Context: an optimization exercise on an open-source flow, tuned for small area. The choices shown serve that exercise and are no tape-out recipe. At most, simulation tests tie the RTL to the original design; equivalence was not proved. The series may have gaps, and a smaller design here may also do less where the tests do not look. Function not checked in runs 2 to 6: the RTL went through the layout flow alone.

**Run 1: supply network**

Pins as bars on the die edge. Tap cells in grey.
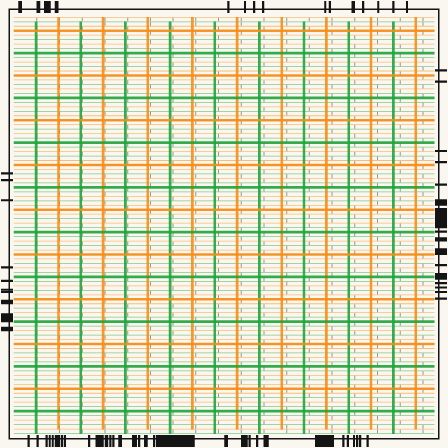
**Run 1: congestion heat map**

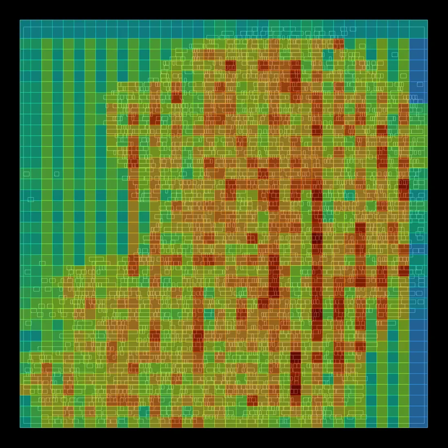
**Run 1: sizing map**

Bar = 100 µm.
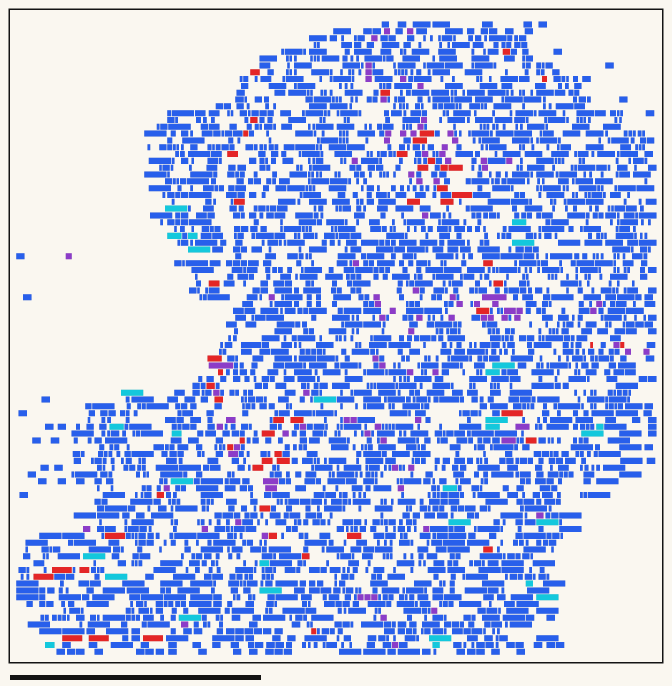
**Run 1: gate families picked out**

Bar = 100 µm.
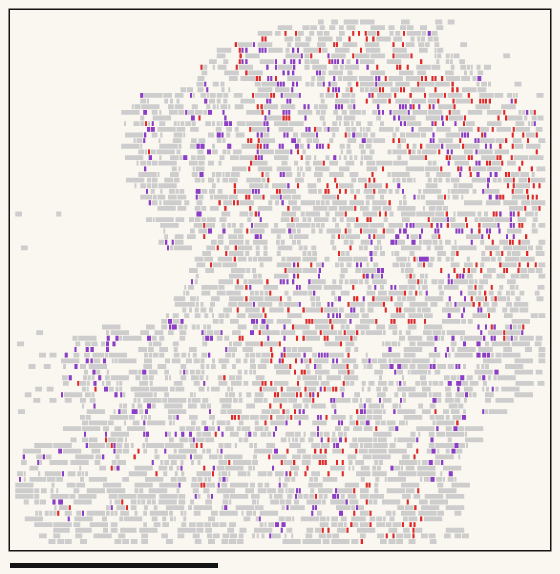
[flow/run.sh]
#!/bin/bash
# synth_recipe.tcl (not shown) runs the flow's synth.tcl, then flattens the netlist and writes it again
# the make line also repeats each setting of config.mk as NAME=value (left out here)
make -C /OpenROAD-flow-scripts/flow DESIGN_CONFIG=/design/flow/config.mk WORK_HOME=/design/flow/orfs CLKGATE_MAP_FILE= SYNTH_SCRIPT=/design/flow/synth_recipe.tcl finish
[flow/config.mk]
export PLATFORM = sky130hd
export DESIGN_NAME = act_n_weight_ctrlr
export DESIGN_NICKNAME = act_n_weight_ctrlr
export VERILOG_FILES = /design/flow/design.v
export SDC_FILE = /design/flow/constraint.sdc
export NUM_CORES = 4
export LEC_CHECK = 0
export CAP_MARGIN = 20
export CORE_MARGIN = 2
export CORE_UTILIZATION = 40
export SLEW_MARGIN = 20
[flow/constraint.sdc]
create_clock -name core_clock -period 15.0 [get_ports {clk}]
set_input_delay 3.0000 -clock core_clock [delete_from_list [all_inputs] [get_ports {clk}]]
set_output_delay 3.0000 -clock core_clock [all_outputs]
set_load 0.01 [all_outputs]
[flow/design.v]
`timescale 1ns / 1ps
module act_n_weight_ctrlr #(
    parameter ADDR_IN           = 20,            
    parameter ADDR_W            = 18,            
    parameter ACT_PER_CORE      = 11,
    parameter WEIGHT_PER_CORE   = 9,
    parameter NUM_DENSE_CORE    = 8,
    parameter NUM_SPARSE_CORE   = 4,
    parameter INPUT_BW          = 8,             
    parameter OUTPUT_BW         = 8              
)(
    input                       clk,
    input                       resetn,
    input  wire start,           
    output wire done,            
    input  wire [9:0] TOTAL_IC,
    input  wire [5:0] OC,
    input  wire [5:0] IMG_H,
    input  wire [5:0] IMG_W,
    input  wire [2:0] K,
    input  wire signed [INPUT_BW-1:0]   input_mem_data,
    output wire [ADDR_IN-1:0]           input_mem_addr,
    output                              input_mem_en,
    input  wire signed [INPUT_BW-1:0]   weight_mem_data,
    output wire [ADDR_W-1:0]            weight_mem_addr,
    output                              weight_mem_en,
    output wire signed [INPUT_BW-1:0]   act_row_mem_data,
    output wire [ACT_PER_CORE-1:0]      act_row_mem_addr,
    output wire signed [INPUT_BW-1:0]       weight_row_mem_data,
    output wire [WEIGHT_PER_CORE-1:0]       weight_row_mem_addr,
    input wire [NUM_DENSE_CORE-1:0]     which_dense_core_done,
    input wire [NUM_SPARSE_CORE-1:0]    which_sparse_core_done,
    output wire [NUM_DENSE_CORE-1:0]        which_dense_core_start,
    output wire [NUM_SPARSE_CORE-1:0]       which_sparse_core_start
    );
    wire [5:0] input_img_h        = IMG_H + K - 1;
    wire [5:0] input_img_w        = IMG_W + K - 1;
    wire [ADDR_IN-1:0] max_elems_input_mem    = input_img_h * input_img_w * TOTAL_IC; 
    wire [ADDR_W-1:0]  max_elems_weight_mem   = K * K * TOTAL_IC * OC; 
    wire [12:0] weight_ic_offset   = K * K * (TOTAL_IC);
    wire [10:0] act_per_core       = (input_img_h * input_img_w);  
    wire [8:0]  weight_per_core    = (K * K * OC);                 
    reg [1:0] ic_per_core_cnt;
    reg       was_dense_core_q;   
    localparam LOG2_NUM_DENSE_CORE  = $clog2(NUM_DENSE_CORE);
    localparam LOG2_NUM_SPARSE_CORE = $clog2(NUM_SPARSE_CORE);
    reg [NUM_DENSE_CORE-1:0]        dense_core_ready;
    reg [NUM_SPARSE_CORE-1:0]       sparse_core_ready;
    reg [LOG2_NUM_DENSE_CORE-1:0]   dense_core_check_cnt;
    reg [LOG2_NUM_SPARSE_CORE-1:0]  sparse_core_check_cnt;
    reg get_core;
    reg [5:0] sparsity_cnt;
    reg [5:0] sparse_amount;
    reg [ADDR_IN-1:0] input_mem_addr_reg;
    reg [ADDR_W-1:0]  weight_mem_addr_reg;
    reg [10:0]  input_per_core_cnt;
    reg [10:0]  weight_per_core_cnt;
    reg [2:0] state, n_state;
    localparam IDLE                 = 3'd0;
    localparam SPARSE_CHECK         = 3'd1;
    localparam DENSE_CORE_CHECK     = 3'd2;
    localparam SPARSE_CORE_CHECK    = 3'd3;
    localparam LOAD_DENSE_DATA      = 3'd4;
    localparam LOAD_SPARSE_DATA     = 3'd5;
    localparam IS_DONE              = 3'd6;
    localparam DONE                 = 3'd7;
    wire was_dense_core = (state == LOAD_DENSE_DATA)  ? 1'b1 :
                          (state == LOAD_SPARSE_DATA) ? 1'b0 : was_dense_core_q;
    always @(posedge clk or negedge resetn) begin
        if(~resetn) was_dense_core_q <= 1'b0;
        else        was_dense_core_q <= was_dense_core;
    end
    assign input_mem_addr   = (state == SPARSE_CHECK) ? (input_mem_addr_reg + sparsity_cnt) : input_mem_addr_reg;
    assign input_mem_en     = (state != IDLE);
    reg [8:0]     weight_oc_iter;     
    reg [9:0]     weight_current_ic;
    reg [3:0]     weight_ic_cnt;
    assign weight_mem_addr  = weight_oc_iter * weight_ic_offset + weight_current_ic * K * K + weight_ic_cnt;
    assign weight_mem_en    = (state != IDLE);
    reg [10:0]  input_per_core_cnt_delay;
    reg [10:0]  weight_per_core_cnt_delay;
    always @(posedge clk or negedge resetn) begin
        if(~resetn) begin
            input_per_core_cnt_delay    <= 0;
            weight_per_core_cnt_delay   <= 0;
        end
        else begin 
            input_per_core_cnt_delay    <= input_per_core_cnt;
            weight_per_core_cnt_delay   <= weight_per_core_cnt;
        end
    end
    assign act_row_mem_data = input_mem_data;
    assign act_row_mem_addr = input_per_core_cnt_delay;
    assign weight_row_mem_data  = weight_mem_data;
    assign weight_row_mem_addr  = weight_per_core_cnt_delay;
    assign done = (state==DONE);
    always @(posedge clk or negedge resetn) begin
        if(~resetn) state <= IDLE;
        else state <= n_state;
    end
     always @(*) begin
        case (state)
        IDLE : begin 
            if(start) begin
                n_state = SPARSE_CHECK;
            end               
            else n_state = IDLE;
        end
        SPARSE_CHECK : begin
            if(ic_per_core_cnt > 0) begin
                if(was_dense_core)  n_state = LOAD_DENSE_DATA;
                else                n_state = LOAD_SPARSE_DATA;
            end
            else if(sparsity_cnt >= (input_img_w-1)) begin
                if(2*sparse_amount >= (input_img_w-1))   n_state = SPARSE_CORE_CHECK;    
                else                                     n_state = DENSE_CORE_CHECK;
            end
            else                                         n_state = SPARSE_CHECK;
        end
        DENSE_CORE_CHECK : begin
            if(get_core == 1)                              n_state = LOAD_DENSE_DATA;
            else                                           n_state = DENSE_CORE_CHECK;
        end
        SPARSE_CORE_CHECK : begin
            if(get_core == 1)                              n_state = LOAD_SPARSE_DATA;
            else                                           n_state = SPARSE_CORE_CHECK;
        end
        LOAD_DENSE_DATA : begin
            if(input_per_core_cnt >= (act_per_core - 1) && weight_per_core_cnt >= (weight_per_core - 1)) n_state = IS_DONE;
            else n_state = LOAD_DENSE_DATA;
        end
        LOAD_SPARSE_DATA : begin
            if(input_per_core_cnt >= (act_per_core - 1) && weight_per_core_cnt >= (weight_per_core - 1)) n_state = IS_DONE;
            else n_state = LOAD_SPARSE_DATA;
        end
        IS_DONE : begin
            if(input_mem_addr_reg >= (max_elems_input_mem-1) && weight_mem_addr_reg >=( max_elems_weight_mem-1))    n_state = DONE;
            else                                                                                                    n_state = SPARSE_CHECK;
        end
        DONE : begin
            n_state = IDLE;
        end
        default :  n_state = IDLE;
        endcase
    end
    always @(posedge clk or negedge resetn) begin
        if(~resetn) begin
            sparsity_cnt    <= 0;
            sparse_amount   <= 0;
        end
        else begin
            case (state)
                IDLE : begin
                    sparsity_cnt    <= 0;
                    sparse_amount   <= 0;      
                end
                SPARSE_CHECK : begin
                    sparsity_cnt    <= sparsity_cnt + 1;
                    if (input_mem_data == 0) begin
                        sparse_amount <= sparse_amount + 1;
                    end
                end
                default :  begin
                    sparsity_cnt    <= 0;
                    sparse_amount   <= 0;
                end
            endcase
        end
    end
    always @(posedge clk or negedge resetn) begin
        if(~resetn) begin
            dense_core_ready        <= 0;
            sparse_core_ready       <= 0;
            get_core                <= 0;
        end
        else begin
            case (state)
                IDLE : begin
                    dense_core_ready        <= dense_core_ready;
                    sparse_core_ready       <= sparse_core_ready;
                    get_core                <= 0;
                end
                DENSE_CORE_CHECK : begin
                    if(which_dense_core_done[dense_core_check_cnt] == 1) begin
                        dense_core_ready[dense_core_check_cnt] <= 0;
                    end
                    if(dense_core_ready[dense_core_check_cnt] == 0 && get_core == 0) begin
                        get_core    <= 1;
                        dense_core_ready[dense_core_check_cnt] <= 1;
                    end
                    else get_core    <= 0;
                end
                SPARSE_CORE_CHECK : begin
                    if(which_sparse_core_done[sparse_core_check_cnt] == 1) begin
                        sparse_core_ready[sparse_core_check_cnt] <= 0;
                    end
                    if(sparse_core_ready[sparse_core_check_cnt] == 0 && get_core == 0) begin
                        get_core    <= 1;
                        sparse_core_ready[sparse_core_check_cnt] <= 1;
                    end
                    else get_core    <= 0;
                end
                default :  begin
                    dense_core_ready        <= dense_core_ready;
                    sparse_core_ready       <= sparse_core_ready;
                    get_core                <= 0;
                end
            endcase
        end
    end
    always @(posedge clk or negedge resetn) begin
        if(~resetn) begin
            dense_core_check_cnt    <= 0;
            sparse_core_check_cnt   <= 0;
        end
        else begin
            case (state)
                IDLE : begin
                    dense_core_check_cnt    <= 0;
                    sparse_core_check_cnt   <= 0;        
                end
                DENSE_CORE_CHECK : begin
                    if(dense_core_check_cnt >= NUM_DENSE_CORE-1)    dense_core_check_cnt    <= 0;
                    else if (get_core == 1)                         dense_core_check_cnt    <= dense_core_check_cnt;
                    else                                            dense_core_check_cnt    <= dense_core_check_cnt + 1;
                end
                SPARSE_CORE_CHECK : begin
                    if(sparse_core_check_cnt >= NUM_SPARSE_CORE-1)  sparse_core_check_cnt    <= 0;
                    else if (get_core == 1)                         dense_core_check_cnt    <= dense_core_check_cnt;
                    else                                            sparse_core_check_cnt    <= sparse_core_check_cnt + 1;
                end
                default :  begin
                    dense_core_check_cnt    <= dense_core_check_cnt;
                    sparse_core_check_cnt   <= sparse_core_check_cnt;
                end
            endcase
        end
    end
    always @(posedge clk or negedge resetn) begin
        if(~resetn) begin
            input_mem_addr_reg    <= 0;
            input_per_core_cnt    <= 0;
            weight_mem_addr_reg   <= 0;
            weight_per_core_cnt   <= 0;
            weight_ic_cnt         <= 0;
            weight_oc_iter        <= 0;
        end
        else begin
            case (state)
                IDLE : begin
                    input_mem_addr_reg     <= 0;
                    weight_mem_addr_reg    <= 0;
                    input_per_core_cnt     <= 0;
                    weight_per_core_cnt    <= 0;
                    weight_ic_cnt          <= 0;
                    weight_oc_iter  <= 0;
                end
                LOAD_DENSE_DATA : begin
                    input_mem_addr_reg   <= input_mem_addr_reg + 1;
                    input_per_core_cnt   <= input_per_core_cnt + 1;
                    if(weight_per_core_cnt == weight_per_core) begin
                        weight_mem_addr_reg  <= weight_mem_addr_reg;
                        weight_per_core_cnt  <= weight_per_core_cnt; 
                    end
                    else begin
                        weight_mem_addr_reg  <= weight_mem_addr_reg + 1;
                        weight_per_core_cnt  <= weight_per_core_cnt + 1;
                        if(weight_ic_cnt == K*K-1) begin
                            weight_ic_cnt           <= 0;
                            weight_oc_iter   <= weight_oc_iter + 1;
                        end
                        else begin
                            weight_ic_cnt <= weight_ic_cnt + 1;
                        end
                    end
                end
                LOAD_SPARSE_DATA : begin
                    input_mem_addr_reg   <= input_mem_addr_reg + 1;
                    input_per_core_cnt   <= input_per_core_cnt + 1;
                    if(weight_per_core_cnt == weight_per_core) begin
                        weight_mem_addr_reg  <= weight_mem_addr_reg;
                        weight_per_core_cnt  <= weight_per_core_cnt; 
                    end
                    else begin
                        weight_mem_addr_reg  <= weight_mem_addr_reg + 1;
                        weight_per_core_cnt  <= weight_per_core_cnt + 1;
                        if(weight_ic_cnt == K*K-1) begin
                            weight_ic_cnt           <= 0;
                            weight_oc_iter   <= weight_oc_iter + 1;
                        end
                        else begin
                            weight_ic_cnt <= weight_ic_cnt + 1;
                        end
                    end
                end
                default :  begin
                    input_mem_addr_reg     <= input_mem_addr_reg;
                    input_per_core_cnt     <= 0;
                    weight_mem_addr_reg    <= weight_mem_addr_reg;
                    weight_per_core_cnt    <= 0;
                    weight_ic_cnt          <= 0;
                    weight_oc_iter  <= 0;
                end
            endcase
        end
    end
    always @(posedge clk or negedge resetn) begin
        if(~resetn) begin
            weight_current_ic    <= 0;
            ic_per_core_cnt      <= 0;
        end
        else begin
            case (state)
                IDLE : begin
                    weight_current_ic      <= 0;
                    ic_per_core_cnt        <= 0;
                end
                IS_DONE : begin
                    weight_current_ic    <= weight_current_ic + 1;
                    if(K!=3 && (ic_per_core_cnt < 2)) ic_per_core_cnt <= ic_per_core_cnt + 1;
                    else                              ic_per_core_cnt <= 0;
                end
                default :  begin
                    weight_current_ic    <= weight_current_ic;
                    ic_per_core_cnt      <= ic_per_core_cnt;
                end
            endcase
        end
    end
    reg [NUM_DENSE_CORE-1:0]        which_dense_core_start_reg;
    reg [NUM_SPARSE_CORE-1:0]       which_sparse_core_start_reg;
    assign which_dense_core_start   = which_dense_core_start_reg;
    assign which_sparse_core_start  = which_sparse_core_start_reg;
    reg get_core_delay;
    reg [LOG2_NUM_DENSE_CORE-1:0]   dense_core_check_cnt_delay, dense_core_check_cnt_delay2;
    reg [LOG2_NUM_SPARSE_CORE-1:0]  sparse_core_check_cnt_delay, sparse_core_check_cnt_delay2;
    always @(posedge clk or negedge resetn) begin
        if(~resetn) begin
            get_core_delay <= 0;
            dense_core_check_cnt_delay  <= 0; dense_core_check_cnt_delay2  <= 0;
            sparse_core_check_cnt_delay <= 0; sparse_core_check_cnt_delay2 <= 0;
        end
        else begin
            get_core_delay <= get_core;
            dense_core_check_cnt_delay  <= dense_core_check_cnt;  dense_core_check_cnt_delay2  <= dense_core_check_cnt_delay;
            sparse_core_check_cnt_delay <= sparse_core_check_cnt; sparse_core_check_cnt_delay2 <= sparse_core_check_cnt_delay;
        end
    end
    always @(posedge clk or negedge resetn) begin
        if(~resetn) begin
            which_dense_core_start_reg        <= 0;
            which_sparse_core_start_reg       <= 0;
        end
        else begin
            if(get_core_delay && was_dense_core) begin
                which_dense_core_start_reg[dense_core_check_cnt_delay2] <= 1;  
            end
            else if(get_core_delay && !was_dense_core) begin
                which_sparse_core_start_reg[sparse_core_check_cnt_delay2] <= 1;  
            end
            else begin
                which_dense_core_start_reg  <= 0;
                which_sparse_core_start_reg <= 0;
            end
        end
    end
endmodule
==> reports/qor.txt, run 1 <==
Cell variety after synth - 92
num tapcells - 855
non-clk buf share - 6.74%
total global-route track usage - 20.0%
Pins Over Slew Limit - 0
most frequent CP cell - fa_1
Layout clock area frac - 2.07%
multi-input combinational area share - 68.0%
synth warn - 1
Max transition margin - 37.2%
iteration count of the initial detailed-routing pass - 5
most frequent cells after synthesis - 449 x inv_1, 379 x nand2_1, 316 x ha_1, 305 x fa_1, 162 x dfrtp_1
Die Span Y - 260 µm
Critical Path AT - 11.51 ns
initial core utilization - 40.6%
Die Width - 260 µm
register area - 4050 µm²
Worst-Margin Slew - 0.942 ns
later-pin clock latency in the skew report - 0.49 ns
Inst Count DP - 3,939
synthesized area per cell - 8.75 µm²
Post-synth EDFFs - 0
Clock Pin Slew Worst Setup and Hold Paths - 0.08 ns
largest cells by area after synthesis - fa_1 23%, dfrtp_1 15%, ha_1 15%
Worst Path Class, Setup - input pin to output pin
fillers - 6,417
GRT Max-Usage Layer - met2
# port buffers - 134
Final Wtd Congestion - 0.817
RSZ-0062 raised after global routing - false
Detailed Place HPWL - 50.8 mm
most common cell after layout, fill and taps aside - inv_1
commonest non-fill, non-tap cells in the layout - 449 x inv_1, 379 x nand2_1, 313 x ha_1
top layer in use - met5
async set-reset flop share out of synthesis - 100%
top cell type's share of synthesized area - 23.3%
hold slack - 0.352 ns
seq_cells - 162
I/O pin count - 151
final std cells w/o fill - 3,981
Tcrit/Tclk final - 96.7%
syn nets - 3,681
first-pass GRT wire length - 109 mm
vias in the first global route - 21,200
clock buffer depth - 2
H-tree depth - 4
Buffers excl. clock - 219
1st-iter DRT viols - 969
final setup vio count - 0
diode count - 1
gr ovfl total - 0
Worst EP required - 12.00 ns
status - finished clean
met2 WL - 29.9 mm
nets - 3,795
Layout Cell Area excl Fill - 29,400 µm²
Fmax - 0.0689 GHz
CTS Hold Bufs - 0
sequential share of the synthesized area - 15.5%
Critical R2R Launch - weight_per_core_cnt[0]$_DFFE_PN0P_
routed vias/inst - 5.09
drt total wl - 63.1 mm
WL/cell - 15.8 µm
Seq area share - 13.8%
fin util - 45.5%
worst reg-to-reg setup slack - 11.82 ns
initial antenna violation count - 2
Remaining DRCs - 0
Post-CTS Setup Inserts - 0
area grow syn2layout - 12.2%
inverters - 452
max reg flops - 20
most common cell in the netlist - inv_1
# clk buffers - 17
Multi-input comb cells - 2,260
CTS tree - done
row cnt - 93
Netlist Area Pre-Place - 26,200 µm²
CTS root buf - clkbuf_16
Die Area - 67,700 µm²
worst reg2reg path depth - 10
final hold violations - 0
flops & latches, synth - 162
final clock skew - 0.0126 ns
crit start category - input pin
layout cells sized above 1 - 5.76%
worst hold endpoint - dense_core_check_cnt_delay2[0]$_DFF_PN0_
Post-Synthesis Cells - 2,998
Resize count post-CTS - 2
M1 WL - 29.9 mm
largest net degree at the start of global routing - 94
antenna viol nets, final - 0
clock buffer count from CTS - 17
CP max stage delay - 0.56 ns
crit path time final - 14.51 ns
reg-to-reg endpoint - weight_mem_addr_reg[5]$_DFFE_PN0P_
met3 WL - 2.11 mm
Via Count - 20,300
-- 'supply network' (at the start) --
Orange stands for VDD. Green stands for VSS.
94 met1 rails follow the rows. The core has 93 rows.

-- 'congestion heat map' (at the start) --
met1 Usage GRT: 27.4%
routing usage on met3: 2.71%

-- 'sizing map' (at the start) --
Cyan stands for _6 and larger, cells 30, share 0.96%, most used clkbuf_16. Purple stands for _3 and _4 cells, cells 96, share 3.1%, most used buf_4. Red stands for _2 cells, cells 54, share 1.7%, most used mux4_2. Blue stands for _0 and _1 cells, cells 2,945, share 94%, most used inv_1.

-- 'gate families picked out' (at the start) --
Purple stands for nand cells, cells 505, where all over the die. Red stands for inv cells, cells 452.

## run 1: critical path: cells and delay by family
family | cells | cell delay [ns]
compound gates | 6 | 0.91
simple gates | 5 | 0.77
fa+ha+maj | 11 | 4.99
xor+xnor | 2 | 0.35
buf+inv | 7 | 1.48
## run 1: logic make-up (layout without fill, tap and decap cells)
family	Yosys count	after routing	share of synthesized area, %
buffers and inverters	576	703	8.50
other	0	1	0
AND/OR/NAND/NOR	1030	1030	19.5
XOR/XNOR	221	221	7.70
AO/OA/AOI/OAI	370	370	9.51
flip-flops	162	162	15.5
multiplexers	18	18	0.997
adder cells (fa/ha/maj)	621	621	38.3
## run 1: worst max path at each step
| stage | start | slack [ns] | endpoint | cells past startpoint |
|---|---|---|---|---|
| finish | K[2] | 0.49 | weight_mem_addr[16] | 31 |
| global route | K[2] | 0.02 | weight_mem_addr[16] | 31 |
| CTS | K[1] | 0.07 | weight_mem_addr[17] | 32 |
| detailed placement | K[1] | 0.02 | weight_mem_addr[17] | 33 |
| global placement | K[1] | 0.09 | weight_mem_addr[17] | 33 |
| floorplan | K[0] | 0.71 | weight_mem_addr[17] | 35 |
--- run 2 (changed files replaced; the others as in run 1) ---
==> flow/design.v <==
`timescale 1ns / 1ps
module act_n_weight_ctrlr #(
    parameter ADDR_IN           = 20,
    parameter ADDR_W            = 18,
    parameter ACT_PER_CORE      = 11,
    parameter WEIGHT_PER_CORE   = 9,
    parameter NUM_DENSE_CORE    = 8,
    parameter NUM_SPARSE_CORE   = 4,
    parameter INPUT_BW          = 8,
    parameter OUTPUT_BW         = 8
)(
    input                       clk,
    input                       resetn,
    input  wire start,
    output wire done,
    input  wire [9:0] TOTAL_IC,
    input  wire [5:0] OC,
    input  wire [5:0] IMG_H,
    input  wire [5:0] IMG_W,
    input  wire [2:0] K,
    input  wire signed [INPUT_BW-1:0]   input_mem_data,
    output wire [ADDR_IN-1:0]           input_mem_addr,
    output                              input_mem_en,
    input  wire signed [INPUT_BW-1:0]   weight_mem_data,
    output wire [ADDR_W-1:0]            weight_mem_addr,
    output                              weight_mem_en,
    output wire signed [INPUT_BW-1:0]   act_row_mem_data,
    output wire [ACT_PER_CORE-1:0]      act_row_mem_addr,
    output wire signed [INPUT_BW-1:0]       weight_row_mem_data,
    output wire [WEIGHT_PER_CORE-1:0]       weight_row_mem_addr,
    input wire [NUM_DENSE_CORE-1:0]     which_dense_core_done,
    input wire [NUM_SPARSE_CORE-1:0]    which_sparse_core_done,
    output wire [NUM_DENSE_CORE-1:0]        which_dense_core_start,
    output wire [NUM_SPARSE_CORE-1:0]       which_sparse_core_start
    );
    function [20:0] radd;
        input [19:0] a;
        input [19:0] b;
        input        ci;
        integer i;
        reg c;
        begin
            c = ci;
            for (i = 0; i < 20; i = i + 1) begin
                radd[i] = a[i] ^ b[i] ^ c;
                c = (a[i] & b[i]) | (c & (a[i] ^ b[i]));
            end
            radd[20] = c;
        end
    endfunction
    localparam IDLE                 = 3'd0;
    localparam SPARSE_CHECK         = 3'd1;
    localparam DENSE_CORE_CHECK     = 3'd2;
    localparam SPARSE_CORE_CHECK    = 3'd3;
    localparam LOAD_DENSE_DATA      = 3'd4;
    localparam LOAD_SPARSE_DATA     = 3'd5;
    localparam IS_DONE              = 3'd6;
    localparam DONE                 = 3'd7;
    reg [2:0] state;
    wire st_idle  = (state == IDLE);
    wire st_sc    = (state == SPARSE_CHECK);
    wire st_dcc   = (state == DENSE_CORE_CHECK);
    wire st_scc   = (state == SPARSE_CORE_CHECK);
    wire st_load  = (state == LOAD_DENSE_DATA) || (state == LOAD_SPARSE_DATA);
    wire st_isd   = (state == IS_DONE);
    wire        k3   = K[1];
    wire [20:0] wm1_s  = radd({14'd0, IMG_W}, {14'd0, {5{~k3}}, 1'b1}, 1'b0);
    wire [20:0] hm1_s  = radd({14'd0, IMG_H}, {14'd0, {5{~k3}}, 1'b1}, 1'b0);
    wire [5:0]  wm1  = wm1_s[5:0];                                   
    wire [5:0]  hm1  = hm1_s[5:0];                                   
    wire [20:0] tm1_s  = radd({10'd0, TOTAL_IC}, {10'd0, 10'h3ff}, 1'b0);
    wire [9:0]  tm1  = tm1_s[9:0];                                   
    wire [20:0] kkt1_s = radd({10'd0, tm1}, {7'd0, k3 ? {tm1, 3'b0} : 13'd0}, 1'b0);
    wire [12:0] kkt1 = kkt1_s[12:0];                                 
    wire [20:0] wpc_s  = radd({14'd0, OC}, {11'd0, k3 ? {OC, 3'b0} : 9'd0}, 1'b0);
    wire [8:0]  wpc  = wpc_s[8:0];                                   
    wire        one_one = ~k3 & (OC == 6'd1) & (IMG_H == 6'd1) & (IMG_W == 6'd1);
    reg        was_dense_core_q;
    reg [1:0]  ic_per_core_cnt;
    reg [5:0]  sparsity_cnt;         
    reg [5:0]  sparse_amount;        
    reg [19:0] input_mem_addr_reg;
    reg [17:0] weight_addr;
    reg [12:0] weight_base;          
    reg [3:0]  weight_ic_cnt;
    reg [8:0]  weight_per_core_cnt;
    reg        weight_full;          
    reg        load_q;               
    reg [10:0] input_per_core_cnt_delay;
    reg [8:0]  weight_per_core_cnt_delay;
    reg [NUM_DENSE_CORE-1:0]   dense_core_ready;
    reg [NUM_SPARSE_CORE-1:0]  sparse_core_ready;
    reg [2:0]  dense_core_check_cnt;
    reg [1:0]  sparse_core_check_cnt;
    reg        get_core, get_core_delay, start_pulse;
    reg [2:0]  granted_core;
    wire col_last = (sparsity_cnt == wm1);
    wire row_last = (sparse_amount == hm1);
    wire act_last = col_last & row_last;
    wire [20:0] scnt_inc_s = radd({14'd0, sparsity_cnt}, 20'd0, 1'b1);
    wire [5:0]  scnt_inc   = scnt_inc_s[5:0];
    wire [20:0] amt_inc_s  = radd({14'd0, sparse_amount}, 20'd0, st_load | (input_mem_data == 0));
    wire [5:0]  amt_inc    = amt_inc_s[5:0];
    wire [20:0] dec_s      = radd({13'd0, sparse_amount, 1'b0}, {13'd0, 1'b1, ~wm1}, 1'b1);
    wire        go_sparse  = dec_s[7];
    wire [20:0] wpc_inc_s = radd({11'd0, weight_per_core_cnt}, 20'd0, 1'b1);
    wire [8:0]  wpc_inc   = wpc_inc_s[8:0];
    wire       w_last    = weight_full | (wpc_inc == wpc);
    wire       w_step    = st_load & ~weight_full;
    wire       ic_wrap   = ~k3 | weight_ic_cnt[3];
    wire [20:0] ic_inc_s = radd({16'd0, weight_ic_cnt}, 20'd0, 1'b1);
    wire [20:0] base_next_s = radd({7'd0, weight_base}, {16'd0, k3, 3'b001}, 1'b0);
    wire [12:0] base_next   = base_next_s[12:0];
    wire        tile_last   = (weight_base == kkt1) | (one_one & (base_next == kkt1));
    wire [20:0] wa_s = radd({2'd0, weight_addr}, {7'd0, ic_wrap ? kkt1 : 13'd0}, 1'b1);
    wire sc_count  = st_sc & (ic_per_core_cnt == 2'd0);
    wire in_rewind = sc_count & col_last;
    wire in_step   = st_load | (sc_count & ~col_last);
    wire [20:0] in_s = radd(input_mem_addr_reg, in_rewind ? {14'h3fff, ~wm1} : 20'd0, in_step | in_rewind);
    wire [20:0] ipc_s = radd({9'd0, input_per_core_cnt_delay}, 20'd0, 1'b1);
    wire [10:0] input_per_core_cnt = load_q ? ipc_s[10:0] : 11'd0;
    assign done             = (state == DONE);
    assign input_mem_en     = ~st_idle;
    assign weight_mem_en    = ~st_idle;
    assign input_mem_addr   = input_mem_addr_reg;
    assign weight_mem_addr  = weight_addr;
    assign act_row_mem_data    = input_mem_data;
    assign act_row_mem_addr    = input_per_core_cnt_delay;
    assign weight_row_mem_data = weight_mem_data;
    assign weight_row_mem_addr = weight_per_core_cnt_delay;
    assign which_dense_core_start  = (start_pulse &  was_dense_core_q) ? (8'd1 << granted_core) : 8'd0;
    assign which_sparse_core_start = (start_pulse & ~was_dense_core_q) ? (4'd1 << granted_core[1:0]) : 4'd0;
    reg [2:0] n_state;
    always @(*) begin
        case (state)
        IDLE              : n_state = start ? SPARSE_CHECK : IDLE;
        SPARSE_CHECK      : begin
            if (ic_per_core_cnt != 2'd0)
                n_state = was_dense_core_q ? LOAD_DENSE_DATA : LOAD_SPARSE_DATA;
            else if (col_last)
                n_state = go_sparse ? SPARSE_CORE_CHECK : DENSE_CORE_CHECK;
            else
                n_state = SPARSE_CHECK;
        end
        DENSE_CORE_CHECK  : n_state = get_core ? LOAD_DENSE_DATA : DENSE_CORE_CHECK;
        SPARSE_CORE_CHECK : n_state = get_core ? LOAD_SPARSE_DATA : SPARSE_CORE_CHECK;
        LOAD_DENSE_DATA   : n_state = (act_last & w_last) ? IS_DONE : LOAD_DENSE_DATA;
        LOAD_SPARSE_DATA  : n_state = (act_last & w_last) ? IS_DONE : LOAD_SPARSE_DATA;
        IS_DONE           : n_state = tile_last ? DONE : SPARSE_CHECK;
        default           : n_state = IDLE;
        endcase
    end
    always @(posedge clk or negedge resetn) begin
        if (~resetn) state <= IDLE;
        else         state <= n_state;
    end
    always @(posedge clk) begin
        if (sc_count) begin
            sparsity_cnt  <= scnt_inc;
            sparse_amount <= amt_inc;
        end
        else if (st_load) begin
            if (~col_last)
                sparsity_cnt <= scnt_inc;
            else if (~row_last) begin
                sparsity_cnt  <= 6'd0;
                sparse_amount <= amt_inc;
            end
        end
        else begin
            sparsity_cnt  <= 6'd0;
            sparse_amount <= 6'd0;
        end
    end
    always @(posedge clk) begin
        if (st_idle) begin
            input_mem_addr_reg <= 20'd0;
            weight_addr        <= 18'd0;
            weight_base        <= 13'd0;
        end
        else begin
            input_mem_addr_reg <= in_s[19:0];
            if (w_step)
                weight_addr <= wa_s[17:0];
            else if (st_isd)
                weight_addr <= {5'd0, base_next};
            if (st_isd) weight_base <= base_next;
        end
        weight_ic_cnt <= (w_step & ~ic_wrap) ? ic_inc_s[3:0] : 4'd0;
    end
    always @(posedge clk or negedge resetn) begin
        if (~resetn) begin
            weight_per_core_cnt       <= 9'd0;
            weight_full               <= 1'b0;
            load_q                    <= 1'b0;
            input_per_core_cnt_delay  <= 11'd0;
            weight_per_core_cnt_delay <= 9'd0;
        end
        else begin
            weight_per_core_cnt       <= st_load ? (weight_full ? weight_per_core_cnt : wpc_inc) : 9'd0;
            weight_full               <= st_load & w_last;
            load_q                    <= st_load;
            input_per_core_cnt_delay  <= input_per_core_cnt;
            weight_per_core_cnt_delay <= weight_per_core_cnt;
        end
    end
    always @(posedge clk) begin
        if (state == LOAD_DENSE_DATA)       was_dense_core_q <= 1'b1;
        else if (state == LOAD_SPARSE_DATA) was_dense_core_q <= 1'b0;
        if (st_idle)     ic_per_core_cnt <= 2'd0;
        else if (st_isd) ic_per_core_cnt <= (~k3 & ~ic_per_core_cnt[1]) ? {ic_per_core_cnt[0], ~ic_per_core_cnt[0]} : 2'd0;
    end
    wire dense_busy  = dense_core_ready[dense_core_check_cnt];
    wire sparse_busy = sparse_core_ready[sparse_core_check_cnt];
    always @(posedge clk or negedge resetn) begin
        if (~resetn) begin
            dense_core_ready  <= 0;
            sparse_core_ready <= 0;
            get_core          <= 1'b0;
            get_core_delay    <= 1'b0;
            start_pulse       <= 1'b0;
        end
        else begin
            get_core_delay <= get_core;
            start_pulse    <= get_core_delay;
            if (st_dcc) begin
                if (which_dense_core_done[dense_core_check_cnt])
                    dense_core_ready[dense_core_check_cnt] <= 1'b0;
                if (~dense_busy & ~get_core) begin
                    get_core <= 1'b1;
                    dense_core_ready[dense_core_check_cnt] <= 1'b1;
                end
                else get_core <= 1'b0;
            end
            else if (st_scc) begin
                if (which_sparse_core_done[sparse_core_check_cnt])
                    sparse_core_ready[sparse_core_check_cnt] <= 1'b0;
                if (~sparse_busy & ~get_core) begin
                    get_core <= 1'b1;
                    sparse_core_ready[sparse_core_check_cnt] <= 1'b1;
                end
                else get_core <= 1'b0;
            end
            else get_core <= 1'b0;
        end
    end
    wire [20:0] dcnt_inc = radd({17'd0, dense_core_check_cnt}, 20'd0, 1'b1);
    wire [20:0] scnt2_inc = radd({18'd0, sparse_core_check_cnt}, 20'd0, 1'b1);
    always @(posedge clk) begin
        if (st_idle) begin
            dense_core_check_cnt  <= 3'd0;
            sparse_core_check_cnt <= 2'd0;
        end
        else if (st_dcc) begin
            if (~get_core | (dense_core_check_cnt == 3'd7))
                dense_core_check_cnt <= dcnt_inc[2:0];
        end
        else if (st_scc) begin
            if (~get_core | (sparse_core_check_cnt == 2'd3))
                sparse_core_check_cnt <= scnt2_inc[1:0];
        end
        if ((st_dcc & ~dense_busy & ~get_core) | (st_scc & ~sparse_busy & ~get_core))
            granted_core <= st_dcc ? dense_core_check_cnt : {1'b0, sparse_core_check_cnt};
    end
endmodule
**Run 2: sizing map**

Bar = 50 µm.
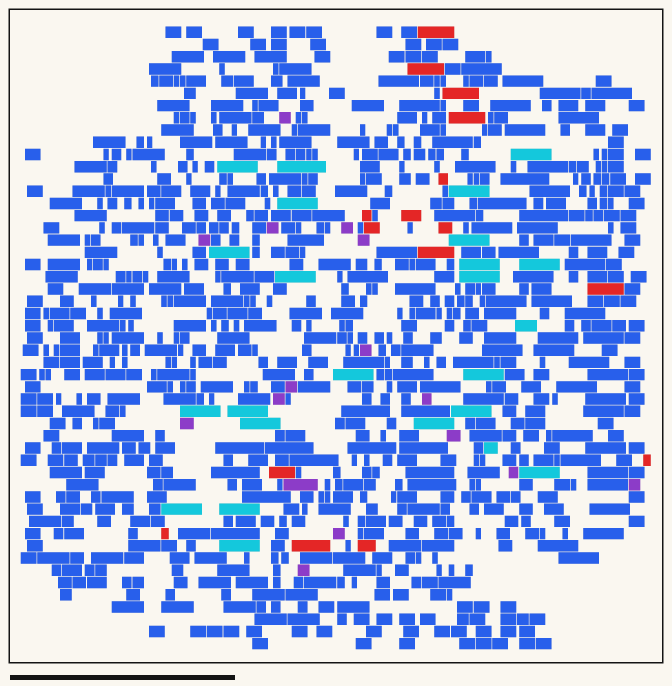
Blue stands for _0 and _1 cells, cells 852, share 94%, most used clkdlybuf4s50_1. Red stands for _2 cells, cells 16, share 1.8%, most used mux4_2. Purple stands for _3 and _4 cells, cells 16, share 1.8%, most used buf_4. Cyan stands for _6 and larger, cells 24, share 2.6%, most used clkbuf_16.

**Run 2: gate families picked out**

Bar = 50 µm.
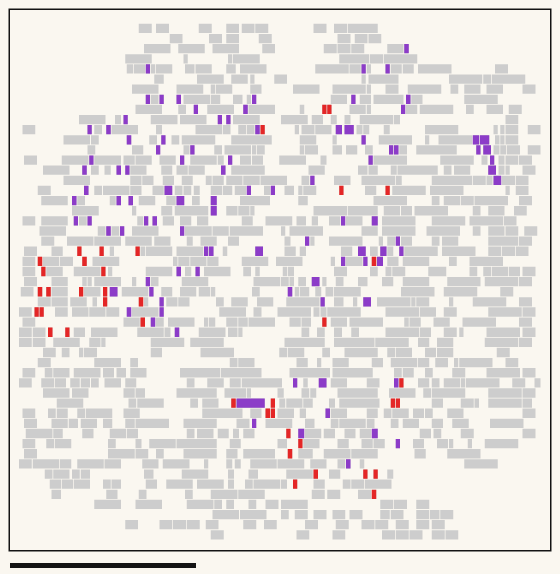
Red stands for inv cells, cells 40. Purple stands for nand cells, cells 98.

==> run 2 against run 1 <==
Compared with the run above: clock skew rose by 0.0022 ns; first-iteration DRC count decreased by 71%; non-clock buffer count shrank 78; die area shrank 69%.
==> reports/qor.txt, run 2 <==
status - finished clean
antenna viol nets, final - 0
most frequent cells after synthesis - 84 x ha_1, 75 x nand2_1, 63 x dfxtp_1, 63 x nor2_1, 49 x dfrtp_1
most common cell in the netlist - ha_1
num tapcells - 265
final setup vio count - 0
Critical Path AT - 12.72 ns
# clk buffers - 23
Netlist Area Pre-Place - 7960 µm²
Critical R2R Launch - state[1]$_DFF_PN0_
commonest non-fill, non-tap cells in the layout - 131 x clkdlybuf4s50_1, 84 x ha_1, 75 x nand2_1
routed vias/inst - 4.91
CTS Hold Bufs - 0
final hold violations - 0
Buffers excl. clock - 141
CP endpoint - input_mem_addr_reg[19]$_SDFF_PN0_
first-pass GRT wire length - 29.4 mm
prevailing post-synth register cell - dfxtp_1
Worst Path Class, Setup - input pin to flop
CTS tree - done
Post-Synthesis Cells - 779
clock buffer count from CTS - 17
WL/cell - 14.8 µm
Worst-Margin Slew - 0.859 ns
GRT Max-Usage Layer - met2
I/O pin count - 151
Post-CTS Setup Inserts - 0
drt total wl - 17.4 mm
diode count - 0
Detailed Place HPWL - 12.9 mm
Multi-input comb cells - 568
Clock Pin Slew Worst Setup and Hold Paths - 0.06 ns
Post-synth EDFFs - 15
syn nets - 960
cell family with most CP delay - adder cells
Seq area share - 29.2%
synthesized area per cell - 10.2 µm²
adder-cell area share of the yosys netlist - 22.0%
largest family of logic cells by synthesized area - adder cells
area grow syn2layout - 26.6%
crit start category - input pin
Tcrit/Tclk final - 82.9%
reg-to-reg endpoint - input_mem_addr_reg[19]$_SDFF_PN0_
most frequent CP cell - ha_1
async set-reset flop share out of synthesis - 38.6%
routing usage on met3 - 3.55%
layout cells sized above 1 - 6.17%
clock buffer depth - 2
row cnt - 51
CTS root buf - clkbuf_16
gr ovfl total - 0
Die Span Y - 145 µm
met2 WL - 7.83 mm
Crit. path cell count - 45
worst reg2reg path depth - 38
Remaining DRCs - 0
most common cell after layout, fill and taps aside - clkdlybuf4s50_1
Top class by area - multi-input combinational cells
final clock skew - 0.0147 ns
Max transition margin - 42.1%
M1 WL - 8.38 mm
CP startpoint - K[1]
Via Count - 5,756
1st-iter DRT viols - 280
later-pin clock latency in the skew report - 0.42 ns
mux cell area share after synthesis - 3.35%
CP max stage delay - 0.57 ns
H-tree depth - 4
top layer in use - met4
fillers - 1,842
Pins Over Slew Limit - 0
# port buffers - 132
RSZ-0062 raised after global routing - false
Buf+Inv Stages, Crit Path - 3
multi-input combinational area share - 46.0%
worst reg-to-reg setup slack - 5.80 ns
vias in the first global route - 5,814
xor/xnor share of the synthesized area - 9.04%
top cell type's share of synthesized area - 15.9%
Resize count post-CTS - 0
M2 GR Usage - 27.1%
initial core utilization - 40.9%
largest cells by area after synthesis - dfxtp_1 16%, dfrtp_1 15%, ha_1 13%
Die Width - 145 µm
nets - 1,076
Worst EP required - 15.28 ns
initial antenna violation count - 0
largest net degree at the start of global routing - 57
Synth Area in Simple Gates - 16.6%
Die Area - 21,000 µm²
seq_cells - 127
synth warn - 1
Layout clock area frac - 6.27%
max reg flops - 20
Fmax - 0.0804 GHz
Cell variety after synth - 54
met1 Usage GRT - 23.6%
Final Wtd Congestion - 0.830
non-clk buf share - 13.7%
crit path time final - 12.44 ns
worst hold endpoint - start_pulse$_DFF_PN0_
inverters - 40
**Run 2: congestion heat map**

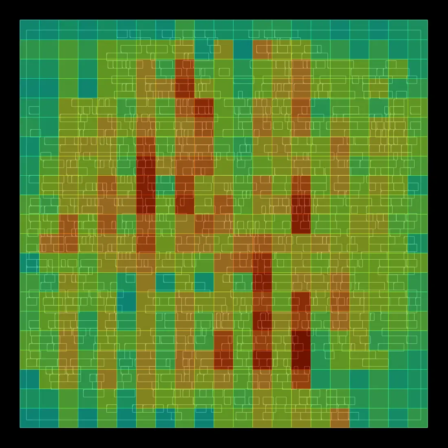
total global-route track usage: 17.3%
fin util: 51.7%

==> run 2: cell types whose count changed in the layout (fill, tap and decap cells not counted), moves of 96 or more <==
cell     delta
inv_1     -410
nand2_1   -304
fa_1      -269
ha_1      -229
and2_1    -126
dfrtp_1   -113
xnor2_1    -96
==> run 2: per-stage QoR <==
stage / hold slack (ns) / worst slack, ns / instance area (µm²) / std cells
after floorplan: 0.331 / 2.80 / 7960 / 779
after global placement: 0.359 / 2.14 / 9440 / 1141
after detailed placement: 0.360 / 2.04 / 9440 / 1141
after CTS: 0.374 / 2.48 / 10100 / 1173
after global routing: 0.379 / 1.96 / 10100 / 1173
final: 0.372 / 2.56 / 10100 / 1173
==> run 2 -> run 3 <==
--- a/flow/config.mk
+++ b/flow/config.mk
@@ -9,3 +9,4 @@
 export CORE_MARGIN = 2
 export CORE_UTILIZATION = 40
+export CTS_BUF_LIST = sky130_fd_sc_hd__clkbuf_8
 export SLEW_MARGIN = 20
**Run 3: sizing map**

Bar = 50 µm.
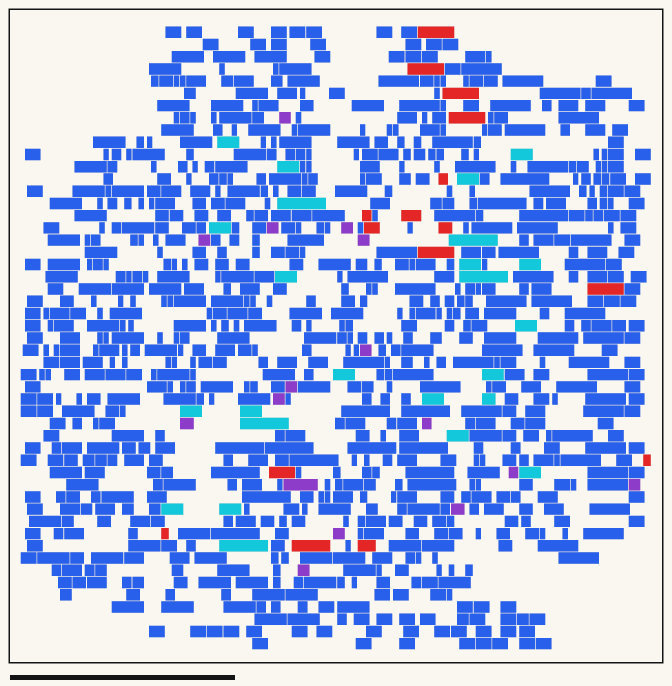
Red stands for _2 cells, cells 16, share 1.8%, most used mux4_2. Blue stands for _0 and _1 cells, cells 852, share 94%, most used clkdlybuf4s50_1. Cyan stands for _6 and larger, cells 24, share 2.6%, most used clkbuf_8. Purple stands for _3 and _4 cells, cells 16, share 1.8%, most used buf_4.
Layout Cell Area excl Fill: 9900 µm²
area grow syn2layout: 24.4%
PnR worst setup slack: 2.57 ns
Buffers excl. clock: 141

**Run 3: met3 routing**

Bar = 50 µm.
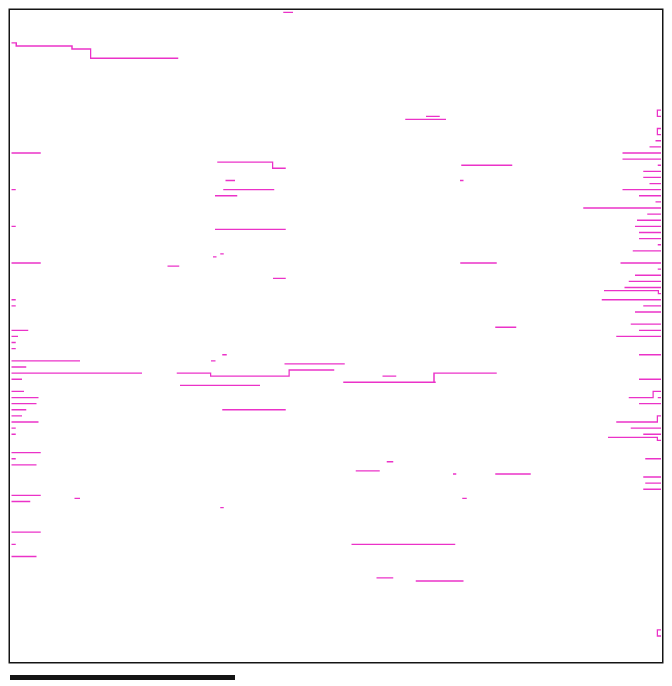
The wires run mostly horizontal. 94 nets have wire on it.

==> run 3 against run 2 <==
Compared with the run above: still clean on timing, DRC and antenna; synthesized cell count did not move; clock skew increased by 0.0044 ns; die area stayed put; highest routed layer unchanged; final cell count stayed put.
==> reports/qor.txt, run 3 <==
final setup vio count - 0
gr ovfl total - 0
clock buffer depth - 2
hold slack - 0.379 ns
Die Area - 21,000 µm²
worst reg2reg path depth - 38
Die Span Y - 145 µm
antenna viol nets, final - 0
synth warn - 1
initial antenna violation count - 0
clock buffer count from CTS - 17
Pins Over Slew Limit - 0
Buf+Inv Stages, Crit Path - 3
Clock Pin Slew Worst Setup and Hold Paths - 0.08 ns
nets - 1,076
Synth Area in Simple Gates - 16.6%
WL/cell - 14.7 µm
# port buffers - 132
CTS Hold Bufs - 0
cell family with most CP delay - adder cells
prevailing post-synth register cell - dfxtp_1
Remaining DRCs - 0
async set-reset flop share out of synthesis - 38.6%
Final Wtd Congestion - 0.830
status - finished clean
Worst Path Class, Setup - input pin to flop
CTS root buf - clkbuf_8
crit path time final - 12.43 ns
routed vias/inst - 4.88
vias in the first global route - 5,784
I/O pin count - 151
most frequent CP cell - ha_1
final clock skew - 0.0191 ns
row cnt - 51
compound-cell area share of the yosys netlist - 7.16%
Critical Path AT - 12.74 ns
top cell type's share of synthesized area - 15.9%
**Run 3: congestion heat map**

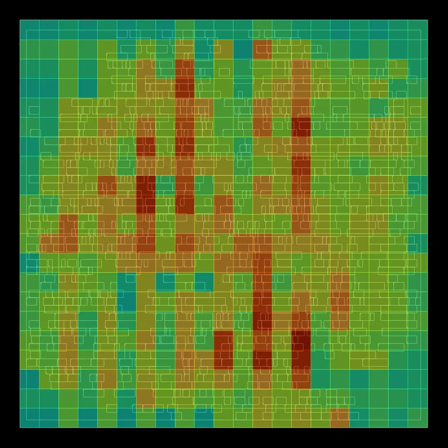
met1 Usage GRT: 23.6%
fin util: 50.9%
total global-route track usage: 17.2%
routing usage on met3: 3.77%

==> run 3: metal layers <==
layer / track usage, % / wire [µm] / up-vias
met5: 0 / 0 / -
met3: 3.77 / 685 / 25
met4: 5.84 / 316 / 0
li1: - / - / 2857
met1: 23.6 / 8580 / 2723
met2: 27.1 / 7680 / 125
==> run 3: worst min-delay path by stage <==
| stage | from | to | slack (ns) | depth (start not counted) |
|---|---|---|---|---|
| finish | get_core_delay$_DFF_PN0_ | start_pulse$_DFF_PN0_ | 0.38 | 0 |
| global route | get_core_delay$_DFF_PN0_ | start_pulse$_DFF_PN0_ | 0.39 | 0 |
| CTS | get_core_delay$_DFF_PN0_ | start_pulse$_DFF_PN0_ | 0.38 | 0 |
| floorplan | get_core_delay$_DFF_PN0_ | start_pulse$_DFF_PN0_ | 0.33 | 0 |
| detailed placement | get_core_delay$_DFF_PN0_ | start_pulse$_DFF_PN0_ | 0.36 | 0 |
| global placement | get_core_delay$_DFF_PN0_ | start_pulse$_DFF_PN0_ | 0.36 | 0 |
==> run 3: cell type report <==
cell class                 count  area [µm²]
fill                        1854        9560
multi-input combinational    568        4640
sequential                   127        2940
timing repair buffer         141        1380
tap                          265         332
clock buffer                  18         248
clock inverter                14         213
inverter                      40         150
==> run 3 -> run 4 <==
--- a/flow/config.mk
+++ b/flow/config.mk
@@ -9,4 +9,5 @@
 export CORE_MARGIN = 2
 export CORE_UTILIZATION = 40
-export CTS_BUF_LIST = sky130_fd_sc_hd__clkbuf_8
+export CTS_BUF_LIST = sky130_fd_sc_hd__clkbuf_4 sky130_fd_sc_hd__clkbuf_8
+export CTS_CLUSTER_SIZE = 10
 export SLEW_MARGIN = 20
**Run 4: sizing map**

Bar = 50 µm.
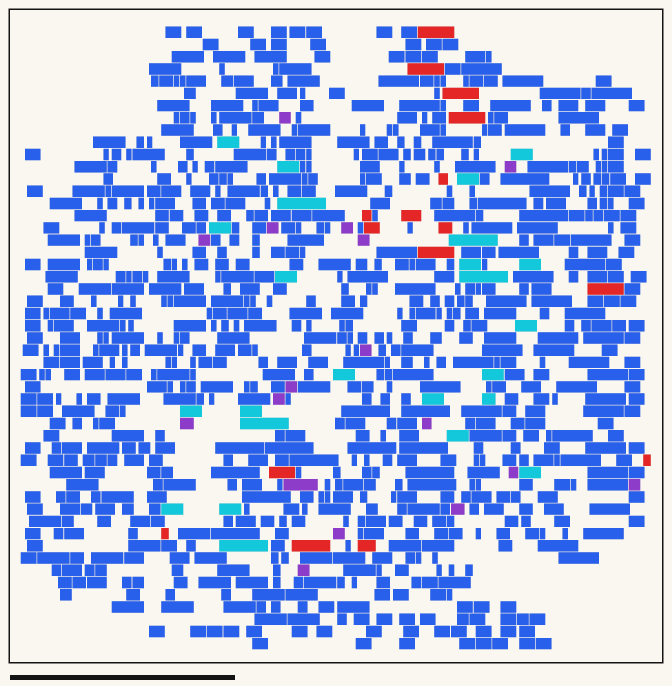
Purple stands for _3 and _4 cells, cells 17, share 1.9%, most used buf_4. Red stands for _2 cells, cells 16, share 1.8%, most used mux4_2. Cyan stands for _6 and larger, cells 24, share 2.6%, most used clkbuf_8. Blue stands for _0 and _1 cells, cells 851, share 94%, most used clkdlybuf4s50_1.
Layout Cell Area excl Fill: 9900 µm²
area grow syn2layout: 24.5%
PnR worst setup slack: 2.57 ns

**Run 4: supply network**

Pins as bars on the die edge. Tap cells in grey.
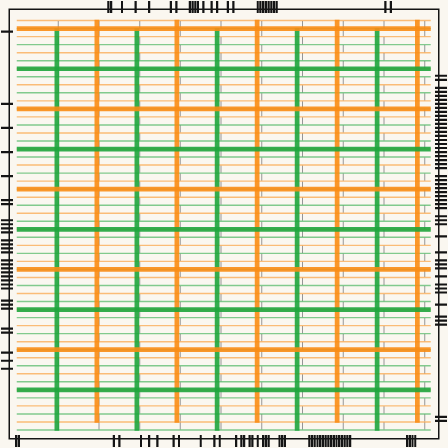
Orange stands for VDD. Green stands for VSS.
265 tap cells. The core has 51 rows. 52 met1 rails follow the rows. 10 straps on met5. 151 signal pins sit on the boundary.
Die Width: 145 µm
Die Span Y: 145 µm
core area: 19,500 µm²

==> run 4 against run 3 <==
Compared with the run above: wire length about the same; sequential share of layout area about the same; synthesized cell count unchanged; maximum frequency about the same; clock-buffer cell count up 1; clock skew about the same; first-iteration DRC count down 0.33%; critical path depth unchanged; hold slack about the same; global-route usage unchanged; highest routed layer unchanged.
==> reports/qor.txt, run 4 <==
CP max stage delay - 0.57 ns
status - finished clean
Worst Path Class, Setup - input pin to flop
most frequent CP cell - ha_1
Multi-input comb cells - 568
max reg flops - 20
most common cell in the netlist - ha_1
Clock Pin Slew Worst Setup and Hold Paths - 0.08 ns
I/O pin count - 151
final hold violations - 0
final setup vio count - 0
Max transition margin - 42.7%
async set-reset flop share out of synthesis - 38.6%
Via Count - 5,725
routing usage on met3 - 3.77%
Critical Path AT - 12.74 ns
largest net degree at the start of global routing - 57
Tcrit/Tclk final - 82.9%
top cell type's share of synthesized area - 15.9%
final clock skew - 0.0192 ns
synth warn - 1
drt total wl - 17.3 mm
Post-CTS Setup Inserts - 0
non-clk buf share - 14.0%
final std cells w/o fill - 1,173
synthesized area per cell - 10.2 µm²
# port buffers - 132
Inst Count DP - 1,141
mux cell area share after synthesis - 3.35%
Synth Area in Simple Gates - 16.6%
Worst EP required - 15.31 ns
row cnt - 51
prevailing post-synth register cell - dfxtp_1
largest cells by area after synthesis - dfxtp_1 16%, dfrtp_1 15%, ha_1 13%
crit path time final - 12.43 ns
later-pin clock latency in the skew report - 0.45 ns
Final Wtd Congestion - 0.830
Top class by area - multi-input combinational cells
layout cells sized above 1 - 6.28%
xor/xnor share of the synthesized area - 9.04%
Worst-Margin Slew - 0.850 ns
nets - 1,076
Buf+Inv Stages, Crit Path - 3
clock buffer depth - 2
# clk buffers - 19
most common cell after layout, fill and taps aside - clkdlybuf4s50_1
seq_cells - 127
H-tree depth - 4
adder-cell area share of the yosys netlist - 22.0%
CP startpoint - K[1]
fillers - 1,852
CTS root buf - clkbuf_8
commonest non-fill, non-tap cells in the layout - 131 x clkdlybuf4s50_1, 84 x ha_1, 75 x nand2_1
multi-input logic area - 4640 µm²
Placed Area - 9440 µm²
num tapcells - 265
routed vias/inst - 4.88
Fmax - 0.0804 GHz
Cell variety after synth - 54
most frequent cells after synthesis - 84 x ha_1, 75 x nand2_1, 63 x dfxtp_1, 63 x nor2_1, 49 x dfrtp_1
initial core utilization - 40.9%
Hold Path Origin - get_core_delay$_DFF_PN0_
CTS Hold Bufs - 0
diode count - 0
compound-cell area share of the yosys netlist - 7.16%
RSZ-0062 raised after global routing - false
register area - 2940 µm²
clock buffer count from CTS - 17
cell family with most CP delay - adder cells
Post-Synthesis Cells - 779
CTS tree - done
largest family of logic cells by synthesized area - adder cells
flops & latches, synth - 127
**Run 4: congestion heat map**

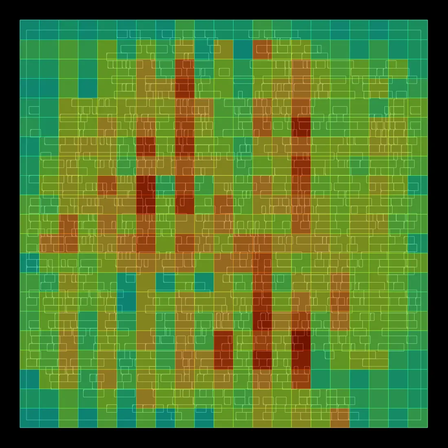
WL/cell: 14.7 µm
GRT Max-Usage Layer: met2
fin util: 50.9%
M2 GR Usage: 27.1%

run 4: cell counts after synthesis:
Identical to the previous run, type by type.
run 4: layer usage:
metal / up-vias / part of all wire (%)
met1: 2720 / 50
met5: - / 0
met2: 122 / 45
met3: 25 / 3.9
met4: 0 / 1.8
li1: 2858 / -
run 4: final timing paths:
kind	to	slack (ns)	depth (start not counted)
worst max-delay path	input_mem_addr_reg[19]$_SDFF_PN0_	2.57	45
max in group asynchronous	sparse_core_ready[3]$_DFFE_PN0P_	11.94	2
worst max register to register	input_mem_addr_reg[19]$_SDFF_PN0_	5.84	38
min in group asynchronous	weight_per_core_cnt_delay[7]$_DFF_PN0_	2.64	2
worst min-delay path	start_pulse$_DFF_PN0_	0.38	0
worst min register to register	start_pulse$_DFF_PN0_	0.38	0
==> run 4 -> run 5 <==
--- a/flow/design.v
+++ b/flow/design.v
@@ -66,5 +66,4 @@
     wire        k3   = K[1];
     wire [20:0] wm1_s  = radd({14'd0, IMG_W}, {14'd0, {5{~k3}}, 1'b1}, 1'b0);
-    wire [20:0] hm1_s  = radd({14'd0, IMG_H}, {14'd0, {5{~k3}}, 1'b1}, 1'b0);
     wire [5:0]  wm1  = wm1_s[5:0];                                   
     wire [5:0]  hm1  = hm1_s[5:0];                                   
@@ -93,8 +92,8 @@
     reg [2:0]  dense_core_check_cnt;
     reg [1:0]  sparse_core_check_cnt;
-    reg        get_core, get_core_delay, start_pulse;
+    reg        get_core;
     reg [2:0]  granted_core;
     wire col_last = (sparsity_cnt == wm1);
-    wire row_last = (sparse_amount == hm1);
+    wire row_last = (sparse_amount == IMG_H);
     wire act_last = col_last & row_last;
     wire [20:0] scnt_inc_s = radd({14'd0, sparsity_cnt}, 20'd0, 1'b1);
@@ -108,6 +107,6 @@
     wire       w_last    = weight_full | (wpc_inc == wpc);
     wire       w_step    = st_load & ~weight_full;
-    wire       ic_wrap   = ~k3 | weight_ic_cnt[3];
-    wire [20:0] ic_inc_s = radd({16'd0, weight_ic_cnt}, 20'd0, 1'b1);
+    wire       ic_wrap   = ~k3 | (weight_ic_cnt[3] & ~weight_ic_cnt[1] & ~weight_ic_cnt[0]);
+    wire [3:0] ic_inc_s  = {weight_ic_cnt[2:0], ~(weight_ic_cnt[3] ^ weight_ic_cnt[2])};
     wire [20:0] base_next_s = radd({7'd0, weight_base}, {16'd0, k3, 3'b001}, 1'b0);
     wire [12:0] base_next   = base_next_s[12:0];
@@ -120,4 +119,5 @@
     wire [20:0] ipc_s = radd({9'd0, input_per_core_cnt_delay}, 20'd0, 1'b1);
     wire [10:0] input_per_core_cnt = load_q ? ipc_s[10:0] : 11'd0;
+    wire start_pulse = load_q & (input_per_core_cnt_delay == 11'd0) & (ic_per_core_cnt == 2'd0);
     assign done             = (state == DONE);
     assign input_mem_en     = ~st_idle;
@@ -170,5 +170,5 @@
         else begin
             sparsity_cnt  <= 6'd0;
-            sparse_amount <= 6'd0;
+            sparse_amount <= (st_dcc | st_scc | st_sc) ? {{5{k3}}, 1'b1} : 6'd0;
         end
     end
@@ -218,10 +218,6 @@
             sparse_core_ready <= 0;
             get_core          <= 1'b0;
-            get_core_delay    <= 1'b0;
-            start_pulse       <= 1'b0;
-        end
-        else begin
-            get_core_delay <= get_core;
-            start_pulse    <= get_core_delay;
+        end
+        else begin
             if (st_dcc) begin
                 if (which_dense_core_done[dense_core_check_cnt])
--- a/flow/config.mk
+++ b/flow/config.mk
@@ -9,5 +9,4 @@
 export CORE_MARGIN = 2
 export CORE_UTILIZATION = 40
-export CTS_BUF_LIST = sky130_fd_sc_hd__clkbuf_4 sky130_fd_sc_hd__clkbuf_8
-export CTS_CLUSTER_SIZE = 10
+export CTS_BUF_LIST = sky130_fd_sc_hd__clkbuf_8
 export SLEW_MARGIN = 20
**Run 5: gate families picked out**

Bar = 50 µm.
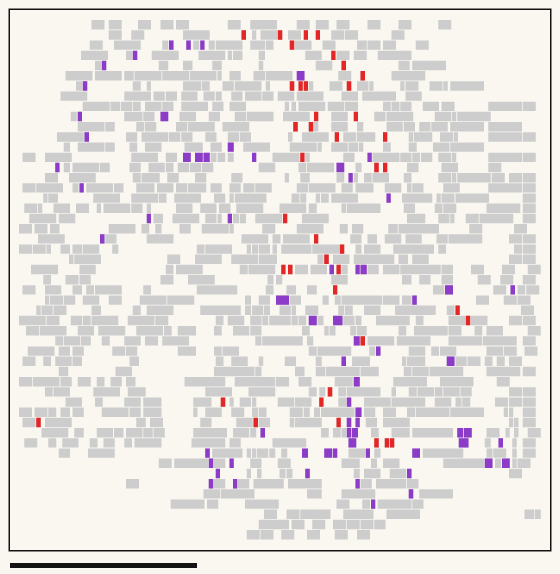
Red stands for inv cells, cells 41, where a vertical strip down the middle. Purple stands for nand cells, cells 68, where all over the die.
final std cells w/o fill: 1,144
most common cell after layout, fill and taps aside: clkdlybuf4s50_1
multi-input combinational area share: 47.2%

**Run 5: met3 routing**

Bar = 50 µm.
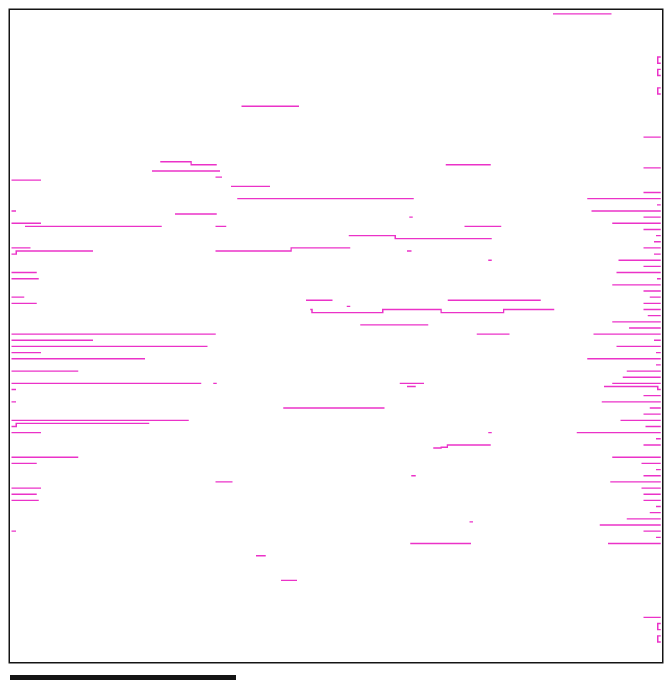
The longest straight run is 44.9 µm. The layer carries 1,120 µm of wire. 109 nets have wire on it. The wires run mostly horizontal.

==> run 5 against run 4 <==
Compared with the run above: die area decreased by 1.4%; highest routed layer unchanged; synthesized area down 1.4%; global-route usage grew 0.31 points; setup slack better by 0.024 ns; flip-flop and latch count fell by 2; hold slack improved by 0.035 ns; still clean on timing, DRC and antenna; maximum frequency grew 0.19%; final area decreased by 2.7%.
==> reports/qor.txt, run 5 <==
total global-route track usage - 17.6%
gr ovfl total - 0
Inst Count DP - 1,114
initial core utilization - 40.6%
synthesized area per cell - 10.4 µm²
final hold violations - 0
met2 WL - 7.15 mm
Die Width - 144 µm
Clock Pin Slew Worst Setup and Hold Paths - 0.07 ns
syn nets - 932
RSZ-0062 raised after global routing - false
first-pass GRT wire length - 28.1 mm
largest net degree at the start of global routing - 48
Fmax - 0.0806 GHz
worst reg-to-reg setup slack - 6.97 ns
non-clk buf share - 14.2%
M2 GR Usage - 25.0%
Post-synth EDFFs - 15
cell family with most CP delay - adder cells
Critical Path AT - 12.72 ns
top cell type's share of synthesized area - 16.1%
commonest non-fill, non-tap cells in the layout - 131 x clkdlybuf4s50_1, 83 x ha_1, 63 x dfxtp_1
# port buffers - 132
Seq area share - 30.0%
Resize count post-CTS - 0
Layout clock area frac - 3.58%
Worst EP required - 15.31 ns
Max transition margin - 38.8%
CTS Hold Bufs - 0
I/O pin count - 151
nets - 1,044
crit start category - input pin
Die Span Y - 144 µm
CP max stage delay - 0.52 ns
max reg flops - 20
Post-CTS Setup Inserts - 0
most frequent CP cell - ha_1
multi-input logic area - 4550 µm²
layout cells sized above 1 - 5.46%
Buffers excl. clock - 139
inverters - 41
clock buffer count from CTS - 17
1st-iter DRT viols - 292
seq_cells - 125
Die Area - 20,700 µm²
met1 Usage GRT - 25.5%
routed vias/inst - 4.94
Tcrit/Tclk final - 82.7%
drt total wl - 17.1 mm
async set-reset flop share out of synthesis - 37.6%
top layer in use - met4
met3 WL - 1.12 mm
H-tree depth - 4
Final Wtd Congestion - 0.817
CTS root buf - clkbuf_8
dpl ws - 2.03 ns
status - finished clean
Worst-Margin Slew - 0.914 ns
flops & latches, synth - 125
register area - 2890 µm²
hold slack - 0.414 ns
WL/cell - 15.0 µm
Cell variety after synth - 49
Worst Path Class, Setup - input pin to flop
**Run 5: sizing map**

Bar = 50 µm.
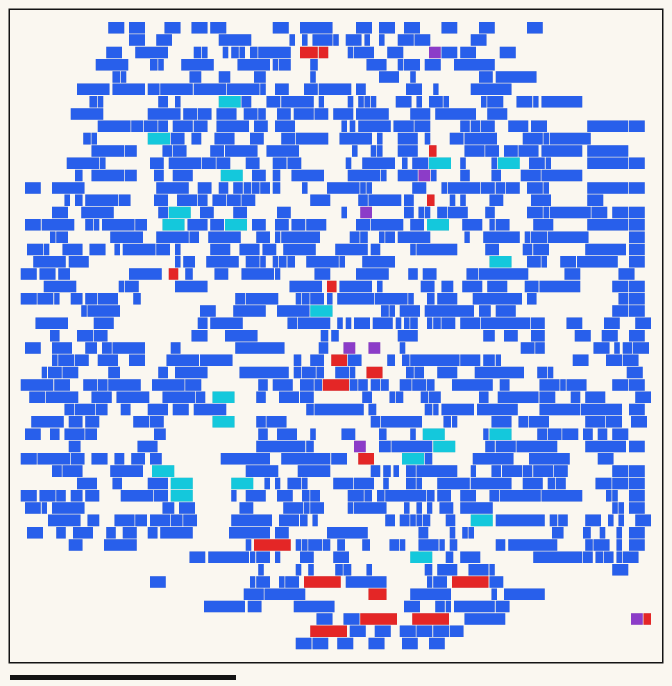
Purple stands for _3 and _4 cells, cells 7, share 0.80%, most used buf_4. Blue stands for _0 and _1 cells, cells 831, share 95%, most used clkdlybuf4s50_1. Cyan stands for _6 and larger, cells 23, share 2.6%, most used clkbuf_8. Red stands for _2 cells, cells 18, share 2.0%, most used mux4_2.
Layout Cell Area excl Fill: 9640 µm²
PnR worst setup slack: 2.59 ns
area grow syn2layout: 22.9%

run 5: cell families after synthesis:
family	share of synthesized area (%)
AOI/OAI and AO/OA	8.98
xor gates and xnor gates	9.13
adders and majority gates	21.2
buffers and inverters	5.31
DFF	36.8
muxes	3.67
and+or+nand+nor	14.9
run 5: how the worst min path moves through the flow:
stage,startpoint,end,slack (ns),depth (start not counted)
after detailed placement,weight_per_core_cnt[1]$_DFFE_PN0P_,weight_per_core_cnt_delay[1]$_DFF_PN0_,0.40,0
after global routing,weight_per_core_cnt[1]$_DFFE_PN0P_,weight_per_core_cnt_delay[1]$_DFF_PN0_,0.42,0
after global placement,weight_per_core_cnt[1]$_DFFE_PN0P_,weight_per_core_cnt_delay[1]$_DFF_PN0_,0.40,0
after CTS,weight_per_core_cnt[1]$_DFFE_PN0P_,weight_per_core_cnt_delay[1]$_DFF_PN0_,0.41,0
final,weight_per_core_cnt[1]$_DFFE_PN0P_,weight_per_core_cnt_delay[1]$_DFF_PN0_,0.41,0
after floorplan,weight_per_core_cnt[1]$_DFFE_PN0P_,weight_per_core_cnt_delay[1]$_DFF_PN0_,0.38,0
==> run 5 -> run 6 <==
==> flow/flow/run.sh (new file) <==
#!/bin/bash
set -euo pipefail
export BUFFER_PORTS_ARGS="-buffer_cell sky130_fd_sc_hd__buf_1"
export CTS_ARGS="-sink_clustering_enable -repair_clock_nets -buf_list sky130_fd_sc_hd__clkbuf_8 -dont_use_dummy_load"
bash standard.sh > flow_make.log 2>&1
==> flow/standard.sh (new file) <==
#!/bin/bash
# synth_recipe.tcl (not shown) runs the flow's synth.tcl, then flattens the netlist and writes it again
# the make line also repeats each setting of config.mk as NAME=value (left out here)
make -C /OpenROAD-flow-scripts/flow DESIGN_CONFIG=/design/flow/config.mk WORK_HOME=/design/flow/orfs CLKGATE_MAP_FILE= SYNTH_SCRIPT=/design/flow/synth_recipe.tcl "${@:-finish}"
--- a/flow/config.mk
+++ b/flow/config.mk
@@ -9,4 +9,3 @@
 export CORE_MARGIN = 2
 export CORE_UTILIZATION = 40
-export CTS_BUF_LIST = sky130_fd_sc_hd__clkbuf_8
 export SLEW_MARGIN = 20
removed: flow/run.sh
**Run 6: supply network**

Pins as bars on the die edge. Tap cells in grey.
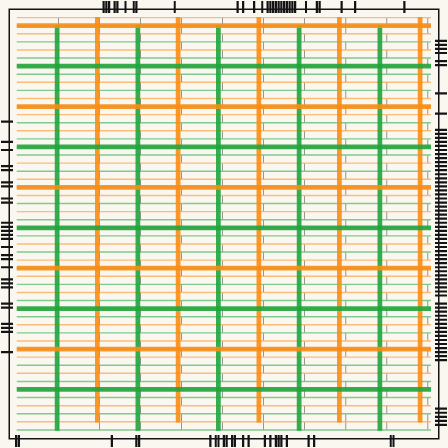
Green stands for VSS. Orange stands for VDD.
265 tap cells. The core has 51 rows. 10 straps on met5. 10 straps on met4.

**Run 6: met3 routing**

Bar = 50 µm.
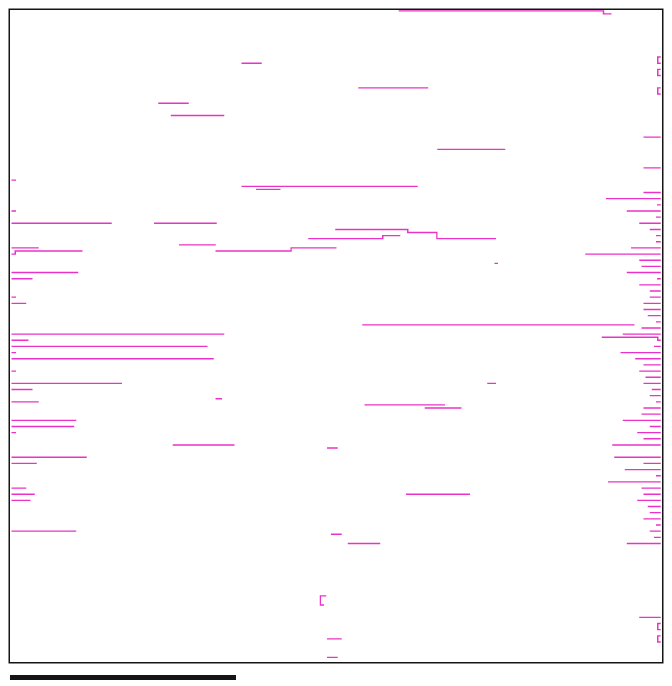
106 nets have wire on it. The layer holds 5.8% of the routed length.
Via Count: 5,586
routing usage on met3: 4.44%
drt total wl: 16.9 mm

==> run 6 against run 5 <==
Compared with the run above: via count down 1.2%; die area is the same; sequential share of layout area is 3.2 points higher; core utilization is 4.8 points lower; clock skew up 0.010 ns; maximum frequency up 3.1%; final area shrank 9.7%; still clean on timing, DRC and antenna; final cell count is 1.1% lower.
==> reports/qor.txt, run 6 <==
CTS tree - done
Buf+Inv Stages, Crit Path - 3
clock buffer depth - 2
syn nets - 932
Critical Path AT - 12.35 ns
initial antenna violation count - 0
iteration count of the initial detailed-routing pass - 4
gr ovfl total - 0
synthesized area per cell - 10.4 µm²
adder-cell area share of the yosys netlist - 21.2%
CTS Hold Bufs - 0
most frequent CP cell - ha_1
Hold Path Origin - weight_per_core_cnt[1]$_DFFE_PN0P_
crit start category - input pin
Netlist Area Pre-Place - 7840 µm²
GRT Max-Usage Layer - met2
M2 GR Usage - 26.1%
top cell type's share of synthesized area - 16.1%
Post-CTS Setup Inserts - 0
top layer in use - met4
routed vias/inst - 4.94
Placed Area - 8470 µm²
clock buffer count from CTS - 17
layout cells sized above 1 - 4.50%
1st-iter DRT viols - 345
most frequent cells after synthesis - 83 x ha_1, 63 x dfxtp_1, 61 x nor2_1, 47 x dfrtp_1, 42 x nand2_1
Inst Count DP - 1,114
met3 WL - 977 µm
most common cell in the netlist - ha_1
WL/cell - 15.0 µm
final std cells w/o fill - 1,131
Worst Setup End Kind - flop
Die Width - 144 µm
worst reg2reg path depth - 37
nets - 1,044
async set-reset flop share out of synthesis - 37.6%
Synth Area in Simple Gates - 14.9%
RSZ-0062 raised after global routing - false
hold depth - 0
Resize count post-CTS - 0
xor/xnor share of the synthesized area - 9.13%
most common cell after layout, fill and taps aside - buf_1
max reg flops - 20
first-pass GRT wire length - 27.5 mm
sequential share of the synthesized area - 36.8%
CP endpoint - input_mem_addr_reg[19]$_SDFF_PN0_
worst reg-to-reg setup slack - 6.94 ns
Layout Cell Area excl Fill - 8700 µm²
status - finished clean
I/O pin count - 151
largest cells by area after synthesis - dfxtp_1 16%, dfrtp_1 15%, ha_1 13%
Fmax - 0.0831 GHz
row cnt - 51
later-pin clock latency in the skew report - 0.44 ns
Post-synth EDFFs - 15
largest family of logic cells by synthesized area - adder cells
vias in the first global route - 5,409
synth warn - 3
H-tree depth - 4
cell family with most CP delay - adder cells
M1 WL - 8.36 mm
Cell variety after synth - 49
antenna viol nets, final - 0
diode count - 0
reg-to-reg endpoint - input_mem_addr_reg[19]$_SDFF_PN0_
core area - 19,300 µm²
CTS root buf - clkbuf_8
Clock Pin Slew Worst Setup and Hold Paths - 0.06 ns
clock sink count - 125
Max stage delay cell, worst path - fa_1
final clock skew - 0.0191 ns
Pins Over Slew Limit - 0
Worst EP required - 15.31 ns
commonest non-fill, non-tap cells in the layout - 131 x buf_1, 83 x ha_1, 63 x dfxtp_1
crit path time final - 12.04 ns
final setup vio count - 0
Tcrit/Tclk final - 80.2%
Critical R2R Launch - state[0]$_DFF_PN0_
# port buffers - 132
total global-route track usage - 17.1%
compound-cell area share of the yosys netlist - 8.98%
Remaining DRCs - 0
Max transition margin - 29.2%
flops & latches, synth - 125
Worst-Margin Slew - 1.06 ns
Worst Path Class, Setup - input pin to flop
Die Span Y - 144 µm
Final Wtd Congestion - 0.797
crit path max fanout - 16
met1 Usage GRT - 24.0%
prevailing post-synth register cell - dfxtp_1
Die Area - 20,700 µm²
Crit. path cell count - 44
final hold violations - 0
Detailed Place HPWL - 12.9 mm
CP max stage delay - 0.51 ns
initial core utilization - 40.6%
met2 WL - 7.32 mm
Post-Synthesis Cells - 756
largest net degree at the start of global routing - 48
worst hold endpoint - weight_per_core_cnt_delay[1]$_DFF_PN0_
CP startpoint - K[1]
mux cell area share after synthesis - 3.67%
**Run 6: sizing map**

Bar = 50 µm.
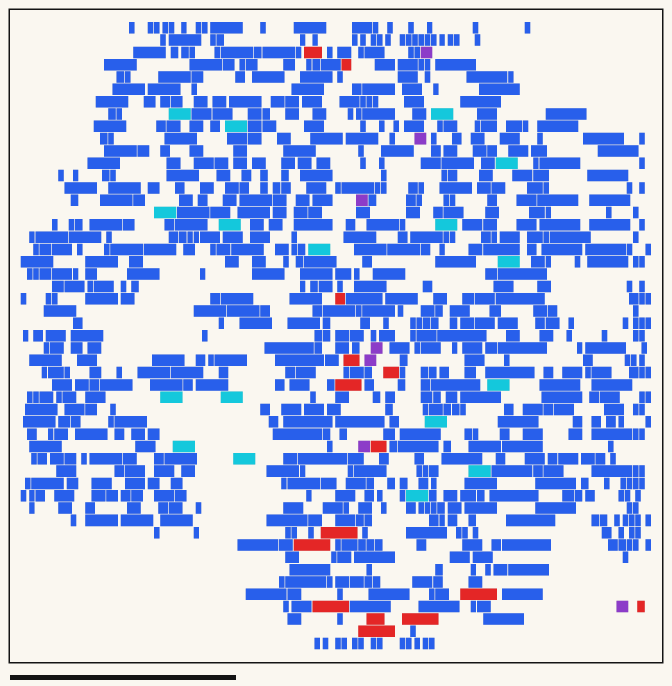
Cyan stands for _6 and larger, cells 17, share 2.0%, most used clkbuf_8. Purple stands for _3 and _4 cells, cells 7, share 0.81%, most used buf_4. Blue stands for _0 and _1 cells, cells 827, share 95%, most used buf_1. Red stands for _2 cells, cells 15, share 1.7%, most used mux4_2.
PnR worst setup slack: 2.96 ns
area grow syn2layout: 11.0%
Buffers excl. clock: 139

run 6: cell counts after synthesis:
No cell type changed its count.
run 6: cell type report:
type	count	area, µm²
repair buffers	139	549
clock buffers	17	234
multi-input cells	544	4550
fillers	1893	10600
inverters	41	154
well taps	265	332
flip-flops and latches	125	2890
run 6: metrics by stage:
stage | hold WS [ns] | utilization [%] | setup slack, ns
floorplan | 0.377 | - | 3.14
global placement | 0.397 | 43.8 | 2.56
detailed placement | 0.393 | 43.8 | 2.46
CTS | 0.403 | 45.0 | 2.91
global route | 0.411 | 45.0 | 2.39
finish | 0.399 | 45.0 | 2.96
run 6: cells by family after synthesis:
group,Yosys count
buffers and inverters,87
multiplexers,21
flip-flops,125
AND/OR/NAND/NOR,231
AO/OA/AOI/OAI,102
adder cells (fa/ha/maj),114
XOR/XNOR,76
==> run 6 -> run 7 <==
--- a/flow/design.v
+++ b/flow/design.v
@@ -67,11 +67,11 @@
     wire [20:0] wm1_s  = radd({14'd0, IMG_W}, {14'd0, {5{~k3}}, 1'b1}, 1'b0);
     wire [5:0]  wm1  = wm1_s[5:0];                                   
-    wire [5:0]  hm1  = hm1_s[5:0];                                   
     wire [20:0] tm1_s  = radd({10'd0, TOTAL_IC}, {10'd0, 10'h3ff}, 1'b0);
     wire [9:0]  tm1  = tm1_s[9:0];                                   
     wire [20:0] kkt1_s = radd({10'd0, tm1}, {7'd0, k3 ? {tm1, 3'b0} : 13'd0}, 1'b0);
     wire [12:0] kkt1 = kkt1_s[12:0];                                 
-    wire [20:0] wpc_s  = radd({14'd0, OC}, {11'd0, k3 ? {OC, 3'b0} : 9'd0}, 1'b0);
-    wire [8:0]  wpc  = wpc_s[8:0];                                   
+    wire [20:0] ocm1_s = radd({14'd0, OC}, {14'd0, 6'h3f}, 1'b0);
+    wire [20:0] wpcm1_s = radd({14'd0, ocm1_s[5:0]}, {11'd0, k3 ? {OC, 3'b0} : 9'd0}, 1'b0);
+    wire [8:0]  wpcm1  = wpcm1_s[8:0];                               
     wire        one_one = ~k3 & (OC == 6'd1) & (IMG_H == 6'd1) & (IMG_W == 6'd1);
     reg        was_dense_core_q;
@@ -83,6 +83,6 @@
     reg [12:0] weight_base;          
     reg [3:0]  weight_ic_cnt;
-    reg [8:0]  weight_per_core_cnt;
     reg        weight_full;          
+    reg        weight_full_q;
     reg        load_q;               
     reg [10:0] input_per_core_cnt_delay;
@@ -93,5 +93,5 @@
     reg [1:0]  sparse_core_check_cnt;
     reg        get_core;
-    reg [2:0]  granted_core;
+    reg        granted_last;         
     wire col_last = (sparsity_cnt == wm1);
     wire row_last = (sparse_amount == IMG_H);
@@ -103,7 +103,7 @@
     wire [20:0] dec_s      = radd({13'd0, sparse_amount, 1'b0}, {13'd0, 1'b1, ~wm1}, 1'b1);
     wire        go_sparse  = dec_s[7];
-    wire [20:0] wpc_inc_s = radd({11'd0, weight_per_core_cnt}, 20'd0, 1'b1);
-    wire [8:0]  wpc_inc   = wpc_inc_s[8:0];
-    wire       w_last    = weight_full | (wpc_inc == wpc);
+    wire [20:0] wpc_inc_s = radd({11'd0, weight_per_core_cnt_delay}, 20'd0, 1'b1);
+    wire [8:0]  weight_per_core_cnt = ~load_q ? 9'd0 : weight_full_q ? weight_per_core_cnt_delay : wpc_inc_s[8:0];
+    wire       w_last    = weight_full | (weight_per_core_cnt == wpcm1);
     wire       w_step    = st_load & ~weight_full;
     wire       ic_wrap   = ~k3 | (weight_ic_cnt[3] & ~weight_ic_cnt[1] & ~weight_ic_cnt[0]);
@@ -129,6 +129,10 @@
     assign weight_row_mem_data = weight_mem_data;
     assign weight_row_mem_addr = weight_per_core_cnt_delay;
-    assign which_dense_core_start  = (start_pulse &  was_dense_core_q) ? (8'd1 << granted_core) : 8'd0;
-    assign which_sparse_core_start = (start_pulse & ~was_dense_core_q) ? (4'd1 << granted_core[1:0]) : 4'd0;
+    wire [7:0] dcnt_hot = 8'd1 << dense_core_check_cnt;
+    wire [3:0] scnt_hot = 4'd1 << sparse_core_check_cnt;
+    assign which_dense_core_start  = (start_pulse &  was_dense_core_q) ?
+        {dcnt_hot[0] & granted_last, dcnt_hot[0] & ~granted_last, dcnt_hot[6:1]} : 8'd0;
+    assign which_sparse_core_start = (start_pulse & ~was_dense_core_q) ?
+        {scnt_hot[0] & granted_last, scnt_hot[0] & ~granted_last, scnt_hot[2:1]} : 4'd0;
     reg [2:0] n_state;
     always @(*) begin
@@ -191,6 +195,4 @@
     always @(posedge clk or negedge resetn) begin
         if (~resetn) begin
-            weight_per_core_cnt       <= 9'd0;
-            weight_full               <= 1'b0;
             load_q                    <= 1'b0;
             input_per_core_cnt_delay  <= 11'd0;
@@ -198,10 +200,12 @@
         end
         else begin
-            weight_per_core_cnt       <= st_load ? (weight_full ? weight_per_core_cnt : wpc_inc) : 9'd0;
-            weight_full               <= st_load & w_last;
             load_q                    <= st_load;
             input_per_core_cnt_delay  <= input_per_core_cnt;
             weight_per_core_cnt_delay <= weight_per_core_cnt;
         end
+    end
+    always @(posedge clk) begin
+        weight_full   <= st_load & w_last;
+        weight_full_q <= weight_full;
     end
     always @(posedge clk) begin
@@ -217,28 +221,20 @@
             dense_core_ready  <= 0;
             sparse_core_ready <= 0;
-            get_core          <= 1'b0;
-        end
-        else begin
-            if (st_dcc) begin
-                if (which_dense_core_done[dense_core_check_cnt])
-                    dense_core_ready[dense_core_check_cnt] <= 1'b0;
-                if (~dense_busy & ~get_core) begin
-                    get_core <= 1'b1;
-                    dense_core_ready[dense_core_check_cnt] <= 1'b1;
-                end
-                else get_core <= 1'b0;
-            end
-            else if (st_scc) begin
-                if (which_sparse_core_done[sparse_core_check_cnt])
-                    sparse_core_ready[sparse_core_check_cnt] <= 1'b0;
-                if (~sparse_busy & ~get_core) begin
-                    get_core <= 1'b1;
-                    sparse_core_ready[sparse_core_check_cnt] <= 1'b1;
-                end
-                else get_core <= 1'b0;
-            end
-            else get_core <= 1'b0;
-        end
-    end
+        end
+        else if (st_dcc) begin
+            if (which_dense_core_done[dense_core_check_cnt])
+                dense_core_ready[dense_core_check_cnt] <= 1'b0;
+            if (~dense_busy & ~get_core)
+                dense_core_ready[dense_core_check_cnt] <= 1'b1;
+        end
+        else if (st_scc) begin
+            if (which_sparse_core_done[sparse_core_check_cnt])
+                sparse_core_ready[sparse_core_check_cnt] <= 1'b0;
+            if (~sparse_busy & ~get_core)
+                sparse_core_ready[sparse_core_check_cnt] <= 1'b1;
+        end
+    end
+    always @(posedge clk)
+        get_core <= ~get_core & ((st_dcc & ~dense_busy) | (st_scc & ~sparse_busy));
     wire [20:0] dcnt_inc = radd({17'd0, dense_core_check_cnt}, 20'd0, 1'b1);
     wire [20:0] scnt2_inc = radd({18'd0, sparse_core_check_cnt}, 20'd0, 1'b1);
@@ -256,6 +252,6 @@
                 sparse_core_check_cnt <= scnt2_inc[1:0];
         end
-        if ((st_dcc & ~dense_busy & ~get_core) | (st_scc & ~sparse_busy & ~get_core))
-            granted_core <= st_dcc ? dense_core_check_cnt : {1'b0, sparse_core_check_cnt};
+        if (get_core)
+            granted_last <= st_dcc ? (dense_core_check_cnt == 3'd0) : (sparse_core_check_cnt == 2'd0);
     end
 endmodule
**Run 7: gate families picked out**

Bar = 50 µm.
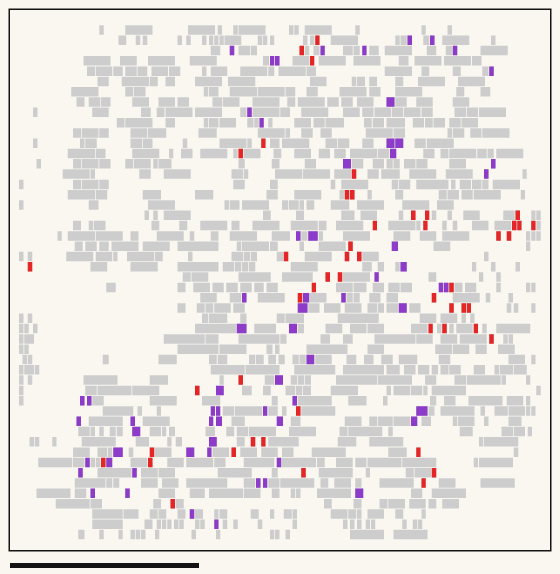
Purple stands for nand cells, cells 65. Red stands for inv cells, cells 50.

**Run 7: congestion heat map**

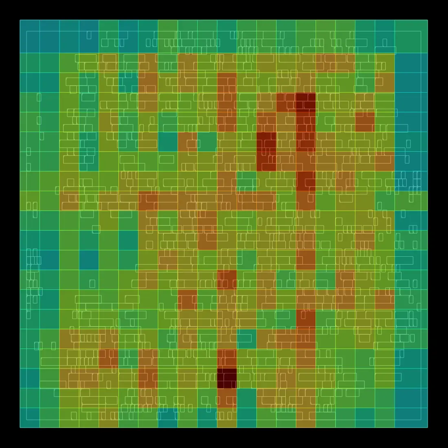
total global-route track usage: 18.3%
WL/cell: 16.1 µm
routing usage on met3: 4.86%
fin util: 45.4%
met1 Usage GRT: 25.6%

==> run 7 against run 6 <==
Compared with the run above: still clean on timing, DRC and antenna; synthesized area decreased by 2.0%; synthesized cell count increased by 0.40%; largest cell class unchanged; hold slack improved by 0.051 ns; die area decreased by 1.9%; wire length increased by 4.9%; critical path type unchanged; maximum frequency decreased by 4.5%.
==> reports/qor.txt, run 7 <==
hold slack - 0.450 ns
multi-input combinational area share - 54.6%
syn nets - 943
final setup vio count - 0
Max transition margin - 28.8%
max reg flops - 20
Layout clock area frac - 2.75%
Final Wtd Congestion - 0.813
final std cells w/o fill - 1,102
later-pin clock latency in the skew report - 0.43 ns
num tapcells - 234
sequential share of the synthesized area - 34.0%
Multi-input comb cells - 548
async set-reset flop share out of synthesis - 31.3%
nets - 1,054
Worst-Margin Slew - 1.06 ns
Top class by area - multi-input combinational cells
Die Area - 20,300 µm²
CP max stage delay - 0.49 ns
Fmax - 0.0793 GHz
prevailing post-synth register cell - dfxtp_1
GRT Max-Usage Layer - met2
CTS root buf - clkbuf_8
Placed Area - 8280 µm²
antenna viol nets, final - 0
clock buffer count from CTS - 17
fillers - 1,854
initial core utilization - 41.0%
Seq area share - 30.7%
Crit. path cell count - 44
status - finished clean
non-clk buf share - 6.36%
H-tree depth - 4
most frequent cells after synthesis - 91 x ha_1, 66 x dfxtp_1, 60 x nor2_1, 50 x inv_1, 42 x xor2_1
Post-synth EDFFs - 13
Post-CTS Setup Inserts - 0
Buffers excl. clock - 138
**Run 7: met3 routing**

Bar = 50 µm.
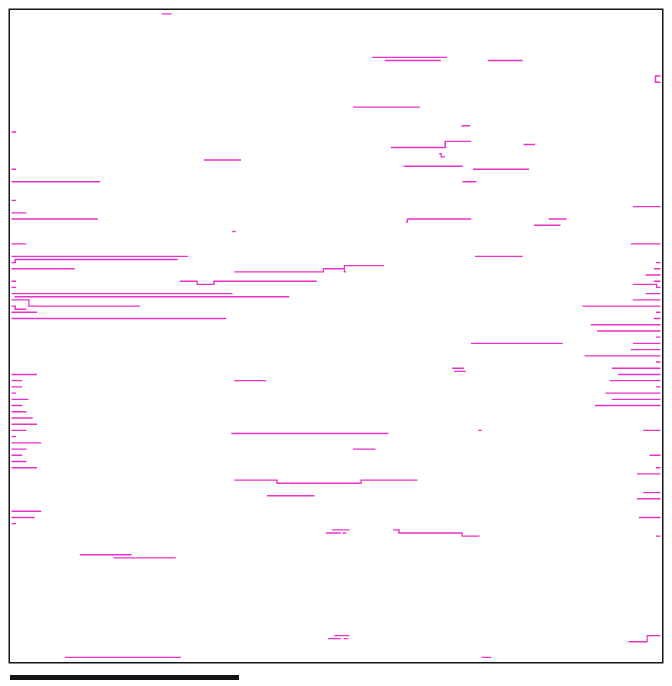
The layer holds 5.8% of the routed length. The longest straight run is 59.8 µm. 95 nets have wire on it. The wires run mostly horizontal. The layer carries 1,020 µm of wire.
drt total wl: 17.7 mm
Via Count: 5,647

==> run 7: kinds of logic (layout without fill, tap and decap cells) <==
group | after synthesis | count (layout) | synth area share (%)
flip-flops | 115 | 115 | 34.0
XOR/XNOR | 72 | 72 | 8.58
AND/OR/NAND/NOR | 227 | 227 | 15.4
multiplexers | 19 | 19 | 3.50
buffers and inverters | 96 | 205 | 5.83
AO/OA/AOI/OAI | 108 | 108 | 9.86
adder cells (fa/ha/maj) | 122 | 122 | 22.9
==> run 7: worst max-delay path by stage <==
stage / end / startpoint
2_1_floorplan: input_mem_addr_reg[19]$_SDFF_PN0_ / K[1]
3_3_place_gp: input_mem_addr_reg[19]$_SDFF_PN0_ / K[1]
3_5_place_dp: input_mem_addr_reg[19]$_SDFF_PN0_ / K[1]
4_1_cts: input_mem_addr_reg[19]$_SDFF_PN0_ / K[1]
5_1_grt: input_mem_addr_reg[19]$_SDFF_PN0_ / K[1]
6_report: input_mem_addr_reg[19]$_SDFF_PN0_ / K[1]
==> run 7: layer usage <==
metal  vias up  routed length [µm]
met5         -                   0
met4         0                 255
met3        18                1020
met2       145                7830
met1      2697                8640
li1       2787                   -
==> run 7 -> run 8 <==
--- a/flow/design.v
+++ b/flow/design.v
@@ -109,8 +109,9 @@
     wire       ic_wrap   = ~k3 | (weight_ic_cnt[3] & ~weight_ic_cnt[1] & ~weight_ic_cnt[0]);
     wire [3:0] ic_inc_s  = {weight_ic_cnt[2:0], ~(weight_ic_cnt[3] ^ weight_ic_cnt[2])};
-    wire [20:0] base_next_s = radd({7'd0, weight_base}, {16'd0, k3, 3'b001}, 1'b0);
-    wire [12:0] base_next   = base_next_s[12:0];
+    wire [20:0] wa_s = radd(st_isd ? {7'd0, weight_base} : {2'd0, weight_addr},
+                            st_isd ? {16'd0, k3, 3'b000} : (w_step & ic_wrap) ? {7'd0, kkt1} : 20'd0,
+                            st_isd | w_step);
+    wire [12:0] base_next   = wa_s[12:0];
     wire        tile_last   = (weight_base == kkt1) | (one_one & (base_next == kkt1));
-    wire [20:0] wa_s = radd({2'd0, weight_addr}, {7'd0, ic_wrap ? kkt1 : 13'd0}, 1'b1);
     wire sc_count  = st_sc & (ic_per_core_cnt == 2'd0);
     wire in_rewind = sc_count & col_last;
@@ -185,8 +186,5 @@
         else begin
             input_mem_addr_reg <= in_s[19:0];
-            if (w_step)
-                weight_addr <= wa_s[17:0];
-            else if (st_isd)
-                weight_addr <= {5'd0, base_next};
+            weight_addr        <= wa_s[17:0];
             if (st_isd) weight_base <= base_next;
         end
@@ -217,4 +215,6 @@
     wire dense_busy  = dense_core_ready[dense_core_check_cnt];
     wire sparse_busy = sparse_core_ready[sparse_core_check_cnt];
+    wire [7:0] dense_sel  = st_dcc ? (8'd1 << dense_core_check_cnt) : 8'd0;
+    wire [3:0] sparse_sel = st_scc ? (4'd1 << sparse_core_check_cnt) : 4'd0;
     always @(posedge clk or negedge resetn) begin
         if (~resetn) begin
@@ -222,15 +222,9 @@
             sparse_core_ready <= 0;
         end
-        else if (st_dcc) begin
-            if (which_dense_core_done[dense_core_check_cnt])
-                dense_core_ready[dense_core_check_cnt] <= 1'b0;
-            if (~dense_busy & ~get_core)
-                dense_core_ready[dense_core_check_cnt] <= 1'b1;
-        end
-        else if (st_scc) begin
-            if (which_sparse_core_done[sparse_core_check_cnt])
-                sparse_core_ready[sparse_core_check_cnt] <= 1'b0;
-            if (~sparse_busy & ~get_core)
-                sparse_core_ready[sparse_core_check_cnt] <= 1'b1;
+        else begin
+            dense_core_ready  <= (dense_core_ready & ~(dense_sel & which_dense_core_done)) |
+                                 (~dense_core_ready & dense_sel & {8{~get_core}});
+            sparse_core_ready <= (sparse_core_ready & ~(sparse_sel & which_sparse_core_done)) |
+                                 (~sparse_core_ready & sparse_sel & {4{~get_core}});
         end
     end
**Run 8: supply network**

Pins as bars on the die edge. Tap cells in grey.
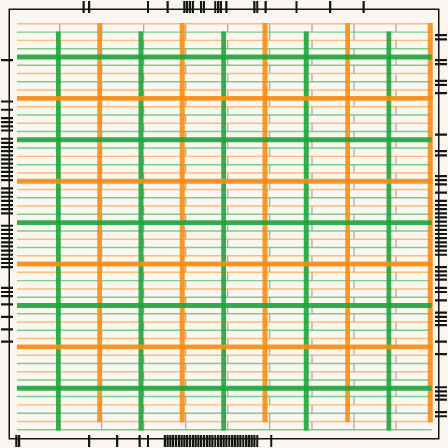
Orange stands for VDD. Green stands for VSS.
229 tap cells. 151 signal pins sit on the boundary. 50 met1 rails follow the rows. The core has 49 rows.
Die Width: 141 µm
Die Span Y: 141 µm
core area: 18,100 µm²

**Run 8: gate families picked out**

Bar = 50 µm.
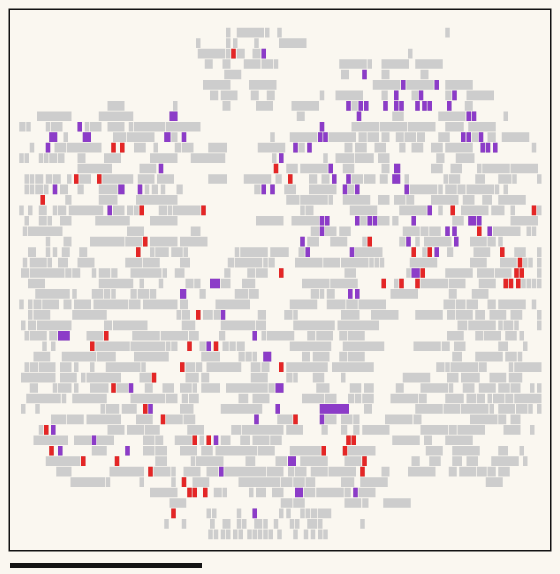
Purple stands for nand cells, cells 100. Red stands for inv cells, cells 60.
final std cells w/o fill: 1,113
most common cell after layout, fill and taps aside: buf_1

==> run 8 against run 7 <==
Compared with the run above: final area is 2.6% lower; maximum frequency is 3.0% higher; flip-flop and latch count did not move; still clean; first-iteration DRC count up 5.3%; critical endpoint unchanged.
==> reports/qor.txt, run 8 <==
inverters - 60
final hold violations - 0
Buffers excl. clock - 139
mux cell area share after synthesis - 2.87%
Worst Path Class, Setup - input pin to flop
first-pass GRT wire length - 27.8 mm
clock buffer count from CTS - 17
Seq area share - 31.5%
Multi-input comb cells - 553
crit path time final - 12.24 ns
area grow syn2layout - 11.2%
prevailing post-synth register cell - dfxtp_1
Resize count post-CTS - 0
Hold Path Origin - weight_full$_DFF_P_
Post-CTS Setup Inserts - 0
worst reg-to-reg setup slack - 6.54 ns
sequential share of the synthesized area - 35.0%
vias in the first global route - 5,605
CP startpoint - K[1]
Worst Setup End Kind - flop
most frequent CP cell - ha_1
initial antenna violation count - 0
CTS Hold Bufs - 0
# port buffers - 132
clock buffer depth - 2
fillers - 1,767
initial core utilization - 41.1%
dpl ws - 2.28 ns
iteration count of the initial detailed-routing pass - 4
xor/xnor share of the synthesized area - 8.74%
Detailed Place HPWL - 12.4 mm
status - finished clean
most common cell in the netlist - nand2_1
total global-route track usage - 17.6%
crit path max fanout - 19
Max transition margin - 37.8%
**Run 8: sizing map**

Bar = 50 µm.
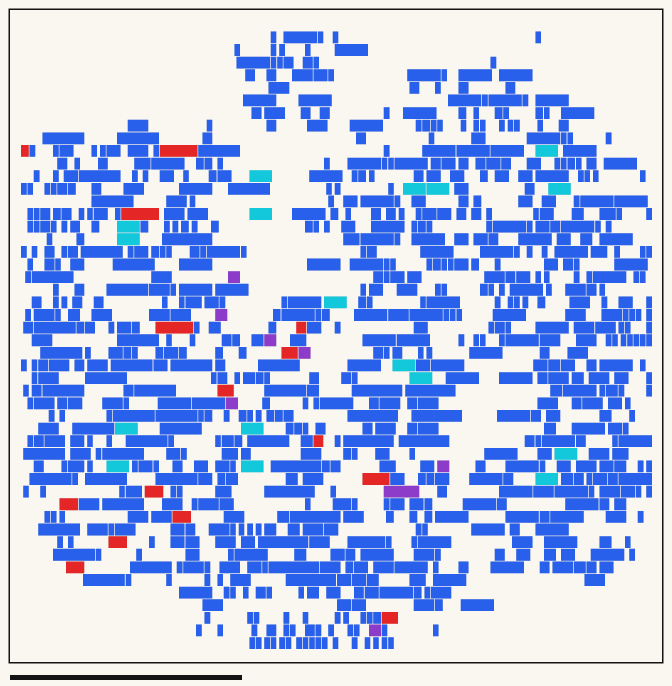
Blue stands for _0 and _1 cells, cells 844, share 95%, most used buf_1. Red stands for _2 cells, cells 15, share 1.7%, most used mux2_2. Purple stands for _3 and _4 cells, cells 8, share 0.90%, most used buf_4. Cyan stands for _6 and larger, cells 17, share 1.9%, most used clkbuf_8.

==> run 8: changes by cell type after synthesis, moves of 6 or more <==
cell / delta
nor4_1: +8
a22oi_1: -16
nand2_1: +44
o21ai_0: -7
nor2_1: -6
nor2b_1: +12
ha_1: -14
inv_1: +8
a21oi_1: +7
a22o_1: -22
a41oi_1: +8
==> run 8: metrics by stage <==
step	area [µm²]	utilization [%]	hold WS [ns]
3_5_place_dp	8060	44.4	0.433
2_1_floorplan	7460	-	0.376
6_report	8290	45.7	0.450
4_1_cts	8290	45.7	0.445
3_3_place_gp	8060	44.4	0.424
5_1_grt	8290	45.7	0.462
==> run 8: metal layers <==
metal  track usage (%)  up-vias  share of wire (%)
met3              4.68       16                5.4
met4              3.68        0               0.85
met5                 0        -                  0
met1              23.8     2637                 48
met2              28.4      128                 45
li1                  -     2792                  -
==> run 8: worst max-delay path: cells and delay by family <==
| kind | cells | cell delay (ns) |
|---|---|---|
| xor+xnor | 3 | 0.60 |
| buf+inv | 3 | 0.66 |
| compound gates | 12 | 1.81 |
| simple gates | 3 | 0.29 |
| fa+ha+maj | 22 | 6.00 |
| mux | 1 | 0.16 |
## Run 9: files that changed since run 8, shown whole
removed: flow/flow/run.sh
removed: flow/standard.sh
==> flow/design.v <==
`timescale 1ns / 1ps
module act_n_weight_ctrlr #(
    parameter ADDR_IN           = 20,
    parameter ADDR_W            = 18,
    parameter ACT_PER_CORE      = 11,
    parameter WEIGHT_PER_CORE   = 9,
    parameter NUM_DENSE_CORE    = 8,
    parameter NUM_SPARSE_CORE   = 4,
    parameter INPUT_BW          = 8,
    parameter OUTPUT_BW         = 8
)(
    input                       clk,
    input                       resetn,
    input  wire start,
    output wire done,
    input  wire [9:0] TOTAL_IC,
    input  wire [5:0] OC,
    input  wire [5:0] IMG_H,
    input  wire [5:0] IMG_W,
    input  wire [2:0] K,
    input  wire signed [INPUT_BW-1:0]   input_mem_data,
    output wire [ADDR_IN-1:0]           input_mem_addr,
    output                              input_mem_en,
    input  wire signed [INPUT_BW-1:0]   weight_mem_data,
    output wire [ADDR_W-1:0]            weight_mem_addr,
    output                              weight_mem_en,
    output wire signed [INPUT_BW-1:0]   act_row_mem_data,
    output wire [ACT_PER_CORE-1:0]      act_row_mem_addr,
    output wire signed [INPUT_BW-1:0]       weight_row_mem_data,
    output wire [WEIGHT_PER_CORE-1:0]       weight_row_mem_addr,
    input wire [NUM_DENSE_CORE-1:0]     which_dense_core_done,
    input wire [NUM_SPARSE_CORE-1:0]    which_sparse_core_done,
    output wire [NUM_DENSE_CORE-1:0]        which_dense_core_start,
    output wire [NUM_SPARSE_CORE-1:0]       which_sparse_core_start
    );
    localparam IDLE                 = 3'd0;
    localparam SPARSE_CHECK         = 3'd1;
    localparam DENSE_CORE_CHECK     = 3'd2;
    localparam SPARSE_CORE_CHECK    = 3'd3;
    localparam LOAD_DENSE_DATA      = 3'd4;
    localparam LOAD_SPARSE_DATA     = 3'd5;
    localparam IS_DONE              = 3'd6;
    localparam DONE                 = 3'd7;
    reg [2:0] state;
    wire st_idle  = (state == IDLE);
    wire st_sc    = (state == SPARSE_CHECK);
    wire st_dcc   = (state == DENSE_CORE_CHECK);
    wire st_scc   = (state == SPARSE_CORE_CHECK);
    wire st_load  = (state == LOAD_DENSE_DATA) || (state == LOAD_SPARSE_DATA);
    wire st_isd   = (state == IS_DONE);
    wire        k3   = K[1];
    wire [5:0]  wm1  = IMG_W + {{5{~k3}}, 1'b1};            
    wire [5:0]  hm1  = IMG_H + {{5{~k3}}, 1'b1};            
    wire [9:0]  tm1  = TOTAL_IC - 1'b1;
    wire [12:0] kkt1 = {3'b0, tm1} + (k3 ? {tm1, 3'b0} : 13'd0);    
    wire [8:0]  wpc  = {3'b0, OC} + (k3 ? {OC, 3'b0} : 9'd0);       
    wire        one_one = ~k3 & (OC == 6'd1) & (IMG_H == 6'd1) & (IMG_W == 6'd1);
    reg        was_dense_core_q;
    reg [1:0]  ic_per_core_cnt;
    reg [5:0]  sparsity_cnt;         
    reg [5:0]  sparse_amount;        
    reg [19:0] input_mem_addr_reg;
    reg [17:0] weight_addr;
    reg [12:0] weight_base;          
    reg [3:0]  weight_ic_cnt;
    reg [8:0]  weight_per_core_cnt;
    reg        weight_full;          
    reg        load_q;               
    reg [10:0] input_per_core_cnt_delay;
    reg [8:0]  weight_per_core_cnt_delay;
    reg [NUM_DENSE_CORE-1:0]   dense_core_ready;
    reg [NUM_SPARSE_CORE-1:0]  sparse_core_ready;
    reg [2:0]  dense_core_check_cnt;
    reg [1:0]  sparse_core_check_cnt;
    reg        get_core, get_core_delay, start_pulse;
    reg [2:0]  granted_core;
    wire col_last = (sparsity_cnt == wm1);
    wire row_last = (sparse_amount == hm1);
    wire act_last = col_last & row_last;
    wire [8:0] wpc_inc   = weight_per_core_cnt + 1'b1;
    wire       w_last    = weight_full | (wpc_inc == wpc);
    wire       w_step    = st_load & ~weight_full;
    wire       ic_wrap   = ~k3 | weight_ic_cnt[3];
    wire [12:0] base_next = weight_base + {k3, 2'b00, 1'b1};
    wire        tile_last = (weight_base == kkt1) | (one_one & (base_next == kkt1));
    wire [10:0] input_per_core_cnt = load_q ? input_per_core_cnt_delay + 1'b1 : 11'd0;
    assign done             = (state == DONE);
    assign input_mem_en     = ~st_idle;
    assign weight_mem_en    = ~st_idle;
    assign input_mem_addr   = st_sc ? (input_mem_addr_reg + sparsity_cnt) : input_mem_addr_reg;
    assign weight_mem_addr  = weight_addr;
    assign act_row_mem_data    = input_mem_data;
    assign act_row_mem_addr    = input_per_core_cnt_delay;
    assign weight_row_mem_data = weight_mem_data;
    assign weight_row_mem_addr = weight_per_core_cnt_delay;
    assign which_dense_core_start  = (start_pulse &  was_dense_core_q) ? (8'd1 << granted_core) : 8'd0;
    assign which_sparse_core_start = (start_pulse & ~was_dense_core_q) ? (4'd1 << granted_core[1:0]) : 4'd0;
    reg [2:0] n_state;
    always @(*) begin
        case (state)
        IDLE              : n_state = start ? SPARSE_CHECK : IDLE;
        SPARSE_CHECK      : begin
            if (ic_per_core_cnt != 2'd0)
                n_state = was_dense_core_q ? LOAD_DENSE_DATA : LOAD_SPARSE_DATA;
            else if (col_last)
                n_state = ({sparse_amount, 1'b0} >= {1'b0, wm1}) ? SPARSE_CORE_CHECK : DENSE_CORE_CHECK;
            else
                n_state = SPARSE_CHECK;
        end
        DENSE_CORE_CHECK  : n_state = get_core ? LOAD_DENSE_DATA : DENSE_CORE_CHECK;
        SPARSE_CORE_CHECK : n_state = get_core ? LOAD_SPARSE_DATA : SPARSE_CORE_CHECK;
        LOAD_DENSE_DATA   : n_state = (act_last & w_last) ? IS_DONE : LOAD_DENSE_DATA;
        LOAD_SPARSE_DATA  : n_state = (act_last & w_last) ? IS_DONE : LOAD_SPARSE_DATA;
        IS_DONE           : n_state = tile_last ? DONE : SPARSE_CHECK;
        default           : n_state = IDLE;
        endcase
    end
    always @(posedge clk or negedge resetn) begin
        if (~resetn) state <= IDLE;
        else         state <= n_state;
    end
    always @(posedge clk) begin
        if (st_sc & (ic_per_core_cnt == 2'd0)) begin
            sparsity_cnt  <= sparsity_cnt + 1'b1;
            sparse_amount <= sparse_amount + (input_mem_data == 0);
        end
        else if (st_load) begin
            if (~col_last)
                sparsity_cnt <= sparsity_cnt + 1'b1;
            else if (~row_last) begin
                sparsity_cnt  <= 6'd0;
                sparse_amount <= sparse_amount + 1'b1;
            end
        end
        else begin
            sparsity_cnt  <= 6'd0;
            sparse_amount <= 6'd0;
        end
    end
    always @(posedge clk) begin
        if (st_idle) begin
            input_mem_addr_reg <= 20'd0;
            weight_addr        <= 18'd0;
            weight_base        <= 13'd0;
        end
        else begin
            if (st_load) input_mem_addr_reg <= input_mem_addr_reg + 1'b1;
            if (w_step)
                weight_addr <= weight_addr + (ic_wrap ? {5'd0, kkt1} : 18'd0) + 1'b1;
            else if (st_isd)
                weight_addr <= {5'd0, base_next};
            if (st_isd) weight_base <= base_next;
        end
        weight_ic_cnt <= (w_step & ~ic_wrap) ? weight_ic_cnt + 1'b1 : 4'd0;
    end
    always @(posedge clk or negedge resetn) begin
        if (~resetn) begin
            weight_per_core_cnt       <= 9'd0;
            weight_full               <= 1'b0;
            load_q                    <= 1'b0;
            input_per_core_cnt_delay  <= 11'd0;
            weight_per_core_cnt_delay <= 9'd0;
        end
        else begin
            weight_per_core_cnt       <= st_load ? (weight_full ? weight_per_core_cnt : wpc_inc) : 9'd0;
            weight_full               <= st_load & w_last;
            load_q                    <= st_load;
            input_per_core_cnt_delay  <= input_per_core_cnt;
            weight_per_core_cnt_delay <= weight_per_core_cnt;
        end
    end
    always @(posedge clk) begin
        if (state == LOAD_DENSE_DATA)       was_dense_core_q <= 1'b1;
        else if (state == LOAD_SPARSE_DATA) was_dense_core_q <= 1'b0;
        if (st_idle)     ic_per_core_cnt <= 2'd0;
        else if (st_isd) ic_per_core_cnt <= (~k3 & ~ic_per_core_cnt[1]) ? ic_per_core_cnt + 1'b1 : 2'd0;
    end
    wire dense_busy  = dense_core_ready[dense_core_check_cnt];
    wire sparse_busy = sparse_core_ready[sparse_core_check_cnt];
    always @(posedge clk or negedge resetn) begin
        if (~resetn) begin
            dense_core_ready  <= 0;
            sparse_core_ready <= 0;
            get_core          <= 1'b0;
            get_core_delay    <= 1'b0;
            start_pulse       <= 1'b0;
        end
        else begin
            get_core_delay <= get_core;
            start_pulse    <= get_core_delay;
            if (st_dcc) begin
                if (which_dense_core_done[dense_core_check_cnt])
                    dense_core_ready[dense_core_check_cnt] <= 1'b0;
                if (~dense_busy & ~get_core) begin
                    get_core <= 1'b1;
                    dense_core_ready[dense_core_check_cnt] <= 1'b1;
                end
                else get_core <= 1'b0;
            end
            else if (st_scc) begin
                if (which_sparse_core_done[sparse_core_check_cnt])
                    sparse_core_ready[sparse_core_check_cnt] <= 1'b0;
                if (~sparse_busy & ~get_core) begin
                    get_core <= 1'b1;
                    sparse_core_ready[sparse_core_check_cnt] <= 1'b1;
                end
                else get_core <= 1'b0;
            end
            else get_core <= 1'b0;
        end
    end
    always @(posedge clk) begin
        if (st_idle) begin
            dense_core_check_cnt  <= 3'd0;
            sparse_core_check_cnt <= 2'd0;
        end
        else if (st_dcc) begin
            if (~get_core | (dense_core_check_cnt == 3'd7))
                dense_core_check_cnt <= dense_core_check_cnt + 1'b1;
        end
        else if (st_scc) begin
            if (~get_core | (sparse_core_check_cnt == 2'd3))
                sparse_core_check_cnt <= sparse_core_check_cnt + 1'b1;
        end
        if ((st_dcc & ~dense_busy & ~get_core) | (st_scc & ~sparse_busy & ~get_core))
            granted_core <= st_dcc ? dense_core_check_cnt : {1'b0, sparse_core_check_cnt};
    end
endmodule
==> flow/run.sh <==
#!/bin/bash
# synth_recipe.tcl (not shown) runs the flow's synth.tcl, then flattens the netlist and writes it again
# the make line also repeats each setting of config.mk as NAME=value (left out here)
make -C /OpenROAD-flow-scripts/flow DESIGN_CONFIG=/design/flow/config.mk WORK_HOME=/design/flow/orfs CLKGATE_MAP_FILE= SYNTH_SCRIPT=/design/flow/synth_recipe.tcl finish
**Run 9: met3 routing**

Bar = 50 µm.
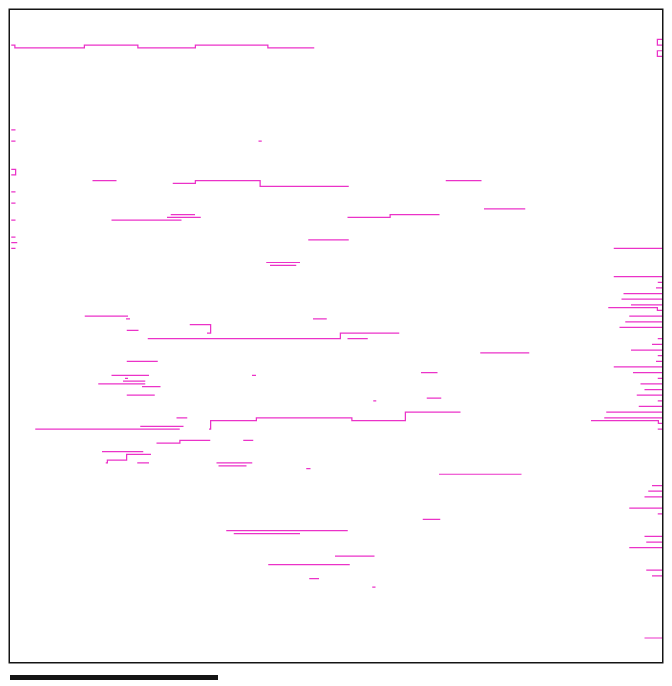
The layer holds 3.8% of the routed length. The layer carries 881 µm of wire.

**Run 9: congestion heat map**

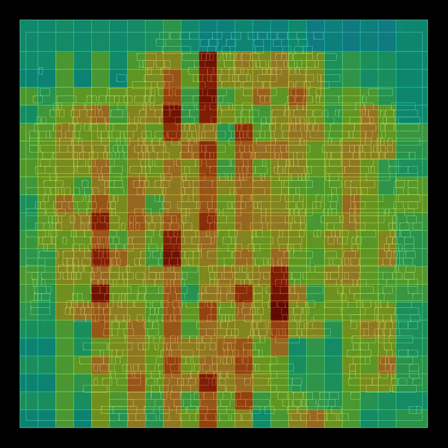
routing usage on met3: 3.61%
WL/cell: 15.4 µm
met1 Usage GRT: 24.5%
total global-route track usage: 19.5%

==> run 9 against run 8 <==
Compared with the run above: still clean on timing, DRC and antenna; clock skew down 0.012 ns; critical path depth down 28; setup slack better by 4.2 ns; final cell count up 37%; flip-flop and latch count up 12; critical endpoint is now weight_addr[16]$_SDFFE_PN0P_; largest cell class unchanged.
==> reports/qor.txt, run 9 <==
Tcrit/Tclk final - 53.7%
non-clk buf share - 11.9%
max reg flops - 20
Detailed Place HPWL - 17.4 mm
Resize count post-CTS - 0
routed vias/inst - 5.27
status - finished clean
dpl ws - 6.62 ns
Buf+Inv Stages, Crit Path - 2
vias in the first global route - 7,699
synthesized area per cell - 8.51 µm²
Final Wtd Congestion - 0.873
multi-input logic area - 5970 µm²
gr ovfl total - 0
final clock skew - 0.00881 ns
crit path time final - 8.06 ns
diode count - 0
sequential share of the synthesized area - 31.4%
most common cell in the netlist - nor2_1
CTS tree - done
CP max stage delay - 0.94 ns
Critical Path AT - 8.42 ns
multi-input combinational area share - 52.3%
row cnt - 55
flops & latches, synth - 127
final setup vio count - 0
top layer in use - met4
Multi-input comb cells - 868
# port buffers - 132
layout cells sized above 1 - 5.54%
antenna viol nets, final - 0
largest net degree at the start of global routing - 50
hold slack - 0.348 ns
H-tree depth - 4
largest cells by area after synthesis - dfxtp_1 13%, dfrtp_1 13%, ha_1 8.5%
inverters - 45
most frequent cells after synthesis - 120 x nor2_1, 80 x xnor2_1, 77 x nand2_1, 64 x ha_1, 63 x dfxtp_1
M2 GR Usage - 34.3%
clock buffer depth - 2
num tapcells - 313
seq_cells - 127
Fmax - 0.124 GHz
cell family with most CP delay - compound AO/OA/AOI/OAI gates
syn nets - 1,233
Crit. path cell count - 16
Die Area - 24,700 µm²
Top class by area - multi-input combinational cells
CP endpoint - weight_addr[16]$_SDFFE_PN0P_
clock buffer count from CTS - 17
Worst Path Class, Setup - input pin to flop
CTS Hold Bufs - 0
later-pin clock latency in the skew report - 0.43 ns
Seq area share - 25.7%
worst reg2reg path depth - 12
xor/xnor share of the synthesized area - 14.0%
Max transition margin - 37.8%
Post-CTS Setup Inserts - 0
initial core utilization - 41.0%
prevailing post-synth register cell - dfxtp_1
top cell type's share of synthesized area - 13.5%
Worst EP required - 15.36 ns
first-pass GRT wire length - 38.5 mm
Via Count - 8,022
CTS root buf - clkbuf_16
Remaining DRCs - 0
Max stage delay cell, worst path - clkdlybuf4s50_1
RSZ-0062 raised after global routing - false
nets - 1,329
compound-cell area share of the yosys netlist - 15.8%
1st-iter DRT viols - 303
Critical R2R Launch - weight_ic_cnt[3]$_SDFF_PN0_
Worst Setup End Kind - flop
Synth Area in Simple Gates - 22.0%
most common cell after layout, fill and taps aside - clkdlybuf4s50_1
initial antenna violation count - 0
# clk buffers - 18
adder-cell area share of the yosys netlist - 9.83%
largest family of logic cells by synthesized area - simple AND/OR/NAND/NOR gates
fillers - 2,205
reg-to-reg endpoint - weight_addr[16]$_SDFFE_PN0P_
Die Span Y - 157 µm
met3 WL - 881 µm
Post-synth EDFFs - 15
Netlist Area Pre-Place - 9370 µm²
**Run 9: sizing map**

Bar = 50 µm.
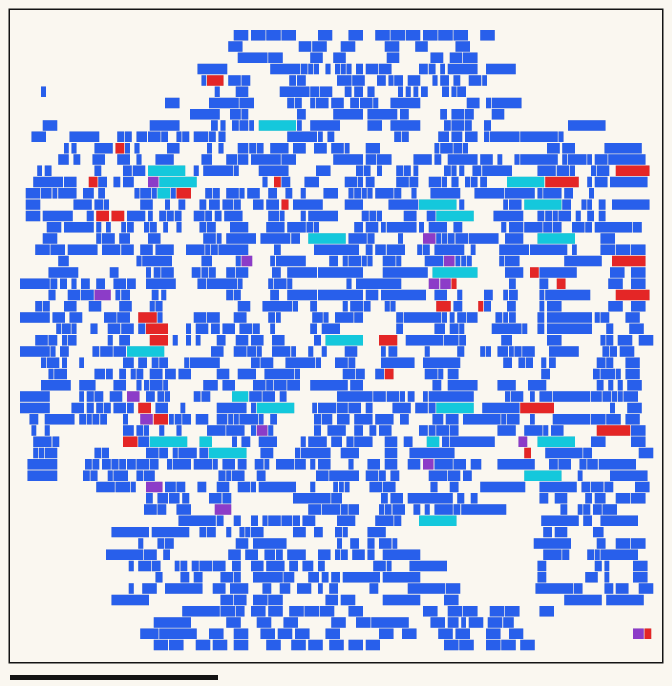
Blue stands for _0 and _1 cells, cells 1,143, share 94%, most used clkdlybuf4s50_1. Red stands for _2 cells, cells 29, share 2.4%, most used mux4_2. Cyan stands for _6 and larger, cells 23, share 1.9%, most used clkbuf_16. Purple stands for _3 and _4 cells, cells 15, share 1.2%, most used buf_4.
Buffers excl. clock: 138
Layout Cell Area excl Fill: 11,400 µm²
area grow syn2layout: 21.8%
PnR worst setup slack: 6.94 ns

==> run 9: stage by stage <==
step | utilization [%] | cell area [µm²] | instances
after floorplan | - | 9370 | 1101
after global placement | 47.4 | 10800 | 1491
after detailed placement | 47.4 | 10800 | 1491
after CTS | 50.0 | 11400 | 1523
after global routing | 50.0 | 11400 | 1523
final | 50.0 | 11400 | 1523
==> run 9: how the worst min path moves through the flow <==
stage | from | endpoint | slack [ns]
2_1_floorplan | get_core_delay$_DFF_PN0_ | start_pulse$_DFF_PN0_ | 0.33
3_3_place_gp | get_core_delay$_DFF_PN0_ | start_pulse$_DFF_PN0_ | 0.33
3_5_place_dp | get_core_delay$_DFF_PN0_ | start_pulse$_DFF_PN0_ | 0.34
4_1_cts | get_core_delay$_DFF_PN0_ | start_pulse$_DFF_PN0_ | 0.35
5_1_grt | get_core_delay$_DFF_PN0_ | start_pulse$_DFF_PN0_ | 0.36
6_report | get_core_delay$_DFF_PN0_ | start_pulse$_DFF_PN0_ | 0.35

==> static timing again, ports no longer ideal <==
Ports are ideal in the flow. The routed layouts listed here were re-timed in OpenROAD.
Step 1 (the two cells are an assumption about what drives the block):
set clk [get_ports {clk}]
set_driving_cell -lib_cell sky130_fd_sc_hd__clkbuf_16 $clk
set_driving_cell -lib_cell sky130_fd_sc_hd__buf_2 [delete_from_list [all_inputs] $clk]
Step 2, shift: input delay + t, output delay - t, t = (earliest + latest rising clock arrival at the registers) / 2. This alone moves slack from input paths to output paths.
a / b / c = ideal / step 1 / step 2; a / b = the first two.
run | t (ns) | slack for setup (ns) | hold WS [ns] | pins driven straight from the clock port
run 1 | 0.543 | 0.491 / 0.467 / 0.427 | 0.352 / 0.352 / 0.352 | 1
run 2 | 0.462 | 2.560 / 2.576 / 2.114 | 0.372 / 0.372 / 0.372 | 1
run 3 | 0.485 | 2.570 / 2.584 / 2.098 | 0.379 / 0.379 / 0.379 | 1
run 4 | 0.485 | 2.568 / 2.581 / 2.096 | 0.379 / 0.379 / 0.379 | 1
run 5 | 0.478 | 2.592 / 2.609 / 2.130 | 0.414 / 0.414 / 0.414 | 1
run 6 | 0.471 | 2.963 / 2.974 / 2.503 | 0.399 / 0.399 / 0.399 | 1
run 7 | 0.464 | 2.395 / 2.409 / 1.945 | 0.450 / 0.450 / 0.450 | 1
run 8 | 0.459 | 2.758 / 2.773 / 2.314 | 0.450 / 0.450 / 0.450 | 1
run 9 | 0.472 | 6.941 / 6.959 / 6.488 | 0.348 / 0.348 / 0.348 | 1
After both steps setup and hold are still met in every run listed.
